This is an optimization exercise on Yosys and OpenROAD, whose aim is small area, not a production implementation. Function was checked by simulation only, so behaviour that the tests miss may differ from the original. Not every run is shown, and edits may drop behaviour that the tests do not exercise. No activity file was given, so power comes from the tool's default toggle rates.

`flow/config.mk`:
```
export PLATFORM = sky130hd
export DESIGN_NAME = fir_filter
export DESIGN_NICKNAME = fir_filter
export VERILOG_FILES = /design/flow/design.v
export SDC_FILE = /design/flow/constraint.sdc
export NUM_CORES = 4
export LEC_CHECK = 0
export CAP_MARGIN = 20
export CORE_MARGIN = 2
export CORE_UTILIZATION = 40
export SLEW_MARGIN = 20
```
`flow/constraint.sdc`:
```
create_clock -name core_clock -period 8.0 [get_ports {clk}]
set_input_delay 1.6000 -clock core_clock [delete_from_list [all_inputs] [get_ports {clk}]]
set_output_delay 1.6000 -clock core_clock [all_outputs]
set_load 0.01 [all_outputs]
```
`flow/design.v`:
```
`timescale 1ns/1ns
module fir_filter (
    input clk,     
    input rst,     
    input signed  [16-1 : 0] input_sig,
    input ready,
    output signed [16-1 : 0] filtred_sig
);
(* ram_style = "block" *) wire signed [16-1 : 0] fir_coefs [0 : 127];
(* ram_style = "block" *) reg signed [16-1: 0] delay [0 : 127];
integer i;
reg  signed [2*16-1: 0] coll_sum;
reg signed [2*16-1 : 0] result;
reg signed [2*16-1 : 0] mult;
reg [6 : 0] r_index;
reg [6 : 0] w_index;
reg [6 : 0] del_index;
reg signed [16-1 : 0] m0;
reg signed [16-1 : 0] m1;
reg signed [16-1 : 0] m0_d;
reg signed [16-1 : 0] m1_d;
always @(posedge clk) begin
    if (rst) begin
        coll_sum <= 0;
        result <= 0;
        mult <= 0;
        r_index <= 8'h7F;
        w_index <= 0;
        del_index <= 0;
    end
    else begin
    if ( r_index == 8'h7F && ready) begin
        result <=  coll_sum  ; 
        w_index <= w_index + 1;
        delay[w_index] <= input_sig;
    end
    if (ready) begin
        r_index <= r_index + 1;
        del_index <= w_index - r_index - 1;
        if (r_index) begin
            m0 <=  fir_coefs[r_index];
            m1 <= delay[del_index];
            m0_d <= m0;
            m1_d <= m1;
            mult <= m0_d * m1_d ;
            coll_sum <= coll_sum + mult;
        end
        else begin
            coll_sum <= 0;
        end
    end
    end
end
assign filtred_sig = result>>> 12;
assign fir_coefs[0] = 16'sd1;
assign fir_coefs[1] = 16'sd1;
assign fir_coefs[2] = 16'sd1;
assign fir_coefs[3] = 16'sd1;
assign fir_coefs[4] = -16'sd1;
assign fir_coefs[5] = -16'sd2;
assign fir_coefs[6] = -16'sd4;
assign fir_coefs[7] = -16'sd4;
assign fir_coefs[8] = -16'sd2;
assign fir_coefs[9] = 16'sd2;
assign fir_coefs[10] = 16'sd6;
assign fir_coefs[11] = 16'sd9;
assign fir_coefs[12] = 16'sd8;
assign fir_coefs[13] = 16'sd4;
assign fir_coefs[14] = -16'sd4;
assign fir_coefs[15] = -16'sd13;
assign fir_coefs[16] = -16'sd18;
assign fir_coefs[17] = -16'sd16;
assign fir_coefs[18] = -16'sd7;
assign fir_coefs[19] = 16'sd8;
assign fir_coefs[20] = 16'sd23;
assign fir_coefs[21] = 16'sd32;
assign fir_coefs[22] = 16'sd29;
assign fir_coefs[23] = 16'sd12;
assign fir_coefs[24] = -16'sd14;
assign fir_coefs[25] = -16'sd39;
assign fir_coefs[26] = -16'sd54;
assign fir_coefs[27] = -16'sd48;
assign fir_coefs[28] = -16'sd20;
assign fir_coefs[29] = 16'sd22;
assign fir_coefs[30] = 16'sd63;
assign fir_coefs[31] = 16'sd85;
assign fir_coefs[32] = 16'sd75;
assign fir_coefs[33] = 16'sd31;
assign fir_coefs[34] = -16'sd34;
assign fir_coefs[35] = -16'sd97;
assign fir_coefs[36] = -16'sd131;
assign fir_coefs[37] = -16'sd115;
assign fir_coefs[38] = -16'sd48;
assign fir_coefs[39] = 16'sd52;
assign fir_coefs[40] = 16'sd147;
assign fir_coefs[41] = 16'sd197;
assign fir_coefs[42] = 16'sd173;
assign fir_coefs[43] = 16'sd72;
assign fir_coefs[44] = -16'sd78;
assign fir_coefs[45] = -16'sd221;
assign fir_coefs[46] = -16'sd298;
assign fir_coefs[47] = -16'sd262;
assign fir_coefs[48] = -16'sd109;
assign fir_coefs[49] = 16'sd120;
assign fir_coefs[50] = 16'sd344;
assign fir_coefs[51] = 16'sd469;
assign fir_coefs[52] = 16'sd421;
assign fir_coefs[53] = 16'sd179;
assign fir_coefs[54] = -16'sd201;
assign fir_coefs[55] = -16'sd596;
assign fir_coefs[56] = -16'sd846;
assign fir_coefs[57] = -16'sd798;
assign fir_coefs[58] = -16'sd364;
assign fir_coefs[59] = 16'sd448;
assign fir_coefs[60] = 16'sd1517;
assign fir_coefs[61] = 16'sd2638;
assign fir_coefs[62] = 16'sd3568;
assign fir_coefs[63] = 16'sd4095;
assign fir_coefs[64] = 16'sd4095;
assign fir_coefs[65] = 16'sd3568;
assign fir_coefs[66] = 16'sd2638;
assign fir_coefs[67] = 16'sd1517;
assign fir_coefs[68] = 16'sd448;
assign fir_coefs[69] = -16'sd364;
assign fir_coefs[70] = -16'sd798;
assign fir_coefs[71] = -16'sd846;
assign fir_coefs[72] = -16'sd596;
assign fir_coefs[73] = -16'sd201;
assign fir_coefs[74] = 16'sd179;
assign fir_coefs[75] = 16'sd421;
assign fir_coefs[76] = 16'sd469;
assign fir_coefs[77] = 16'sd344;
assign fir_coefs[78] = 16'sd120;
assign fir_coefs[79] = -16'sd109;
assign fir_coefs[80] = -16'sd262;
assign fir_coefs[81] = -16'sd298;
assign fir_coefs[82] = -16'sd221;
assign fir_coefs[83] = -16'sd78;
assign fir_coefs[84] = 16'sd72;
assign fir_coefs[85] = 16'sd173;
assign fir_coefs[86] = 16'sd197;
assign fir_coefs[87] = 16'sd147;
assign fir_coefs[88] = 16'sd52;
assign fir_coefs[89] = -16'sd48;
assign fir_coefs[90] = -16'sd115;
assign fir_coefs[91] = -16'sd131;
assign fir_coefs[92] = -16'sd97;
assign fir_coefs[93] = -16'sd34;
assign fir_coefs[94] = 16'sd31;
assign fir_coefs[95] = 16'sd75;
assign fir_coefs[96] = 16'sd85;
assign fir_coefs[97] = 16'sd63;
assign fir_coefs[98] = 16'sd22;
assign fir_coefs[99] = -16'sd20;
assign fir_coefs[100] = -16'sd48;
assign fir_coefs[101] = -16'sd54;
assign fir_coefs[102] = -16'sd39;
assign fir_coefs[103] = -16'sd14;
assign fir_coefs[104] = 16'sd12;
assign fir_coefs[105] = 16'sd29;
assign fir_coefs[106] = 16'sd32;
assign fir_coefs[107] = 16'sd23;
assign fir_coefs[108] = 16'sd8;
assign fir_coefs[109] = -16'sd7;
assign fir_coefs[110] = -16'sd16;
assign fir_coefs[111] = -16'sd18;
assign fir_coefs[112] = -16'sd13;
assign fir_coefs[113] = -16'sd4;
assign fir_coefs[114] = 16'sd4;
assign fir_coefs[115] = 16'sd8;
assign fir_coefs[116] = 16'sd9;
assign fir_coefs[117] = 16'sd6;
assign fir_coefs[118] = 16'sd2;
assign fir_coefs[119] = -16'sd2;
assign fir_coefs[120] = -16'sd4;
assign fir_coefs[121] = -16'sd4;
assign fir_coefs[122] = -16'sd2;
assign fir_coefs[123] = -16'sd1;
assign fir_coefs[124] = 16'sd1;
assign fir_coefs[125] = 16'sd1;
assign fir_coefs[126] = 16'sd1;
assign fir_coefs[127] = 16'sd1;
endmodule
```
`flow/run.sh`:
```
#!/bin/bash
# synth_recipe.tcl (not shown) runs the flow's synth.tcl, then flattens the netlist and writes it again
# the make line also repeats each setting of config.mk as NAME=value (left out here)
make -C /OpenROAD-flow-scripts/flow DESIGN_CONFIG=/design/flow/config.mk WORK_HOME=/design/flow/orfs CLKGATE_MAP_FILE= SYNTH_SCRIPT=/design/flow/synth_recipe.tcl finish
```
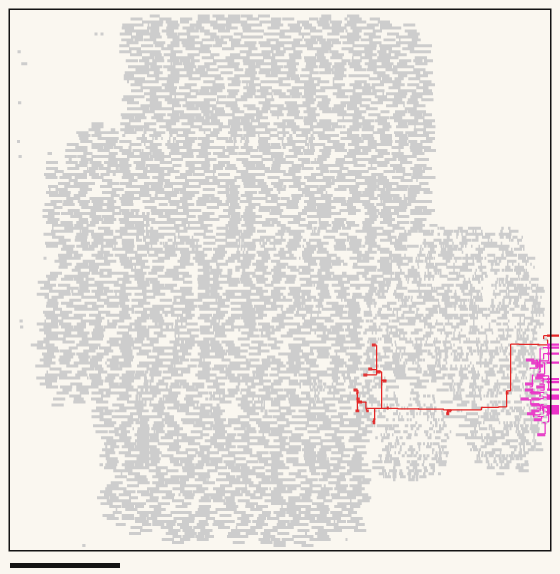
run_1/port_nets.png
Bar = 100 um.
magenta -> filtred_sig  # direction output, edge right, end cells 16, buffers 16, wire 327 um
red -> ready  # direction input, edge right, end cells 18, buffers 2, wire 379 um
# IOs: 35
port buffer count: 34

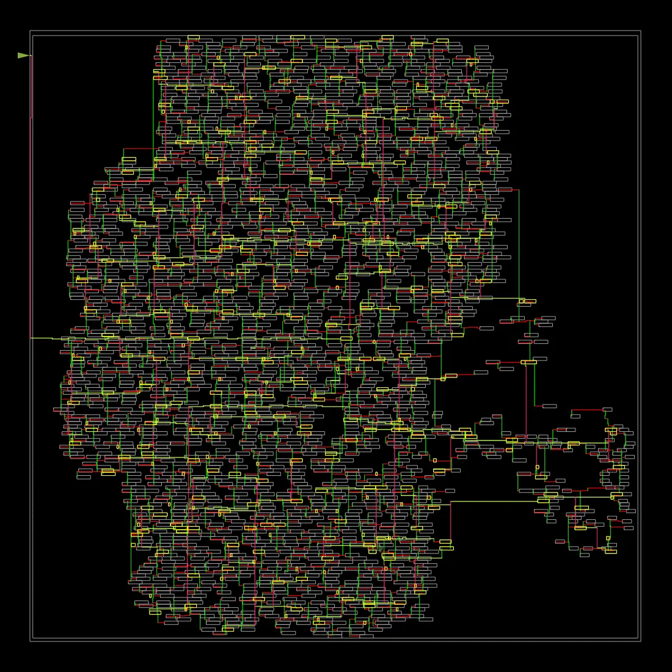
run_1/final_clocks.png
worst-skew pair later-pin latency: 880 ps
clock buffer count: 272
num sequential: 2199

==> impl_metrics.json, run 1 <==
{
  "status": "no timing/DRC/antenna violations",
  "synth_area_per_cell_um2": 19.2,
  "crit_path_max_fanout": 16,
  "fin_nets": 5492,
  "drive_gt1_share_pct": 23.2,
  "firstDrtPassIters": 6,
  "end_kind": "flip-flop",
  "grt.total_usage_pct": 19.1,
  "num_antenna_cells": 4,
  "synth-seq-cells": 2199,
  "synth_cells": 4947,
  "ir_drop_v": 0.000801,
  "critPathMaxStageDelay_ps": 760,
  "cp_common_cell": "fa_1",
  "synth_area_um2": 94800,
  "finalCritPeriodShare_pct": 84.0,
  "rr_startpoint": "m0_d[9]",
  "setup_viol": 0,
  "maxSlewViolCount": 0,
  "clk_pin_slew_worst_paths_ps": 60,
  "nMultiInputCombCells": 2216,
  "largest_cell_class": "registers",
  "final_util_pct": 45.4,
  "required_ps": 8730,
  "cts_root_buffer": "clkbuf_16",
  "vias": 47619,
  "wl_per_cell_um": 27.2,
  "worstPathArrival_ps": 7440,
  "postCtsSetupBuffers": 0,
  "signal_buffers": 230,
  "drv_cap": 0,
  "cts_tree": "built",
  "pre_cts_ws_ps": 1370,
  "synth-seq-area-share_pct": 68.6,
  "multi_input_area_share_pct": 25.9,
  "hp-start": "m1[15]",
  "place.gp.congestion": 0.866,
  "worst-path-buf-inv": 3,
  "n_tap_cell": 3150,
  "synth_adder_area_share_pct": 6.04,
  "crit_type": "reg2reg",
  "timing.critical_path.cells": "nand2_1, fa_1, fa_1, fa_1, fa_1, inv_1, fa_1, inv_1, fa_1, inv_1, ha_1, and3_1, and3_1, a21oi_1, a21oi_1, a211oi_1, nor4b_1, o31a_1, o31a_1",
  "antenna_found_initial": 7,
  "synth.most_common_cell": "edfxtp_1",
  "ant_nets": 0,
  "synth_compound_area_share_pct": 2.27,
  "clkSinkCount": 2199,
  "drc": 0,
  "synth-edff-count": 2106,
  "clk_path_buf_depth": 3,
  "synth.distinct_cells": 74,
  "syn2layout_area_growth_pct": 12.6,
  "start_kind": "flip-flop",
  "holdBufCountCts": 0,
  "finalCriticalPeriod_ps": 6720,
  "critPathTopFamily": "adder cells",
  "slowest_stage": "edfxtp_1",
  "regArea_um2": 65100,
  "synth_flop_cell": "edfxtp_1",
  "design.core.area_um2": 235000,
  "clock_skew_ps": 51.5,
  "grt_max_degree": 120,
  "total_power_mw": 31.9,
  "nFillCells": 19871,
  "startpoint": "m0_d[9]",
  "synth_top_family_by_area": "multiplexers",
  "sh_seq_area_pct": 61.0,
  "finalWirelength_mm": 231,
  "multi_input_area_um2": 27700,
  "cts_made_buffers": 220,
  "first_iter_violations": 5152,
  "hold_viol": 0,
  "min_path_type": "reg2reg",
  "row_count": 178,
  "die_h_um": 491,
  "power_density_nw_per_um2": 299,
  "most-common-layout-cells": "edfxtp_1, mux4_2, inv_1",
  "yosys.area.top_type": "edfxtp_1",
  "buf_share_pct": 1.84,
  "relSlewSlack_pct": 22.9,
  "start_util_pct": 40.3,
  "dieArea_um2": 241000,
  "finalWorstSetupSlack_ps": 1280,
  "chipWidth_um": 491,
  "grt_pass1_wl_mm": 337,
  "synthMuxAreaShare_pct": 16.3,
  "final_common_cell": "edfxtp_1",
  "fmax_mhz": 149
}
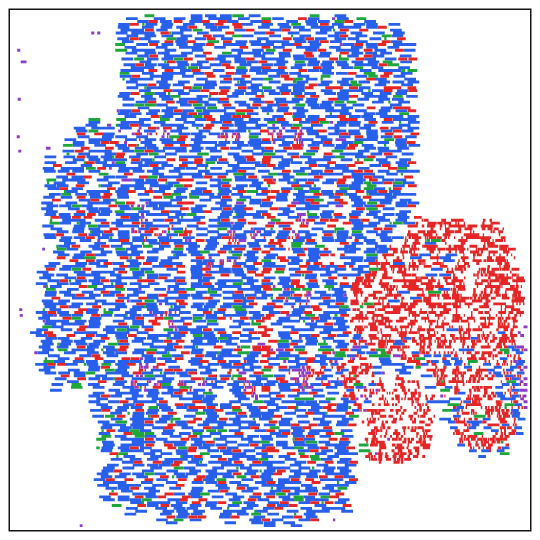
run_1/cell_classes.png
purple -> other buffers and delay cells  # cells 230, share of their area 1.9%
green -> clock drivers and dummy loads  # cells 400, share of their area 6.8%
blue -> flip-flops  # cells 2199, share of their area 63%
red -> all other logic  # cells 2494, share of their area 28%

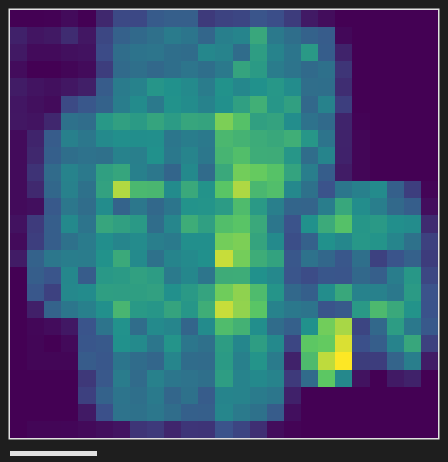
run_1/wire_density.png
Bar = 100 um. 25 x 25 tiles, from dark purple (low) to yellow (high), scaled to the fullest tile. Values are wire area over tile area, all layers added.
tiles over half the peak = 22%
densest ninth of the die = center
nearly empty tiles = 18%
fullest tile = 0.47
emptiest ninth of the die = upper right

-- run 1: metrics by stage --
stage	instances	hold WS (ps)	area, um^2
floorplan	4947	400	94800
global placement	8070	404	99700
detailed placement	8070	405	99700
CTS	8470	406	107000
global route	8475	428	107000
finish	8477	415	107000
-- run 1: flip-flops by register name, indices dropped and copies added, names as in the netlist --
name	count
m0_d	13
m0	13
w_index	7
m1_d	16
coll_sum	28
delay	2048
m1	16
result	16
r_index	7
del_index	7
mult	28
-- run 1: power by group --
part	switching [mW]	total [mW]	leakage [nW]	internal [mW]
clock network	4.37	10.1	3.44	5.70
registers	0.173	12.9	19.7	12.8
logic	5.09	8.87	11.2	3.78
-- run 1: final timing paths --
| kind | to | slack, ps | cells after the start |
|---|---|---|---|
| hold / removal | m1_d[15] | 420 | 0 |
| setup / recovery | mult[27] | 1280 | 19 |
| hold reg to reg | m1_d[15] | 420 | 0 |
| setup reg to reg | mult[27] | 1280 | 19 |
-- run 1: layer usage --
layer	GRT usage (%)	wire length, um	vias up
li1	-	-	19999
met1	28.1	102000	25707
met2	29.9	109000	1618
met3	3.09	15100	289
met4	4.30	4630	6
met5	0	35	-
--- run 2 (changed files replaced; the others as in run 1) ---
==> flow/design.v <==
`timescale 1ns/1ns
module fir_filter (
    input clk,     
    input rst,     
    input signed  [16-1 : 0] input_sig,
    input ready,
    output signed [16-1 : 0] filtred_sig
);
reg [128*16-1 : 0] ring;
reg [6:0] cnt;         
reg [6:0] agehead;     
reg [7:0] ph;          
reg pending;
reg signed [16-1 : 0] stage;
reg [27:0] acc;
reg [16-1 : 0] result;
wire accept = !rst && ready && (cnt == 7'd127);
wire use_stage = pending && (agehead == 7'd0);
wire signed [16-1 : 0] head = use_stage ? stage : ring[16-1 : 0];
wire active = (ph != 8'd0) && (ph <= 8'd128);
reg signed [12:0] coef;
always @(*) begin
    case (agehead)
    7'd0: coef = 13'sd1;
    7'd1: coef = 13'sd1;
    7'd2: coef = 13'sd1;
    7'd3: coef = -13'sd1;
    7'd4: coef = -13'sd2;
    7'd5: coef = -13'sd4;
    7'd6: coef = -13'sd4;
    7'd7: coef = -13'sd2;
    7'd8: coef = 13'sd2;
    7'd9: coef = 13'sd6;
    7'd10: coef = 13'sd9;
    7'd11: coef = 13'sd8;
    7'd12: coef = 13'sd4;
    7'd13: coef = -13'sd4;
    7'd14: coef = -13'sd13;
    7'd15: coef = -13'sd18;
    7'd16: coef = -13'sd16;
    7'd17: coef = -13'sd7;
    7'd18: coef = 13'sd8;
    7'd19: coef = 13'sd23;
    7'd20: coef = 13'sd32;
    7'd21: coef = 13'sd29;
    7'd22: coef = 13'sd12;
    7'd23: coef = -13'sd14;
    7'd24: coef = -13'sd39;
    7'd25: coef = -13'sd54;
    7'd26: coef = -13'sd48;
    7'd27: coef = -13'sd20;
    7'd28: coef = 13'sd22;
    7'd29: coef = 13'sd63;
    7'd30: coef = 13'sd85;
    7'd31: coef = 13'sd75;
    7'd32: coef = 13'sd31;
    7'd33: coef = -13'sd34;
    7'd34: coef = -13'sd97;
    7'd35: coef = -13'sd131;
    7'd36: coef = -13'sd115;
    7'd37: coef = -13'sd48;
    7'd38: coef = 13'sd52;
    7'd39: coef = 13'sd147;
    7'd40: coef = 13'sd197;
    7'd41: coef = 13'sd173;
    7'd42: coef = 13'sd72;
    7'd43: coef = -13'sd78;
    7'd44: coef = -13'sd221;
    7'd45: coef = -13'sd298;
    7'd46: coef = -13'sd262;
    7'd47: coef = -13'sd109;
    7'd48: coef = 13'sd120;
    7'd49: coef = 13'sd344;
    7'd50: coef = 13'sd469;
    7'd51: coef = 13'sd421;
    7'd52: coef = 13'sd179;
    7'd53: coef = -13'sd201;
    7'd54: coef = -13'sd596;
    7'd55: coef = -13'sd846;
    7'd56: coef = -13'sd798;
    7'd57: coef = -13'sd364;
    7'd58: coef = 13'sd448;
    7'd59: coef = 13'sd1517;
    7'd60: coef = 13'sd2638;
    7'd61: coef = 13'sd3568;
    7'd62: coef = 13'sd4095;
    7'd63: coef = 13'sd4095;
    7'd64: coef = 13'sd3568;
    7'd65: coef = 13'sd2638;
    7'd66: coef = 13'sd1517;
    7'd67: coef = 13'sd448;
    7'd68: coef = -13'sd364;
    7'd69: coef = -13'sd798;
    7'd70: coef = -13'sd846;
    7'd71: coef = -13'sd596;
    7'd72: coef = -13'sd201;
    7'd73: coef = 13'sd179;
    7'd74: coef = 13'sd421;
    7'd75: coef = 13'sd469;
    7'd76: coef = 13'sd344;
    7'd77: coef = 13'sd120;
    7'd78: coef = -13'sd109;
    7'd79: coef = -13'sd262;
    7'd80: coef = -13'sd298;
    7'd81: coef = -13'sd221;
    7'd82: coef = -13'sd78;
    7'd83: coef = 13'sd72;
    7'd84: coef = 13'sd173;
    7'd85: coef = 13'sd197;
    7'd86: coef = 13'sd147;
    7'd87: coef = 13'sd52;
    7'd88: coef = -13'sd48;
    7'd89: coef = -13'sd115;
    7'd90: coef = -13'sd131;
    7'd91: coef = -13'sd97;
    7'd92: coef = -13'sd34;
    7'd93: coef = 13'sd31;
    7'd94: coef = 13'sd75;
    7'd95: coef = 13'sd85;
    7'd96: coef = 13'sd63;
    7'd97: coef = 13'sd22;
    7'd98: coef = -13'sd20;
    7'd99: coef = -13'sd48;
    7'd100: coef = -13'sd54;
    7'd101: coef = -13'sd39;
    7'd102: coef = -13'sd14;
    7'd103: coef = 13'sd12;
    7'd104: coef = 13'sd29;
    7'd105: coef = 13'sd32;
    7'd106: coef = 13'sd23;
    7'd107: coef = 13'sd8;
    7'd108: coef = -13'sd7;
    7'd109: coef = -13'sd16;
    7'd110: coef = -13'sd18;
    7'd111: coef = -13'sd13;
    7'd112: coef = -13'sd4;
    7'd113: coef = 13'sd4;
    7'd114: coef = 13'sd8;
    7'd115: coef = 13'sd9;
    7'd116: coef = 13'sd6;
    7'd117: coef = 13'sd2;
    7'd118: coef = -13'sd2;
    7'd119: coef = -13'sd4;
    7'd120: coef = -13'sd4;
    7'd121: coef = -13'sd2;
    7'd122: coef = -13'sd1;
    7'd123: coef = 13'sd0;
    7'd124: coef = 13'sd0;
    default: coef = 13'sd1;
    endcase
end
wire signed [27:0] prod = head * coef;
wire [27:0] sum = (ph == 8'd1 ? 28'd0 : acc) + (active ? prod : 28'd0);
always @(posedge clk) begin
    ring <= {head, ring[128*16-1 : 16]};
    acc <= sum;
    if (rst) begin
        cnt <= 7'd127;
        agehead <= 7'd0;
        ph <= 8'd129;
        pending <= 1'b0;
    end
    else begin
        if (ready)
            cnt <= cnt + 7'd1;
        agehead <= agehead + 7'd1 + {6'd0, accept};
        if (accept)
            ph <= 8'd1;
        else if (ph != 8'd129)
            ph <= ph + 8'd1;
        if (accept) begin
            pending <= 1'b1;
            stage <= input_sig;
        end
        else if (use_stage)
            pending <= 1'b0;
    end
    if (accept)
        result <= sum[27:12];
end
assign filtred_sig = result;
endmodule
==> impl_metrics.json, run 2 <==
{
  "cp-endpoint": "result[14]",
  "slowest_stage": "fa_1",
  "dieArea_um2": 140000,
  "clock_power_share_pct": 41.5,
  "synth-seq-area-share_pct": 78.7,
  "grt-busiest-layer": "met2",
  "p_comb_share_pct": 7.4,
  "yosys.area.top_type": "dfxtp_1",
  "regMostFlops": "ring",
  "largest_reg_flops": 2048,
  "p_switching_mw": 4.81,
  "startpoint": "agehead[4]",
  "cts_root_buffer": "clkbuf_16",
  "row_count": 136,
  "fin_nets": 4250,
  "grt_pass1_wl_mm": 132,
  "power_leader": "sequential cells",
  "firstDrtPassIters": 5,
  "finalCritPeriodShare_pct": 98.3,
  "num_antenna_cells": 0,
  "status": "no timing/DRC/antenna violations",
  "met3_usage_pct": 2.59,
  "num_io_pins": 35,
  "grtUsageMet2_pct": 17.2,
  "drive_gt1_share_pct": 14.0,
  "most-common-layout-cells": "dfxtp_1, inv_1, fa_1, clkbuf_16, nand2_1",
  "whs_endpoint": "ring[1924]",
  "ir_drop_v": 0.000235,
  "crit_cells": 29,
  "design.core.area_um2": 137000,
  "worstPathArrival_ps": 8390,
  "holdPathStages": 0,
  "fin_hold_ws_ps": 302,
  "syn2layout_area_growth_pct": 18.8,
  "synth-edff-count": 32,
  "holdBufCountCts": 0,
  "met1Wirelength_mm": 39.5,
  "crit_type": "reg2reg",
  "min_path_type": "reg2reg",
  "start_util_pct": 40.1,
  "dr_wl_met2_mm": 34.2,
  "synth_cells": 3630,
  "antenna_found_initial": 1,
  "finalCriticalPeriod_ps": 7860,
  "top_regs": "ring x2048, acc x28",
  "hold_viol": 0,
  "required_ps": 8520,
  "synth_flop_cell": "dfxtp_1"
}
==> run 2: changes by cell type in the layout (fill, tap and decap cells not counted), moves of 81 or more <==
| cell | before | now |
|---|---|---|
| nor2_1 | 208 | 94 |
| nand2_1 | 261 | 172 |
| edfxtp_1 | 2106 | 32 |
| mux4_2 | 672 | 0 |
| dfxtp_1 | 87 | 2110 |
| inv_1 | 274 | 193 |
==> run 2: cells by family (layout without fill, tap and decap cells) <==
| group | Yosys count | after routing | share of synthesized area, % |
|---|---|---|---|
| flip-flops | 2144 | 2144 | 78.7 |
| AND/OR/NAND/NOR | 508 | 509 | 4.52 |
| adder cells (fa/ha/maj) | 307 | 307 | 9.61 |
| AO/OA/AOI/OAI | 301 | 301 | 3.63 |
| buffers and inverters | 281 | 732 | 1.98 |
| XOR/XNOR | 69 | 69 | 1.15 |
| multiplexers | 20 | 20 | 0.408 |
==> run 2: area by class of cell <==
| cell class | instances | area [um^2] |
|---|---|---|
| well taps | 1794 | 2240 |
| clock inverters | 85 | 1050 |
| multi-input cells | 1206 | 11000 |
| flip-flops and latches | 2144 | 43200 |
| repair buffers | 186 | 1530 |
| clock buffers | 262 | 5420 |
| inverters | 199 | 747 |
| fillers | 11840 | 71700 |
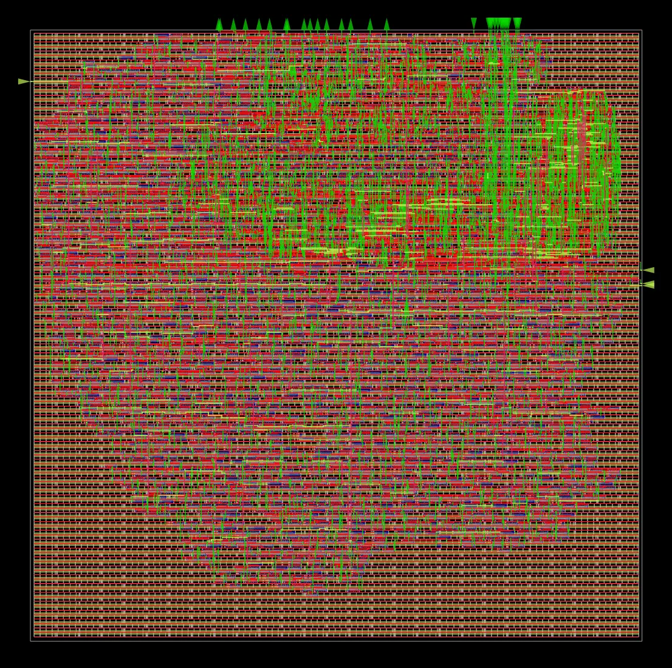
run_2/final_routing.png
drt total wl: 80.0 mm
GRT Util Overall: 11.7%
top routing layer used: met4

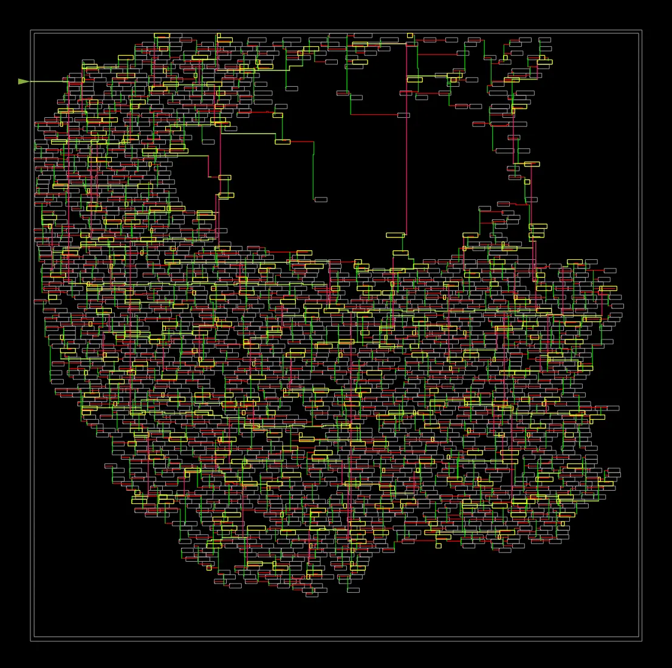
run_2/final_clocks.png
worst-skew pair later-pin latency: 790 ps
clk sink count: 2144
CTS Buf Count: 187
skew final: 38.7 ps
Clk power: 9.08 mW

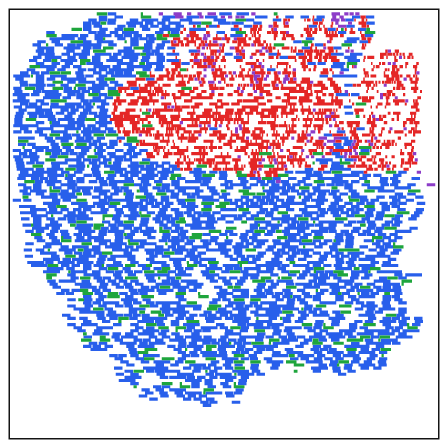
run_2/cell_classes.png
red -> all other logic  # cells 1405, share of their area 19%
blue -> flip-flops  # cells 2144, share of their area 69%
green -> clock drivers and dummy loads  # cells 347, share of their area 10%
purple -> other buffers and delay cells  # cells 186, share of their area 2.4%

--- run 3 (changed files replaced; the others as in run 2) ---
==> flow/design.v <==
`timescale 1ns/1ns
module fir_filter (
    input clk,     
    input rst,     
    input signed  [16-1 : 0] input_sig,
    input ready,
    output signed [16-1 : 0] filtred_sig
);
reg [128*16-1 : 0] ring;
reg [6:0] cnt;         
reg [6:0] kidx;        
reg [7:0] ph;          
reg pending;
reg signed [16-1 : 0] stage;
reg [27:0] acc;
reg [16-1 : 0] result;
wire accept = !rst && ready && (cnt == 7'd127);
wire use_stage = pending && (kidx == 7'd1);
wire [16-1 : 0] head = use_stage ? stage : ring[16-1 : 0];
wire active = (ph != 8'd0) && (ph <= 8'd128);
wire [27:0] acc_sel = (ph == 8'd1) ? 28'd0 : acc;
wire [5:0] fidx = kidx[6] ? ~kidx[5:0] : kidx[5:0];
reg signed [12:0] fc;
always @(*) begin
    case (fidx)
    6'd0: fc = 13'sd1;
    6'd1: fc = 13'sd1;
    6'd2: fc = 13'sd1;
    6'd3: fc = 13'sd1;
    6'd4: fc = -13'sd1;
    6'd5: fc = -13'sd2;
    6'd6: fc = -13'sd4;
    6'd7: fc = -13'sd4;
    6'd8: fc = -13'sd2;
    6'd9: fc = 13'sd2;
    6'd10: fc = 13'sd6;
    6'd11: fc = 13'sd9;
    6'd12: fc = 13'sd8;
    6'd13: fc = 13'sd4;
    6'd14: fc = -13'sd4;
    6'd15: fc = -13'sd13;
    6'd16: fc = -13'sd18;
    6'd17: fc = -13'sd16;
    6'd18: fc = -13'sd7;
    6'd19: fc = 13'sd8;
    6'd20: fc = 13'sd23;
    6'd21: fc = 13'sd32;
    6'd22: fc = 13'sd29;
    6'd23: fc = 13'sd12;
    6'd24: fc = -13'sd14;
    6'd25: fc = -13'sd39;
    6'd26: fc = -13'sd54;
    6'd27: fc = -13'sd48;
    6'd28: fc = -13'sd20;
    6'd29: fc = 13'sd22;
    6'd30: fc = 13'sd63;
    6'd31: fc = 13'sd85;
    6'd32: fc = 13'sd75;
    6'd33: fc = 13'sd31;
    6'd34: fc = -13'sd34;
    6'd35: fc = -13'sd97;
    6'd36: fc = -13'sd131;
    6'd37: fc = -13'sd115;
    6'd38: fc = -13'sd48;
    6'd39: fc = 13'sd52;
    6'd40: fc = 13'sd147;
    6'd41: fc = 13'sd197;
    6'd42: fc = 13'sd173;
    6'd43: fc = 13'sd72;
    6'd44: fc = -13'sd78;
    6'd45: fc = -13'sd221;
    6'd46: fc = -13'sd298;
    6'd47: fc = -13'sd262;
    6'd48: fc = -13'sd109;
    6'd49: fc = 13'sd120;
    6'd50: fc = 13'sd344;
    6'd51: fc = 13'sd469;
    6'd52: fc = 13'sd421;
    6'd53: fc = 13'sd179;
    6'd54: fc = -13'sd201;
    6'd55: fc = -13'sd596;
    6'd56: fc = -13'sd846;
    6'd57: fc = -13'sd798;
    6'd58: fc = -13'sd364;
    6'd59: fc = 13'sd448;
    6'd60: fc = 13'sd1517;
    6'd61: fc = 13'sd2638;
    6'd62: fc = 13'sd3568;
    6'd63: fc = 13'sd4095;
    default: fc = 13'sd0;
    endcase
end
wire [12:0] coef = (active && kidx != 7'd124 && kidx != 7'd125) ? fc : 13'd0;
wire [14:0] pp0 = head[14:0] & {15{coef[0]}};
wire ppn0 = ~(head[15] & coef[0]);
wire [14:0] pp1 = head[14:0] & {15{coef[1]}};
wire ppn1 = ~(head[15] & coef[1]);
wire [14:0] pp2 = head[14:0] & {15{coef[2]}};
wire ppn2 = ~(head[15] & coef[2]);
wire [14:0] pp3 = head[14:0] & {15{coef[3]}};
wire ppn3 = ~(head[15] & coef[3]);
wire [14:0] pp4 = head[14:0] & {15{coef[4]}};
wire ppn4 = ~(head[15] & coef[4]);
wire [14:0] pp5 = head[14:0] & {15{coef[5]}};
wire ppn5 = ~(head[15] & coef[5]);
wire [14:0] pp6 = head[14:0] & {15{coef[6]}};
wire ppn6 = ~(head[15] & coef[6]);
wire [14:0] pp7 = head[14:0] & {15{coef[7]}};
wire ppn7 = ~(head[15] & coef[7]);
wire [14:0] pp8 = head[14:0] & {15{coef[8]}};
wire ppn8 = ~(head[15] & coef[8]);
wire [14:0] pp9 = head[14:0] & {15{coef[9]}};
wire ppn9 = ~(head[15] & coef[9]);
wire [14:0] pp10 = head[14:0] & {15{coef[10]}};
wire ppn10 = ~(head[15] & coef[10]);
wire [14:0] pp11 = head[14:0] & {15{coef[11]}};
wire ppn11 = ~(head[15] & coef[11]);
wire [14:0] pq = ~(head[14:0] & {15{coef[12]}});
wire pt = head[15] & coef[12];
wire k12 = ~acc_sel[12];
wire k15 = ~acc_sel[15];
wire hs0 = k12 ^ pp0[12];
wire hc0 = k12 & pp0[12];
wire fs0 = acc_sel[12] ^ acc_sel[13] ^ pp0[13];
wire fc0 = (acc_sel[12] & acc_sel[13]) | (pp0[13] & (acc_sel[12] ^ acc_sel[13]));
wire hs1 = pp1[12] ^ pp2[11];
wire hc1 = pp1[12] & pp2[11];
wire fs1 = acc_sel[14] ^ pp0[14] ^ pp1[13];
wire fc1 = (acc_sel[14] & pp0[14]) | (pp1[13] & (acc_sel[14] ^ pp0[14]));
wire hs2 = pp2[12] ^ pp3[11];
wire hc2 = pp2[12] & pp3[11];
wire fs2 = k15 ^ ppn0 ^ pp1[14];
wire fc2 = (k15 & ppn0) | (pp1[14] & (k15 ^ ppn0));
wire hs3 = pp2[13] ^ pp3[12];
wire hc3 = pp2[13] & pp3[12];
wire fs3 = acc_sel[15] ^ acc_sel[16] ^ ppn1;
wire fc3 = (acc_sel[15] & acc_sel[16]) | (ppn1 & (acc_sel[15] ^ acc_sel[16]));
wire hs4 = pp2[14] ^ pp3[13];
wire hc4 = pp2[14] & pp3[13];
wire hs5 = acc_sel[17] ^ ppn2;
wire hc5 = acc_sel[17] & ppn2;
wire hs6 = acc_sel[8] ^ pp0[8];
wire hc6 = acc_sel[8] & pp0[8];
wire fs4 = acc_sel[9] ^ pp0[9] ^ pp1[8];
wire fc4 = (acc_sel[9] & pp0[9]) | (pp1[8] & (acc_sel[9] ^ pp0[9]));
wire hs7 = pp2[7] ^ pp3[6];
wire hc7 = pp2[7] & pp3[6];
wire fs5 = acc_sel[10] ^ pp0[10] ^ pp1[9];
wire fc5 = (acc_sel[10] & pp0[10]) | (pp1[9] & (acc_sel[10] ^ pp0[10]));
wire fs6 = pp2[8] ^ pp3[7] ^ pp4[6];
wire fc6 = (pp2[8] & pp3[7]) | (pp4[6] & (pp2[8] ^ pp3[7]));
wire hs8 = pp5[5] ^ pp6[4];
wire hc8 = pp5[5] & pp6[4];
wire fs7 = acc_sel[11] ^ pp0[11] ^ pp1[10];
wire fc7 = (acc_sel[11] & pp0[11]) | (pp1[10] & (acc_sel[11] ^ pp0[11]));
wire fs8 = pp2[9] ^ pp3[8] ^ pp4[7];
wire fc8 = (pp2[9] & pp3[8]) | (pp4[7] & (pp2[9] ^ pp3[8]));
wire fs9 = pp5[6] ^ pp6[5] ^ pp7[4];
wire fc9 = (pp5[6] & pp6[5]) | (pp7[4] & (pp5[6] ^ pp6[5]));
wire hs9 = pp8[3] ^ pp9[2];
wire hc9 = pp8[3] & pp9[2];
wire fs10 = pp1[11] ^ pp2[10] ^ pp3[9];
wire fc10 = (pp1[11] & pp2[10]) | (pp3[9] & (pp1[11] ^ pp2[10]));
wire fs11 = pp4[8] ^ pp5[7] ^ pp6[6];
wire fc11 = (pp4[8] & pp5[7]) | (pp6[6] & (pp4[8] ^ pp5[7]));
wire fs12 = pp7[5] ^ pp8[4] ^ pp9[3];
wire fc12 = (pp7[5] & pp8[4]) | (pp9[3] & (pp7[5] ^ pp8[4]));
wire fs13 = pp10[2] ^ pp11[1] ^ pq[0];
wire fc13 = (pp10[2] & pp11[1]) | (pq[0] & (pp10[2] ^ pp11[1]));
wire fs14 = pp3[10] ^ pp4[9] ^ pp5[8];
wire fc14 = (pp3[10] & pp4[9]) | (pp5[8] & (pp3[10] ^ pp4[9]));
wire fs15 = pp6[7] ^ pp7[6] ^ pp8[5];
wire fc15 = (pp6[7] & pp7[6]) | (pp8[5] & (pp6[7] ^ pp7[6]));
wire fs16 = pp9[4] ^ pp10[3] ^ pp11[2];
wire fc16 = (pp9[4] & pp10[3]) | (pp11[2] & (pp9[4] ^ pp10[3]));
wire fs17 = pq[1] ^ hc0 ^ fs0;
wire fc17 = (pq[1] & hc0) | (fs0 & (pq[1] ^ hc0));
wire fs18 = pp4[10] ^ pp5[9] ^ pp6[8];
wire fc18 = (pp4[10] & pp5[9]) | (pp6[8] & (pp4[10] ^ pp5[9]));
wire fs19 = pp7[7] ^ pp8[6] ^ pp9[5];
wire fc19 = (pp7[7] & pp8[6]) | (pp9[5] & (pp7[7] ^ pp8[6]));
wire fs20 = pp10[4] ^ pp11[3] ^ pq[2];
wire fc20 = (pp10[4] & pp11[3]) | (pq[2] & (pp10[4] ^ pp11[3]));
wire fs21 = fc0 ^ hc1 ^ fs1;
wire fc21 = (fc0 & hc1) | (fs1 & (fc0 ^ hc1));
wire fs22 = pp4[11] ^ pp5[10] ^ pp6[9];
wire fc22 = (pp4[11] & pp5[10]) | (pp6[9] & (pp4[11] ^ pp5[10]));
wire fs23 = pp7[8] ^ pp8[7] ^ pp9[6];
wire fc23 = (pp7[8] & pp8[7]) | (pp9[6] & (pp7[8] ^ pp8[7]));
wire fs24 = pp10[5] ^ pp11[4] ^ pq[3];
wire fc24 = (pp10[5] & pp11[4]) | (pq[3] & (pp10[5] ^ pp11[4]));
wire fs25 = fc1 ^ hc2 ^ fs2;
wire fc25 = (fc1 & hc2) | (fs2 & (fc1 ^ hc2));
wire fs26 = pp4[12] ^ pp5[11] ^ pp6[10];
wire fc26 = (pp4[12] & pp5[11]) | (pp6[10] & (pp4[12] ^ pp5[11]));
wire fs27 = pp7[9] ^ pp8[8] ^ pp9[7];
wire fc27 = (pp7[9] & pp8[8]) | (pp9[7] & (pp7[9] ^ pp8[8]));
wire fs28 = pp10[6] ^ pp11[5] ^ pq[4];
wire fc28 = (pp10[6] & pp11[5]) | (pq[4] & (pp10[6] ^ pp11[5]));
wire fs29 = fc2 ^ hc3 ^ fs3;
wire fc29 = (fc2 & hc3) | (fs3 & (fc2 ^ hc3));
wire fs30 = pp3[14] ^ pp4[13] ^ pp5[12];
wire fc30 = (pp3[14] & pp4[13]) | (pp5[12] & (pp3[14] ^ pp4[13]));
wire fs31 = pp6[11] ^ pp7[10] ^ pp8[9];
wire fc31 = (pp6[11] & pp7[10]) | (pp8[9] & (pp6[11] ^ pp7[10]));
wire fs32 = pp9[8] ^ pp10[7] ^ pp11[6];
wire fc32 = (pp9[8] & pp10[7]) | (pp11[6] & (pp9[8] ^ pp10[7]));
wire fs33 = pq[5] ^ fc3 ^ hc4;
wire fc33 = (pq[5] & fc3) | (hc4 & (pq[5] ^ fc3));
wire fs34 = acc_sel[18] ^ ppn3 ^ pp4[14];
wire fc34 = (acc_sel[18] & ppn3) | (pp4[14] & (acc_sel[18] ^ ppn3));
wire fs35 = pp5[13] ^ pp6[12] ^ pp7[11];
wire fc35 = (pp5[13] & pp6[12]) | (pp7[11] & (pp5[13] ^ pp6[12]));
wire fs36 = pp8[10] ^ pp9[9] ^ pp10[8];
wire fc36 = (pp8[10] & pp9[9]) | (pp10[8] & (pp8[10] ^ pp9[9]));
wire hs10 = pp11[7] ^ pq[6];
wire hc10 = pp11[7] & pq[6];
wire fs37 = acc_sel[19] ^ ppn4 ^ pp5[14];
wire fc37 = (acc_sel[19] & ppn4) | (pp5[14] & (acc_sel[19] ^ ppn4));
wire fs38 = pp6[13] ^ pp7[12] ^ pp8[11];
wire fc38 = (pp6[13] & pp7[12]) | (pp8[11] & (pp6[13] ^ pp7[12]));
wire hs11 = pp9[10] ^ pp10[9];
wire hc11 = pp9[10] & pp10[9];
wire fs39 = acc_sel[20] ^ ppn5 ^ pp6[14];
wire fc39 = (acc_sel[20] & ppn5) | (pp6[14] & (acc_sel[20] ^ ppn5));
wire hs12 = pp7[13] ^ pp8[12];
wire hc12 = pp7[13] & pp8[12];
wire hs13 = acc_sel[21] ^ ppn6;
wire hc13 = acc_sel[21] & ppn6;
wire hs14 = acc_sel[5] ^ pp0[5];
wire hc14 = acc_sel[5] & pp0[5];
wire fs40 = acc_sel[6] ^ pp0[6] ^ pp1[5];
wire fc40 = (acc_sel[6] & pp0[6]) | (pp1[5] & (acc_sel[6] ^ pp0[6]));
wire hs15 = pp2[4] ^ pp3[3];
wire hc15 = pp2[4] & pp3[3];
wire fs41 = acc_sel[7] ^ pp0[7] ^ pp1[6];
wire fc41 = (acc_sel[7] & pp0[7]) | (pp1[6] & (acc_sel[7] ^ pp0[7]));
wire fs42 = pp2[5] ^ pp3[4] ^ pp4[3];
wire fc42 = (pp2[5] & pp3[4]) | (pp4[3] & (pp2[5] ^ pp3[4]));
wire hs16 = pp5[2] ^ pp6[1];
wire hc16 = pp5[2] & pp6[1];
wire fs43 = pp1[7] ^ pp2[6] ^ pp3[5];
wire fc43 = (pp1[7] & pp2[6]) | (pp3[5] & (pp1[7] ^ pp2[6]));
wire fs44 = pp4[4] ^ pp5[3] ^ pp6[2];
wire fc44 = (pp4[4] & pp5[3]) | (pp6[2] & (pp4[4] ^ pp5[3]));
wire fs45 = pp7[1] ^ pp8[0] ^ hs6;
wire fc45 = (pp7[1] & pp8[0]) | (hs6 & (pp7[1] ^ pp8[0]));
wire fs46 = pp4[5] ^ pp5[4] ^ pp6[3];
wire fc46 = (pp4[5] & pp5[4]) | (pp6[3] & (pp4[5] ^ pp5[4]));
wire fs47 = pp7[2] ^ pp8[1] ^ pp9[0];
wire fc47 = (pp7[2] & pp8[1]) | (pp9[0] & (pp7[2] ^ pp8[1]));
wire fs48 = hc6 ^ fs4 ^ hs7;
wire fc48 = (hc6 & fs4) | (hs7 & (hc6 ^ fs4));
wire fs49 = pp7[3] ^ pp8[2] ^ pp9[1];
wire fc49 = (pp7[3] & pp8[2]) | (pp9[1] & (pp7[3] ^ pp8[2]));
wire fs50 = pp10[0] ^ fc4 ^ hc7;
wire fc50 = (pp10[0] & fc4) | (hc7 & (pp10[0] ^ fc4));
wire fs51 = fs5 ^ fs6 ^ hs8;
wire fc51 = (fs5 & fs6) | (hs8 & (fs5 ^ fs6));
wire fs52 = pp10[1] ^ pp11[0] ^ fc5;
wire fc52 = (pp10[1] & pp11[0]) | (fc5 & (pp10[1] ^ pp11[0]));
wire fs53 = fc6 ^ hc8 ^ fs7;
wire fc53 = (fc6 & hc8) | (fs7 & (fc6 ^ hc8));
wire fs54 = fs8 ^ fs9 ^ hs9;
wire fc54 = (fs8 & fs9) | (hs9 & (fs8 ^ fs9));
wire fs55 = fc7 ^ fc8 ^ fc9;
wire fc55 = (fc7 & fc8) | (fc9 & (fc7 ^ fc8));
wire fs56 = hc9 ^ fs10 ^ fs11;
wire fc56 = (hc9 & fs10) | (fs11 & (hc9 ^ fs10));
wire fs57 = fs12 ^ fs13 ^ hs0;
wire fc57 = (fs12 & fs13) | (hs0 & (fs12 ^ fs13));
wire fs58 = fc10 ^ fc11 ^ fc12;
wire fc58 = (fc10 & fc11) | (fc12 & (fc10 ^ fc11));
wire fs59 = fc13 ^ fs14 ^ fs15;
wire fc59 = (fc13 & fs14) | (fs15 & (fc13 ^ fs14));
wire fs60 = fs16 ^ hs1 ^ fs17;
wire fc60 = (fs16 & hs1) | (fs17 & (fs16 ^ hs1));
wire fs61 = fc14 ^ fc15 ^ fc16;
wire fc61 = (fc14 & fc15) | (fc16 & (fc14 ^ fc15));
wire fs62 = fs18 ^ fs19 ^ fs20;
wire fc62 = (fs18 & fs19) | (fs20 & (fs18 ^ fs19));
wire fs63 = hs2 ^ fc17 ^ fs21;
wire fc63 = (hs2 & fc17) | (fs21 & (hs2 ^ fc17));
wire fs64 = fc18 ^ fc19 ^ fc20;
wire fc64 = (fc18 & fc19) | (fc20 & (fc18 ^ fc19));
wire fs65 = fs22 ^ fs23 ^ fs24;
wire fc65 = (fs22 & fs23) | (fs24 & (fs22 ^ fs23));
wire fs66 = hs3 ^ fc21 ^ fs25;
wire fc66 = (hs3 & fc21) | (fs25 & (hs3 ^ fc21));
wire fs67 = fc22 ^ fc23 ^ fc24;
wire fc67 = (fc22 & fc23) | (fc24 & (fc22 ^ fc23));
wire fs68 = fs26 ^ fs27 ^ fs28;
wire fc68 = (fs26 & fs27) | (fs28 & (fs26 ^ fs27));
wire fs69 = hs4 ^ fc25 ^ fs29;
wire fc69 = (hs4 & fc25) | (fs29 & (hs4 ^ fc25));
wire fs70 = fc26 ^ fc27 ^ fc28;
wire fc70 = (fc26 & fc27) | (fc28 & (fc26 ^ fc27));
wire fs71 = fs30 ^ fs31 ^ fs32;
wire fc71 = (fs30 & fs31) | (fs32 & (fs30 ^ fs31));
wire fs72 = hs5 ^ fc29 ^ fs33;
wire fc72 = (hs5 & fc29) | (fs33 & (hs5 ^ fc29));
wire fs73 = fc30 ^ fc31 ^ fc32;
wire fc73 = (fc30 & fc31) | (fc32 & (fc30 ^ fc31));
wire fs74 = fs34 ^ fs35 ^ fs36;
wire fc74 = (fs34 & fs35) | (fs36 & (fs34 ^ fs35));
wire fs75 = hs10 ^ hc5 ^ fc33;
wire fc75 = (hs10 & hc5) | (fc33 & (hs10 ^ hc5));
wire fs76 = pp11[8] ^ pq[7] ^ fc34;
wire fc76 = (pp11[8] & pq[7]) | (fc34 & (pp11[8] ^ pq[7]));
wire fs77 = fc35 ^ fc36 ^ hc10;
wire fc77 = (fc35 & fc36) | (hc10 & (fc35 ^ fc36));
wire fs78 = fs37 ^ fs38 ^ hs11;
wire fc78 = (fs37 & fs38) | (hs11 & (fs37 ^ fs38));
wire fs79 = pp9[11] ^ pp10[10] ^ pp11[9];
wire fc79 = (pp9[11] & pp10[10]) | (pp11[9] & (pp9[11] ^ pp10[10]));
wire fs80 = pq[8] ^ fc37 ^ fc38;
wire fc80 = (pq[8] & fc37) | (fc38 & (pq[8] ^ fc37));
wire fs81 = hc11 ^ fs39 ^ hs12;
wire fc81 = (hc11 & fs39) | (hs12 & (hc11 ^ fs39));
wire fs82 = pp7[14] ^ pp8[13] ^ pp9[12];
wire fc82 = (pp7[14] & pp8[13]) | (pp9[12] & (pp7[14] ^ pp8[13]));
wire fs83 = pp10[11] ^ pp11[10] ^ pq[9];
wire fc83 = (pp10[11] & pp11[10]) | (pq[9] & (pp10[11] ^ pp11[10]));
wire fs84 = fc39 ^ hc12 ^ hs13;
wire fc84 = (fc39 & hc12) | (hs13 & (fc39 ^ hc12));
wire fs85 = acc_sel[22] ^ ppn7 ^ pp8[14];
wire fc85 = (acc_sel[22] & ppn7) | (pp8[14] & (acc_sel[22] ^ ppn7));
wire fs86 = pp9[13] ^ pp10[12] ^ pp11[11];
wire fc86 = (pp9[13] & pp10[12]) | (pp11[11] & (pp9[13] ^ pp10[12]));
wire hs17 = pq[10] ^ hc13;
wire hc17 = pq[10] & hc13;
wire fs87 = acc_sel[23] ^ ppn8 ^ pp9[14];
wire fc87 = (acc_sel[23] & ppn8) | (pp9[14] & (acc_sel[23] ^ ppn8));
wire hs18 = pp10[13] ^ pp11[12];
wire hc18 = pp10[13] & pp11[12];
wire hs19 = acc_sel[24] ^ ppn9;
wire hc19 = acc_sel[24] & ppn9;
wire hs20 = acc_sel[3] ^ pp0[3];
wire hc20 = acc_sel[3] & pp0[3];
wire fs88 = acc_sel[4] ^ pp0[4] ^ pp1[3];
wire fc88 = (acc_sel[4] & pp0[4]) | (pp1[3] & (acc_sel[4] ^ pp0[4]));
wire hs21 = pp2[2] ^ pp3[1];
wire hc21 = pp2[2] & pp3[1];
wire fs89 = pp1[4] ^ pp2[3] ^ pp3[2];
wire fc89 = (pp1[4] & pp2[3]) | (pp3[2] & (pp1[4] ^ pp2[3]));
wire fs90 = pp4[1] ^ pp5[0] ^ hs14;
wire fc90 = (pp4[1] & pp5[0]) | (hs14 & (pp4[1] ^ pp5[0]));
wire fs91 = pp4[2] ^ pp5[1] ^ pp6[0];
wire fc91 = (pp4[2] & pp5[1]) | (pp6[0] & (pp4[2] ^ pp5[1]));
wire fs92 = hc14 ^ fs40 ^ hs15;
wire fc92 = (hc14 & fs40) | (hs15 & (hc14 ^ fs40));
wire fs93 = pp7[0] ^ fc40 ^ hc15;
wire fc93 = (pp7[0] & fc40) | (hc15 & (pp7[0] ^ fc40));
wire fs94 = fs41 ^ fs42 ^ hs16;
wire fc94 = (fs41 & fs42) | (hs16 & (fs41 ^ fs42));
wire fs95 = fc41 ^ fc42 ^ hc16;
wire fc95 = (fc41 & fc42) | (hc16 & (fc41 ^ fc42));
wire fs96 = fs43 ^ fs44 ^ fs45;
wire fc96 = (fs43 & fs44) | (fs45 & (fs43 ^ fs44));
wire fs97 = fc43 ^ fc44 ^ fs46;
wire fc97 = (fc43 & fc44) | (fs46 & (fc43 ^ fc44));
wire fs98 = fs47 ^ fc45 ^ fs48;
wire fc98 = (fs47 & fc45) | (fs48 & (fs47 ^ fc45));
wire fs99 = fc46 ^ fc47 ^ fs49;
wire fc99 = (fc46 & fc47) | (fs49 & (fc46 ^ fc47));
wire fs100 = fc48 ^ fs50 ^ fs51;
wire fc100 = (fc48 & fs50) | (fs51 & (fc48 ^ fs50));
wire fs101 = fc49 ^ fc50 ^ fc51;
wire fc101 = (fc49 & fc50) | (fc51 & (fc49 ^ fc50));
wire fs102 = fs52 ^ fs53 ^ fs54;
wire fc102 = (fs52 & fs53) | (fs54 & (fs52 ^ fs53));
wire fs103 = fc52 ^ fc53 ^ fc54;
wire fc103 = (fc52 & fc53) | (fc54 & (fc52 ^ fc53));
wire fs104 = fs55 ^ fs56 ^ fs57;
wire fc104 = (fs55 & fs56) | (fs57 & (fs55 ^ fs56));
wire fs105 = fc55 ^ fc56 ^ fc57;
wire fc105 = (fc55 & fc56) | (fc57 & (fc55 ^ fc56));
wire fs106 = fs58 ^ fs59 ^ fs60;
wire fc106 = (fs58 & fs59) | (fs60 & (fs58 ^ fs59));
wire fs107 = fc58 ^ fc59 ^ fs61;
wire fc107 = (fc58 & fc59) | (fs61 & (fc58 ^ fc59));
wire fs108 = fs62 ^ fc60 ^ fs63;
wire fc108 = (fs62 & fc60) | (fs63 & (fs62 ^ fc60));
wire fs109 = fc61 ^ fc62 ^ fs64;
wire fc109 = (fc61 & fc62) | (fs64 & (fc61 ^ fc62));
wire fs110 = fs65 ^ fc63 ^ fs66;
wire fc110 = (fs65 & fc63) | (fs66 & (fs65 ^ fc63));
wire fs111 = fc64 ^ fc65 ^ fs67;
wire fc111 = (fc64 & fc65) | (fs67 & (fc64 ^ fc65));
wire fs112 = fs68 ^ fc66 ^ fs69;
wire fc112 = (fs68 & fc66) | (fs69 & (fs68 ^ fc66));
wire fs113 = fc67 ^ fc68 ^ fs70;
wire fc113 = (fc67 & fc68) | (fs70 & (fc67 ^ fc68));
wire fs114 = fs71 ^ fc69 ^ fs72;
wire fc114 = (fs71 & fc69) | (fs72 & (fs71 ^ fc69));
wire fs115 = fc70 ^ fc71 ^ fs73;
wire fc115 = (fc70 & fc71) | (fs73 & (fc70 ^ fc71));
wire fs116 = fs74 ^ fc72 ^ fs75;
wire fc116 = (fs74 & fc72) | (fs75 & (fs74 ^ fc72));
wire fs117 = fc73 ^ fc74 ^ fs76;
wire fc117 = (fc73 & fc74) | (fs76 & (fc73 ^ fc74));
wire fs118 = fs77 ^ fs78 ^ fc75;
wire fc118 = (fs77 & fs78) | (fc75 & (fs77 ^ fs78));
wire fs119 = fs79 ^ fc76 ^ fc77;
wire fc119 = (fs79 & fc76) | (fc77 & (fs79 ^ fc76));
wire fs120 = fc78 ^ fs80 ^ fs81;
wire fc120 = (fc78 & fs80) | (fs81 & (fc78 ^ fs80));
wire fs121 = fc79 ^ fs82 ^ fs83;
wire fc121 = (fc79 & fs82) | (fs83 & (fc79 ^ fs82));
wire fs122 = fc80 ^ fc81 ^ fs84;
wire fc122 = (fc80 & fc81) | (fs84 & (fc80 ^ fc81));
wire fs123 = fc82 ^ fc83 ^ fs85;
wire fc123 = (fc82 & fc83) | (fs85 & (fc82 ^ fc83));
wire fs124 = fs86 ^ fc84 ^ hs17;
wire fc124 = (fs86 & fc84) | (hs17 & (fs86 ^ fc84));
wire fs125 = pq[11] ^ fc85 ^ fc86;
wire fc125 = (pq[11] & fc85) | (fc86 & (pq[11] ^ fc85));
wire fs126 = fs87 ^ hs18 ^ hc17;
wire fc126 = (fs87 & hs18) | (hc17 & (fs87 ^ hs18));
wire fs127 = pp10[14] ^ pp11[13] ^ pq[12];
wire fc127 = (pp10[14] & pp11[13]) | (pq[12] & (pp10[14] ^ pp11[13]));
wire fs128 = fc87 ^ hc18 ^ hs19;
wire fc128 = (fc87 & hc18) | (hs19 & (fc87 ^ hc18));
wire fs129 = acc_sel[25] ^ ppn10 ^ pp11[14];
wire fc129 = (acc_sel[25] & ppn10) | (pp11[14] & (acc_sel[25] ^ ppn10));
wire hs22 = pq[13] ^ hc19;
wire hc22 = pq[13] & hc19;
wire hs23 = acc_sel[26] ^ ppn11;
wire hc23 = acc_sel[26] & ppn11;
wire hs24 = acc_sel[2] ^ pp0[2];
wire hc24 = acc_sel[2] & pp0[2];
wire fs130 = pp1[2] ^ pp2[1] ^ pp3[0];
wire fc130 = (pp1[2] & pp2[1]) | (pp3[0] & (pp1[2] ^ pp2[1]));
wire fs131 = pp4[0] ^ hc20 ^ fs88;
wire fc131 = (pp4[0] & hc20) | (fs88 & (pp4[0] ^ hc20));
wire fs132 = fc88 ^ hc21 ^ fs89;
wire fc132 = (fc88 & hc21) | (fs89 & (fc88 ^ hc21));
wire fs133 = fc89 ^ fs91 ^ fc90;
wire fc133 = (fc89 & fs91) | (fc90 & (fc89 ^ fs91));
wire fs134 = fc91 ^ fc92 ^ fs93;
wire fc134 = (fc91 & fc92) | (fs93 & (fc91 ^ fc92));
wire fs135 = fc93 ^ fc94 ^ fs95;
wire fc135 = (fc93 & fc94) | (fs95 & (fc93 ^ fc94));
wire fs136 = fc95 ^ fs97 ^ fc96;
wire fc136 = (fc95 & fs97) | (fc96 & (fc95 ^ fs97));
wire fs137 = fc97 ^ fs99 ^ fc98;
wire fc137 = (fc97 & fs99) | (fc98 & (fc97 ^ fs99));
wire fs138 = fc99 ^ fc100 ^ fs101;
wire fc138 = (fc99 & fc100) | (fs101 & (fc99 ^ fc100));
wire fs139 = fc101 ^ fc102 ^ fs103;
wire fc139 = (fc101 & fc102) | (fs103 & (fc101 ^ fc102));
wire fs140 = fc103 ^ fc104 ^ fs105;
wire fc140 = (fc103 & fc104) | (fs105 & (fc103 ^ fc104));
wire fs141 = fc105 ^ fs107 ^ fc106;
wire fc141 = (fc105 & fs107) | (fc106 & (fc105 ^ fs107));
wire fs142 = fc107 ^ fs109 ^ fc108;
wire fc142 = (fc107 & fs109) | (fc108 & (fc107 ^ fs109));
wire fs143 = fc109 ^ fs111 ^ fc110;
wire fc143 = (fc109 & fs111) | (fc110 & (fc109 ^ fs111));
wire fs144 = fc111 ^ fs113 ^ fc112;
wire fc144 = (fc111 & fs113) | (fc112 & (fc111 ^ fs113));
wire fs145 = fc113 ^ fs115 ^ fc114;
wire fc145 = (fc113 & fs115) | (fc114 & (fc113 ^ fs115));
wire fs146 = fc115 ^ fs117 ^ fc116;
wire fc146 = (fc115 & fs117) | (fc116 & (fc115 ^ fs117));
wire fs147 = fc117 ^ fs119 ^ fs120;
wire fc147 = (fc117 & fs119) | (fs120 & (fc117 ^ fs119));
wire fs148 = fs121 ^ fc119 ^ fc120;
wire fc148 = (fs121 & fc119) | (fc120 & (fs121 ^ fc119));
wire fs149 = fc121 ^ fs123 ^ fc122;
wire fc149 = (fc121 & fs123) | (fc122 & (fc121 ^ fs123));
wire fs150 = fc123 ^ fs125 ^ fc124;
wire fc150 = (fc123 & fs125) | (fc124 & (fc123 ^ fs125));
wire fs151 = fs127 ^ fc125 ^ fs128;
wire fc151 = (fs127 & fc125) | (fs128 & (fs127 ^ fc125));
wire fs152 = fc127 ^ fs129 ^ fc128;
wire fc152 = (fc127 & fs129) | (fc128 & (fc127 ^ fs129));
wire fs153 = pq[14] ^ fc129 ^ hs23;
wire fc153 = (pq[14] & fc129) | (hs23 & (pq[14] ^ fc129));
wire hs25 = acc_sel[27] ^ pt;
wire hc25 = acc_sel[27] & pt;
wire hs26 = acc_sel[1] ^ pp0[1];
wire hc26 = acc_sel[1] & pp0[1];
wire fs154 = pp1[1] ^ pp2[0] ^ hs24;
wire fc154 = (pp1[1] & pp2[0]) | (hs24 & (pp1[1] ^ pp2[0]));
wire fs155 = hc24 ^ fs130 ^ hs20;
wire fc155 = (hc24 & fs130) | (hs20 & (hc24 ^ fs130));
wire fs156 = fc130 ^ hs21 ^ fs131;
wire fc156 = (fc130 & hs21) | (fs131 & (fc130 ^ hs21));
wire fs157 = fc131 ^ fs132 ^ fs90;
wire fc157 = (fc131 & fs132) | (fs90 & (fc131 ^ fs132));
wire fs158 = fc132 ^ fs92 ^ fs133;
wire fc158 = (fc132 & fs92) | (fs133 & (fc132 ^ fs92));
wire fs159 = fs94 ^ fc133 ^ fs134;
wire fc159 = (fs94 & fc133) | (fs134 & (fs94 ^ fc133));
wire fs160 = fc134 ^ fs135 ^ fs96;
wire fc160 = (fc134 & fs135) | (fs96 & (fc134 ^ fs135));
wire fs161 = fc135 ^ fs98 ^ fs136;
wire fc161 = (fc135 & fs98) | (fs136 & (fc135 ^ fs98));
wire fs162 = fs100 ^ fc136 ^ fs137;
wire fc162 = (fs100 & fc136) | (fs137 & (fs100 ^ fc136));
wire fs163 = fs102 ^ fc137 ^ fs138;
wire fc163 = (fs102 & fc137) | (fs138 & (fs102 ^ fc137));
wire fs164 = fs104 ^ fc138 ^ fs139;
wire fc164 = (fs104 & fc138) | (fs139 & (fs104 ^ fc138));
wire fs165 = fc139 ^ fs140 ^ fs106;
wire fc165 = (fc139 & fs140) | (fs106 & (fc139 ^ fs140));
wire fs166 = fc140 ^ fs108 ^ fs141;
wire fc166 = (fc140 & fs108) | (fs141 & (fc140 ^ fs108));
wire fs167 = fs110 ^ fc141 ^ fs142;
wire fc167 = (fs110 & fc141) | (fs142 & (fs110 ^ fc141));
wire fs168 = fs112 ^ fc142 ^ fs143;
wire fc168 = (fs112 & fc142) | (fs143 & (fs112 ^ fc142));
wire fs169 = fs114 ^ fc143 ^ fs144;
wire fc169 = (fs114 & fc143) | (fs144 & (fs114 ^ fc143));
wire fs170 = fs116 ^ fc144 ^ fs145;
wire fc170 = (fs116 & fc144) | (fs145 & (fs116 ^ fc144));
wire fs171 = fs118 ^ fc145 ^ fs146;
wire fc171 = (fs118 & fc145) | (fs146 & (fs118 ^ fc145));
wire fs172 = fs147 ^ fc118 ^ fc146;
wire fc172 = (fs147 & fc118) | (fc146 & (fs147 ^ fc118));
wire fs173 = fs122 ^ fc147 ^ fs148;
wire fc173 = (fs122 & fc147) | (fs148 & (fs122 ^ fc147));
wire fs174 = fs124 ^ fc148 ^ fs149;
wire fc174 = (fs124 & fc148) | (fs149 & (fs124 ^ fc148));
wire fs175 = fs126 ^ fc149 ^ fs150;
wire fc175 = (fs126 & fc149) | (fs150 & (fs126 ^ fc149));
wire fs176 = fs151 ^ fc126 ^ fc150;
wire fc176 = (fs151 & fc126) | (fc150 & (fs151 ^ fc126));
wire fs177 = hs22 ^ fc151 ^ fs152;
wire fc177 = (hs22 & fc151) | (fs152 & (hs22 ^ fc151));
wire fs178 = fs153 ^ hc22 ^ fc152;
wire fc178 = (fs153 & hc22) | (fc152 & (fs153 ^ hc22));
wire fs179 = hs25 ^ hc23 ^ fc153;
wire fc179 = (hs25 & hc23) | (fc153 & (hs25 ^ hc23));
wire [27:0] tree_a = {fc178, fc177, fc176, fc175, fc174, fc173, fc172, fc171, fc170, fc169, fc168, fc167, fc166, fc165, fc164, fc163, fc162, fc161, fc160, fc159, fc158, fc157, fc156, fc155, fc154, hc26, hs26, acc_sel[0]};
wire [27:0] tree_b = {fs179, fs178, fs177, fs176, fs175, fs174, fs173, fs172, fs171, fs170, fs169, fs168, fs167, fs166, fs165, fs164, fs163, fs162, fs161, fs160, fs159, fs158, fs157, fs156, fs155, fs154, pp1[0], pp0[0]};
wire [27:0] sum = tree_a + tree_b;
always @(posedge clk) begin
    ring <= {head, ring[128*16-1 : 16]};
    acc <= sum;
    if (rst) begin
        cnt <= 7'd127;
        kidx <= 7'd1;
        ph <= 8'd129;
        pending <= 1'b0;
    end
    else begin
        if (ready)
            cnt <= cnt + 7'd1;
        kidx <= kidx + 7'd1 + {6'd0, accept};
        if (accept)
            ph <= 8'd1;
        else if (ph != 8'd129)
            ph <= ph + 8'd1;
        if (accept) begin
            pending <= 1'b1;
            stage <= input_sig;
        end
        else if (use_stage)
            pending <= 1'b0;
    end
    if (accept)
        result <= sum[27:12];
end
assign filtred_sig = result;
endmodule
==> flow/config.mk <==
export PLATFORM = sky130hd
export DESIGN_NAME = fir_filter
export DESIGN_NICKNAME = fir_filter
export VERILOG_FILES = /design/flow/design.v
export SDC_FILE = /design/flow/constraint.sdc
export NUM_CORES = 4
export LEC_CHECK = 0
export CAP_MARGIN = 20
export CORE_MARGIN = 2
export CORE_UTILIZATION = 40
export CTS_BUF_LIST = sky130_fd_sc_hd__clkbuf_4 sky130_fd_sc_hd__clkbuf_8
export GPL_TIMING_DRIVEN = 0
export SLEW_MARGIN = 20
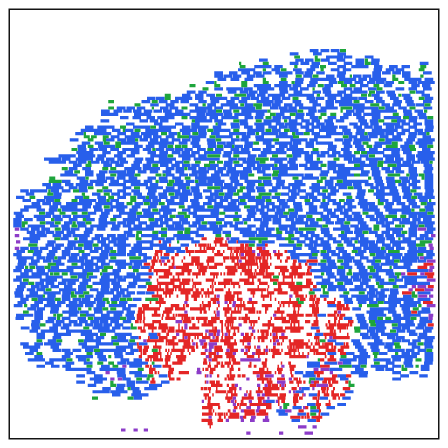
run_3/cell_classes.png
Core Region: 129000 um^2
placement row count: 132
Seq area share: 68.4%
Final Util: 48.5%
Final Cell Area: 62800 um^2

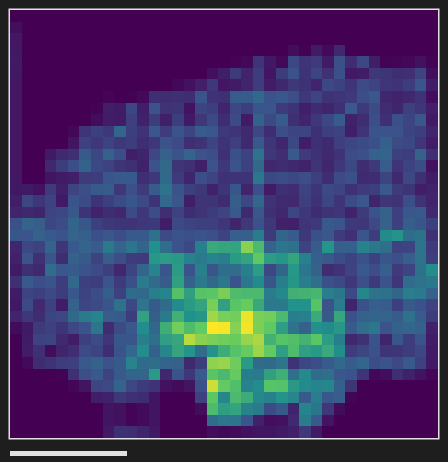
run_3/wire_density.png
Bar = 100 um. 37 x 37 tiles, from dark purple (low) to yellow (high), scaled to the fullest tile. Values are wire area over tile area, all layers added.
drt total wl: 76.2 mm
routed vias: 23217
drt wl/cell: 13.4 um
GRT Util Overall: 11.8%

==> impl_metrics.json, run 3 <==
{
  "required_ps": 8630,
  "clock_power_share_pct": 35.7,
  "synth_cells": 3317,
  "whs_endpoint": "ring[675]",
  "most-common-layout-cells": "dfxtp_1, clkbuf_8, inv_1",
  "rsz0062_at_grt": "yes",
  "yosys.area.top_type": "dfxtp_1",
  "drv_cap": 0,
  "ir_drop_v": 0.000344,
  "ff2ff_setup_slack_ps": 210,
  "grt_max_degree": 17,
  "sw_frac_of_total_pct": 25.7,
  "met3_usage_pct": 3.10,
  "nMultiInputCombCells": 907,
  "holdPathStages": 0,
  "p_switching_mw": 6.22,
  "antenna_found_initial": 4,
  "synth-edff-count": 32,
  "grt-busiest-layer": "met1",
  "seq-power_mw": 11.3,
  "crit_path_max_fanout": 10,
  "firstDrtPassIters": 5,
  "fin_nets": 4012,
  "top_layer_used": "met4",
  "n_tap_cell": 1742,
  "finalWorstSetupSlack_ps": 208,
  "clkSinkCount": 2131,
  "maxSlewViolCount": 0,
  "synth-seq-cells": 2131,
  "total_power_mw": 24.2,
  "cts_made_buffers": 310,
  "grt_pass1_wl_mm": 124,
  "finalCriticalPeriod_ps": 7790,
  "synth.distinct_cells": 65,
  "cp-endpoint": "result[15]",
  "start_util_pct": 40.3,
  "leakagePower_nw": 25.7,
  "largest_cell_class": "registers",
  "seq_power_share_pct": 46.7,
  "dp_cells": 5098,
  "first_iter_violations": 1233,
  "nClkBuffers": 467,
  "met1Wirelength_mm": 39.1,
  "synth_area_um2": 52200,
  "wl_met3_mm": 4.00,
  "finalCritPeriodShare_pct": 97.4,
  "setup_viol": 0,
  "drc": 0,
  "syn2layout_area_growth_pct": 20.4,
  "rr_startpoint": "kidx[6]",
  "synth_flop_cell": "dfxtp_1",
  "regMostFlops": "ring",
  "startpoint": "kidx[6]",
  "power_leader": "sequential cells",
  "globalRouteOverflowTotal": 0,
  "synth_common_cells": "dfxtp_1, inv_1, fa_1",
  "dieArea_um2": 133000,
  "multi_input_area_share_pct": 14.1,
  "top_regs": "ring x2048, acc x28",
  "fin_cells": 5695,
  "cts_tree": "built",
  "pre_cts_ws_ps": -1530,
  "synthArstFlopShare_pct": 0,
  "synth-seq-area-share_pct": 82.4,
  "internal-power_mw": 18.0,
  "num_antenna_cells": 3,
  "slowest_stage": "fa_2",
  "hold_viol": 0,
  "min_path_type": "reg2reg",
  "yosys_warnings": 1,
  "buf_share_pct": 2.31,
  "worstPathArrival_ps": 8420,
  "grtUsageMet2_pct": 16.0,
  "ff2ff_path_depth": 25,
  "power_density_nw_per_um2": 385,
  "clk_share_pct": 10.2,
  "nFillCells": 11094,
  "clk_latency_ps": 920,
  "clk_path_buf_depth": 4,
  "end_kind": "flip-flop",
  "signal_buffers": 161,
  "synth_area_per_cell_um2": 15.7,
  "clock_power_mw": 8.63,
  "critPathMaxStageDelay_ps": 620,
  "hp-start": "ring[691]",
  "synth.most_common_cell": "dfxtp_1",
  "p_comb_share_pct": 17.6,
  "multi_input_area_um2": 8860,
  "dr_wl_met2_mm": 30.8,
  "num_io_pins": 35,
  "holdBufCountCts": 0,
  "start_kind": "flip-flop",
  "drive_gt1_share_pct": 19.1,
  "final_common_cell": "dfxtp_1",
  "flops_and_latches": 2131,
  "die_h_um": 365,
  "cts_root_buffer": "clkbuf_8",
  "nNonClkInverters": 235,
  "placed_area_um2": 54800,
  "io_buffer_count": 34,
  "clock_skew_ps": 71.5,
  "crit_type": "reg2reg",
  "regArea_um2": 43000,
  "place.gp.congestion": 0.861,
  "fin_hold_ws_ps": 255,
  "p_comb_mw": 4.27,
  "largest_reg_flops": 2048,
  "status": "no timing/DRC/antenna violations"
}
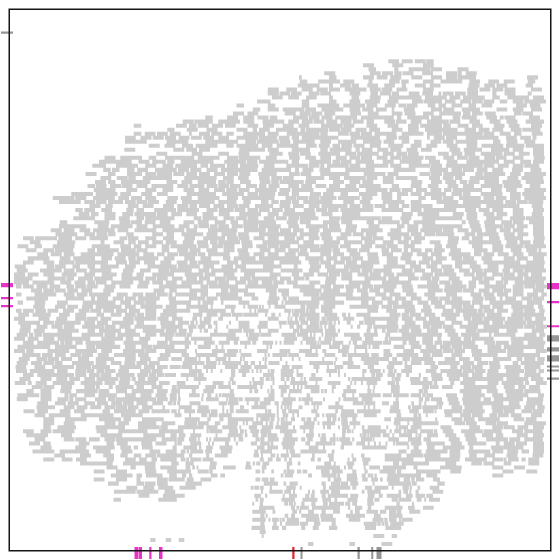
run_3/pins.png
Pins as bars across the die edge, other pins in gray.
magenta -> filtred_sig  # pins 16, direction output, edge 7 bottom, 5 right, 4 left
red -> ready  # pins 1, direction input, edge bottom
all pins by edge = 16 right, 14 bottom, 5 left

## run 3: cell types whose count changed after synthesis, moves of 15 or more
cell	delta
and2_1	-77
nor2_1	+60
ha_1	-48
a21oi_1	-42
clkbuf_1	-42
inv_1	+30
o21ai_0	-28
nor2b_1	-27
nand2_1	-25
mux2_2	-15
## run 3: kinds of logic (layout without fill, tap and decap cells)
group,count (synthesis),count (layout),share of synthesized area [%]
xor gates and xnor gates,51,51,0.885
muxes,19,19,0.388
DFF,2131,2131,82.4
buffers and inverters,279,912,2.10
and+or+nand+nor,416,416,3.48
adders and majority gates,247,247,8.51
other,0,3,0
AOI/OAI and AO/OA,174,174,2.26
## run 3: critical path: cells and delay by family, from the launching register on
kind,cells,cell delay [ps]
and+or+nand+nor,1,50
adders and majority gates,7,3110
AOI/OAI and AO/OA,9,2270
buffers and inverters,7,1220
DFF,1,330
xor gates and xnor gates,1,530
## run 3: what timing repair did
| item | CTS | global route |
|---|---|---|
| endpoints found under the hold margin | 0 | 0 |
| endpoints found under the setup margin | 30 | 22 |
| setup buffers | 16 | 68 |
| resized for setup | 71 | 119 |
| pin swaps | 12 | 33 |
| gates cloned | 1 | 1 |

-- what the ideal ports hide --
Ports are ideal in the flow. The routed layouts listed here were re-timed in OpenROAD.
Step 1, drivers: a clkbuf_16 drives clk and a buf_2 each remaining input, both assumed.
Step 2 times the ports against the registers' clock, not the clock port: input delays grow and output delays shrink by t, the midpoint of the rising clock arrivals with the driver on.
Three values: ideal ports, drivers, drivers and shift; two values: the first two.
| run | shift t [ns] | setup slack, ns | hold WS [ns] | worst register clock-pin slew, ns | cell pins on the clock port's net |
|---|---|---|---|---|---|
| run 1 | 0.948 | 1.284 / 1.284 / 1.284 | 0.415 / 0.415 / 0.415 | 0.07 / 0.07 | 1 |
| run 2 | 0.834 | 0.135 / 0.135 / 0.135 | 0.302 / 0.302 / 0.302 | 0.07 / 0.07 | 1 |
| run 3 | 0.946 | 0.208 / 0.208 / 0.208 | 0.255 / 0.255 / 0.255 | 0.09 / 0.09 | 1 |
After both steps every run listed still meets setup and hold.
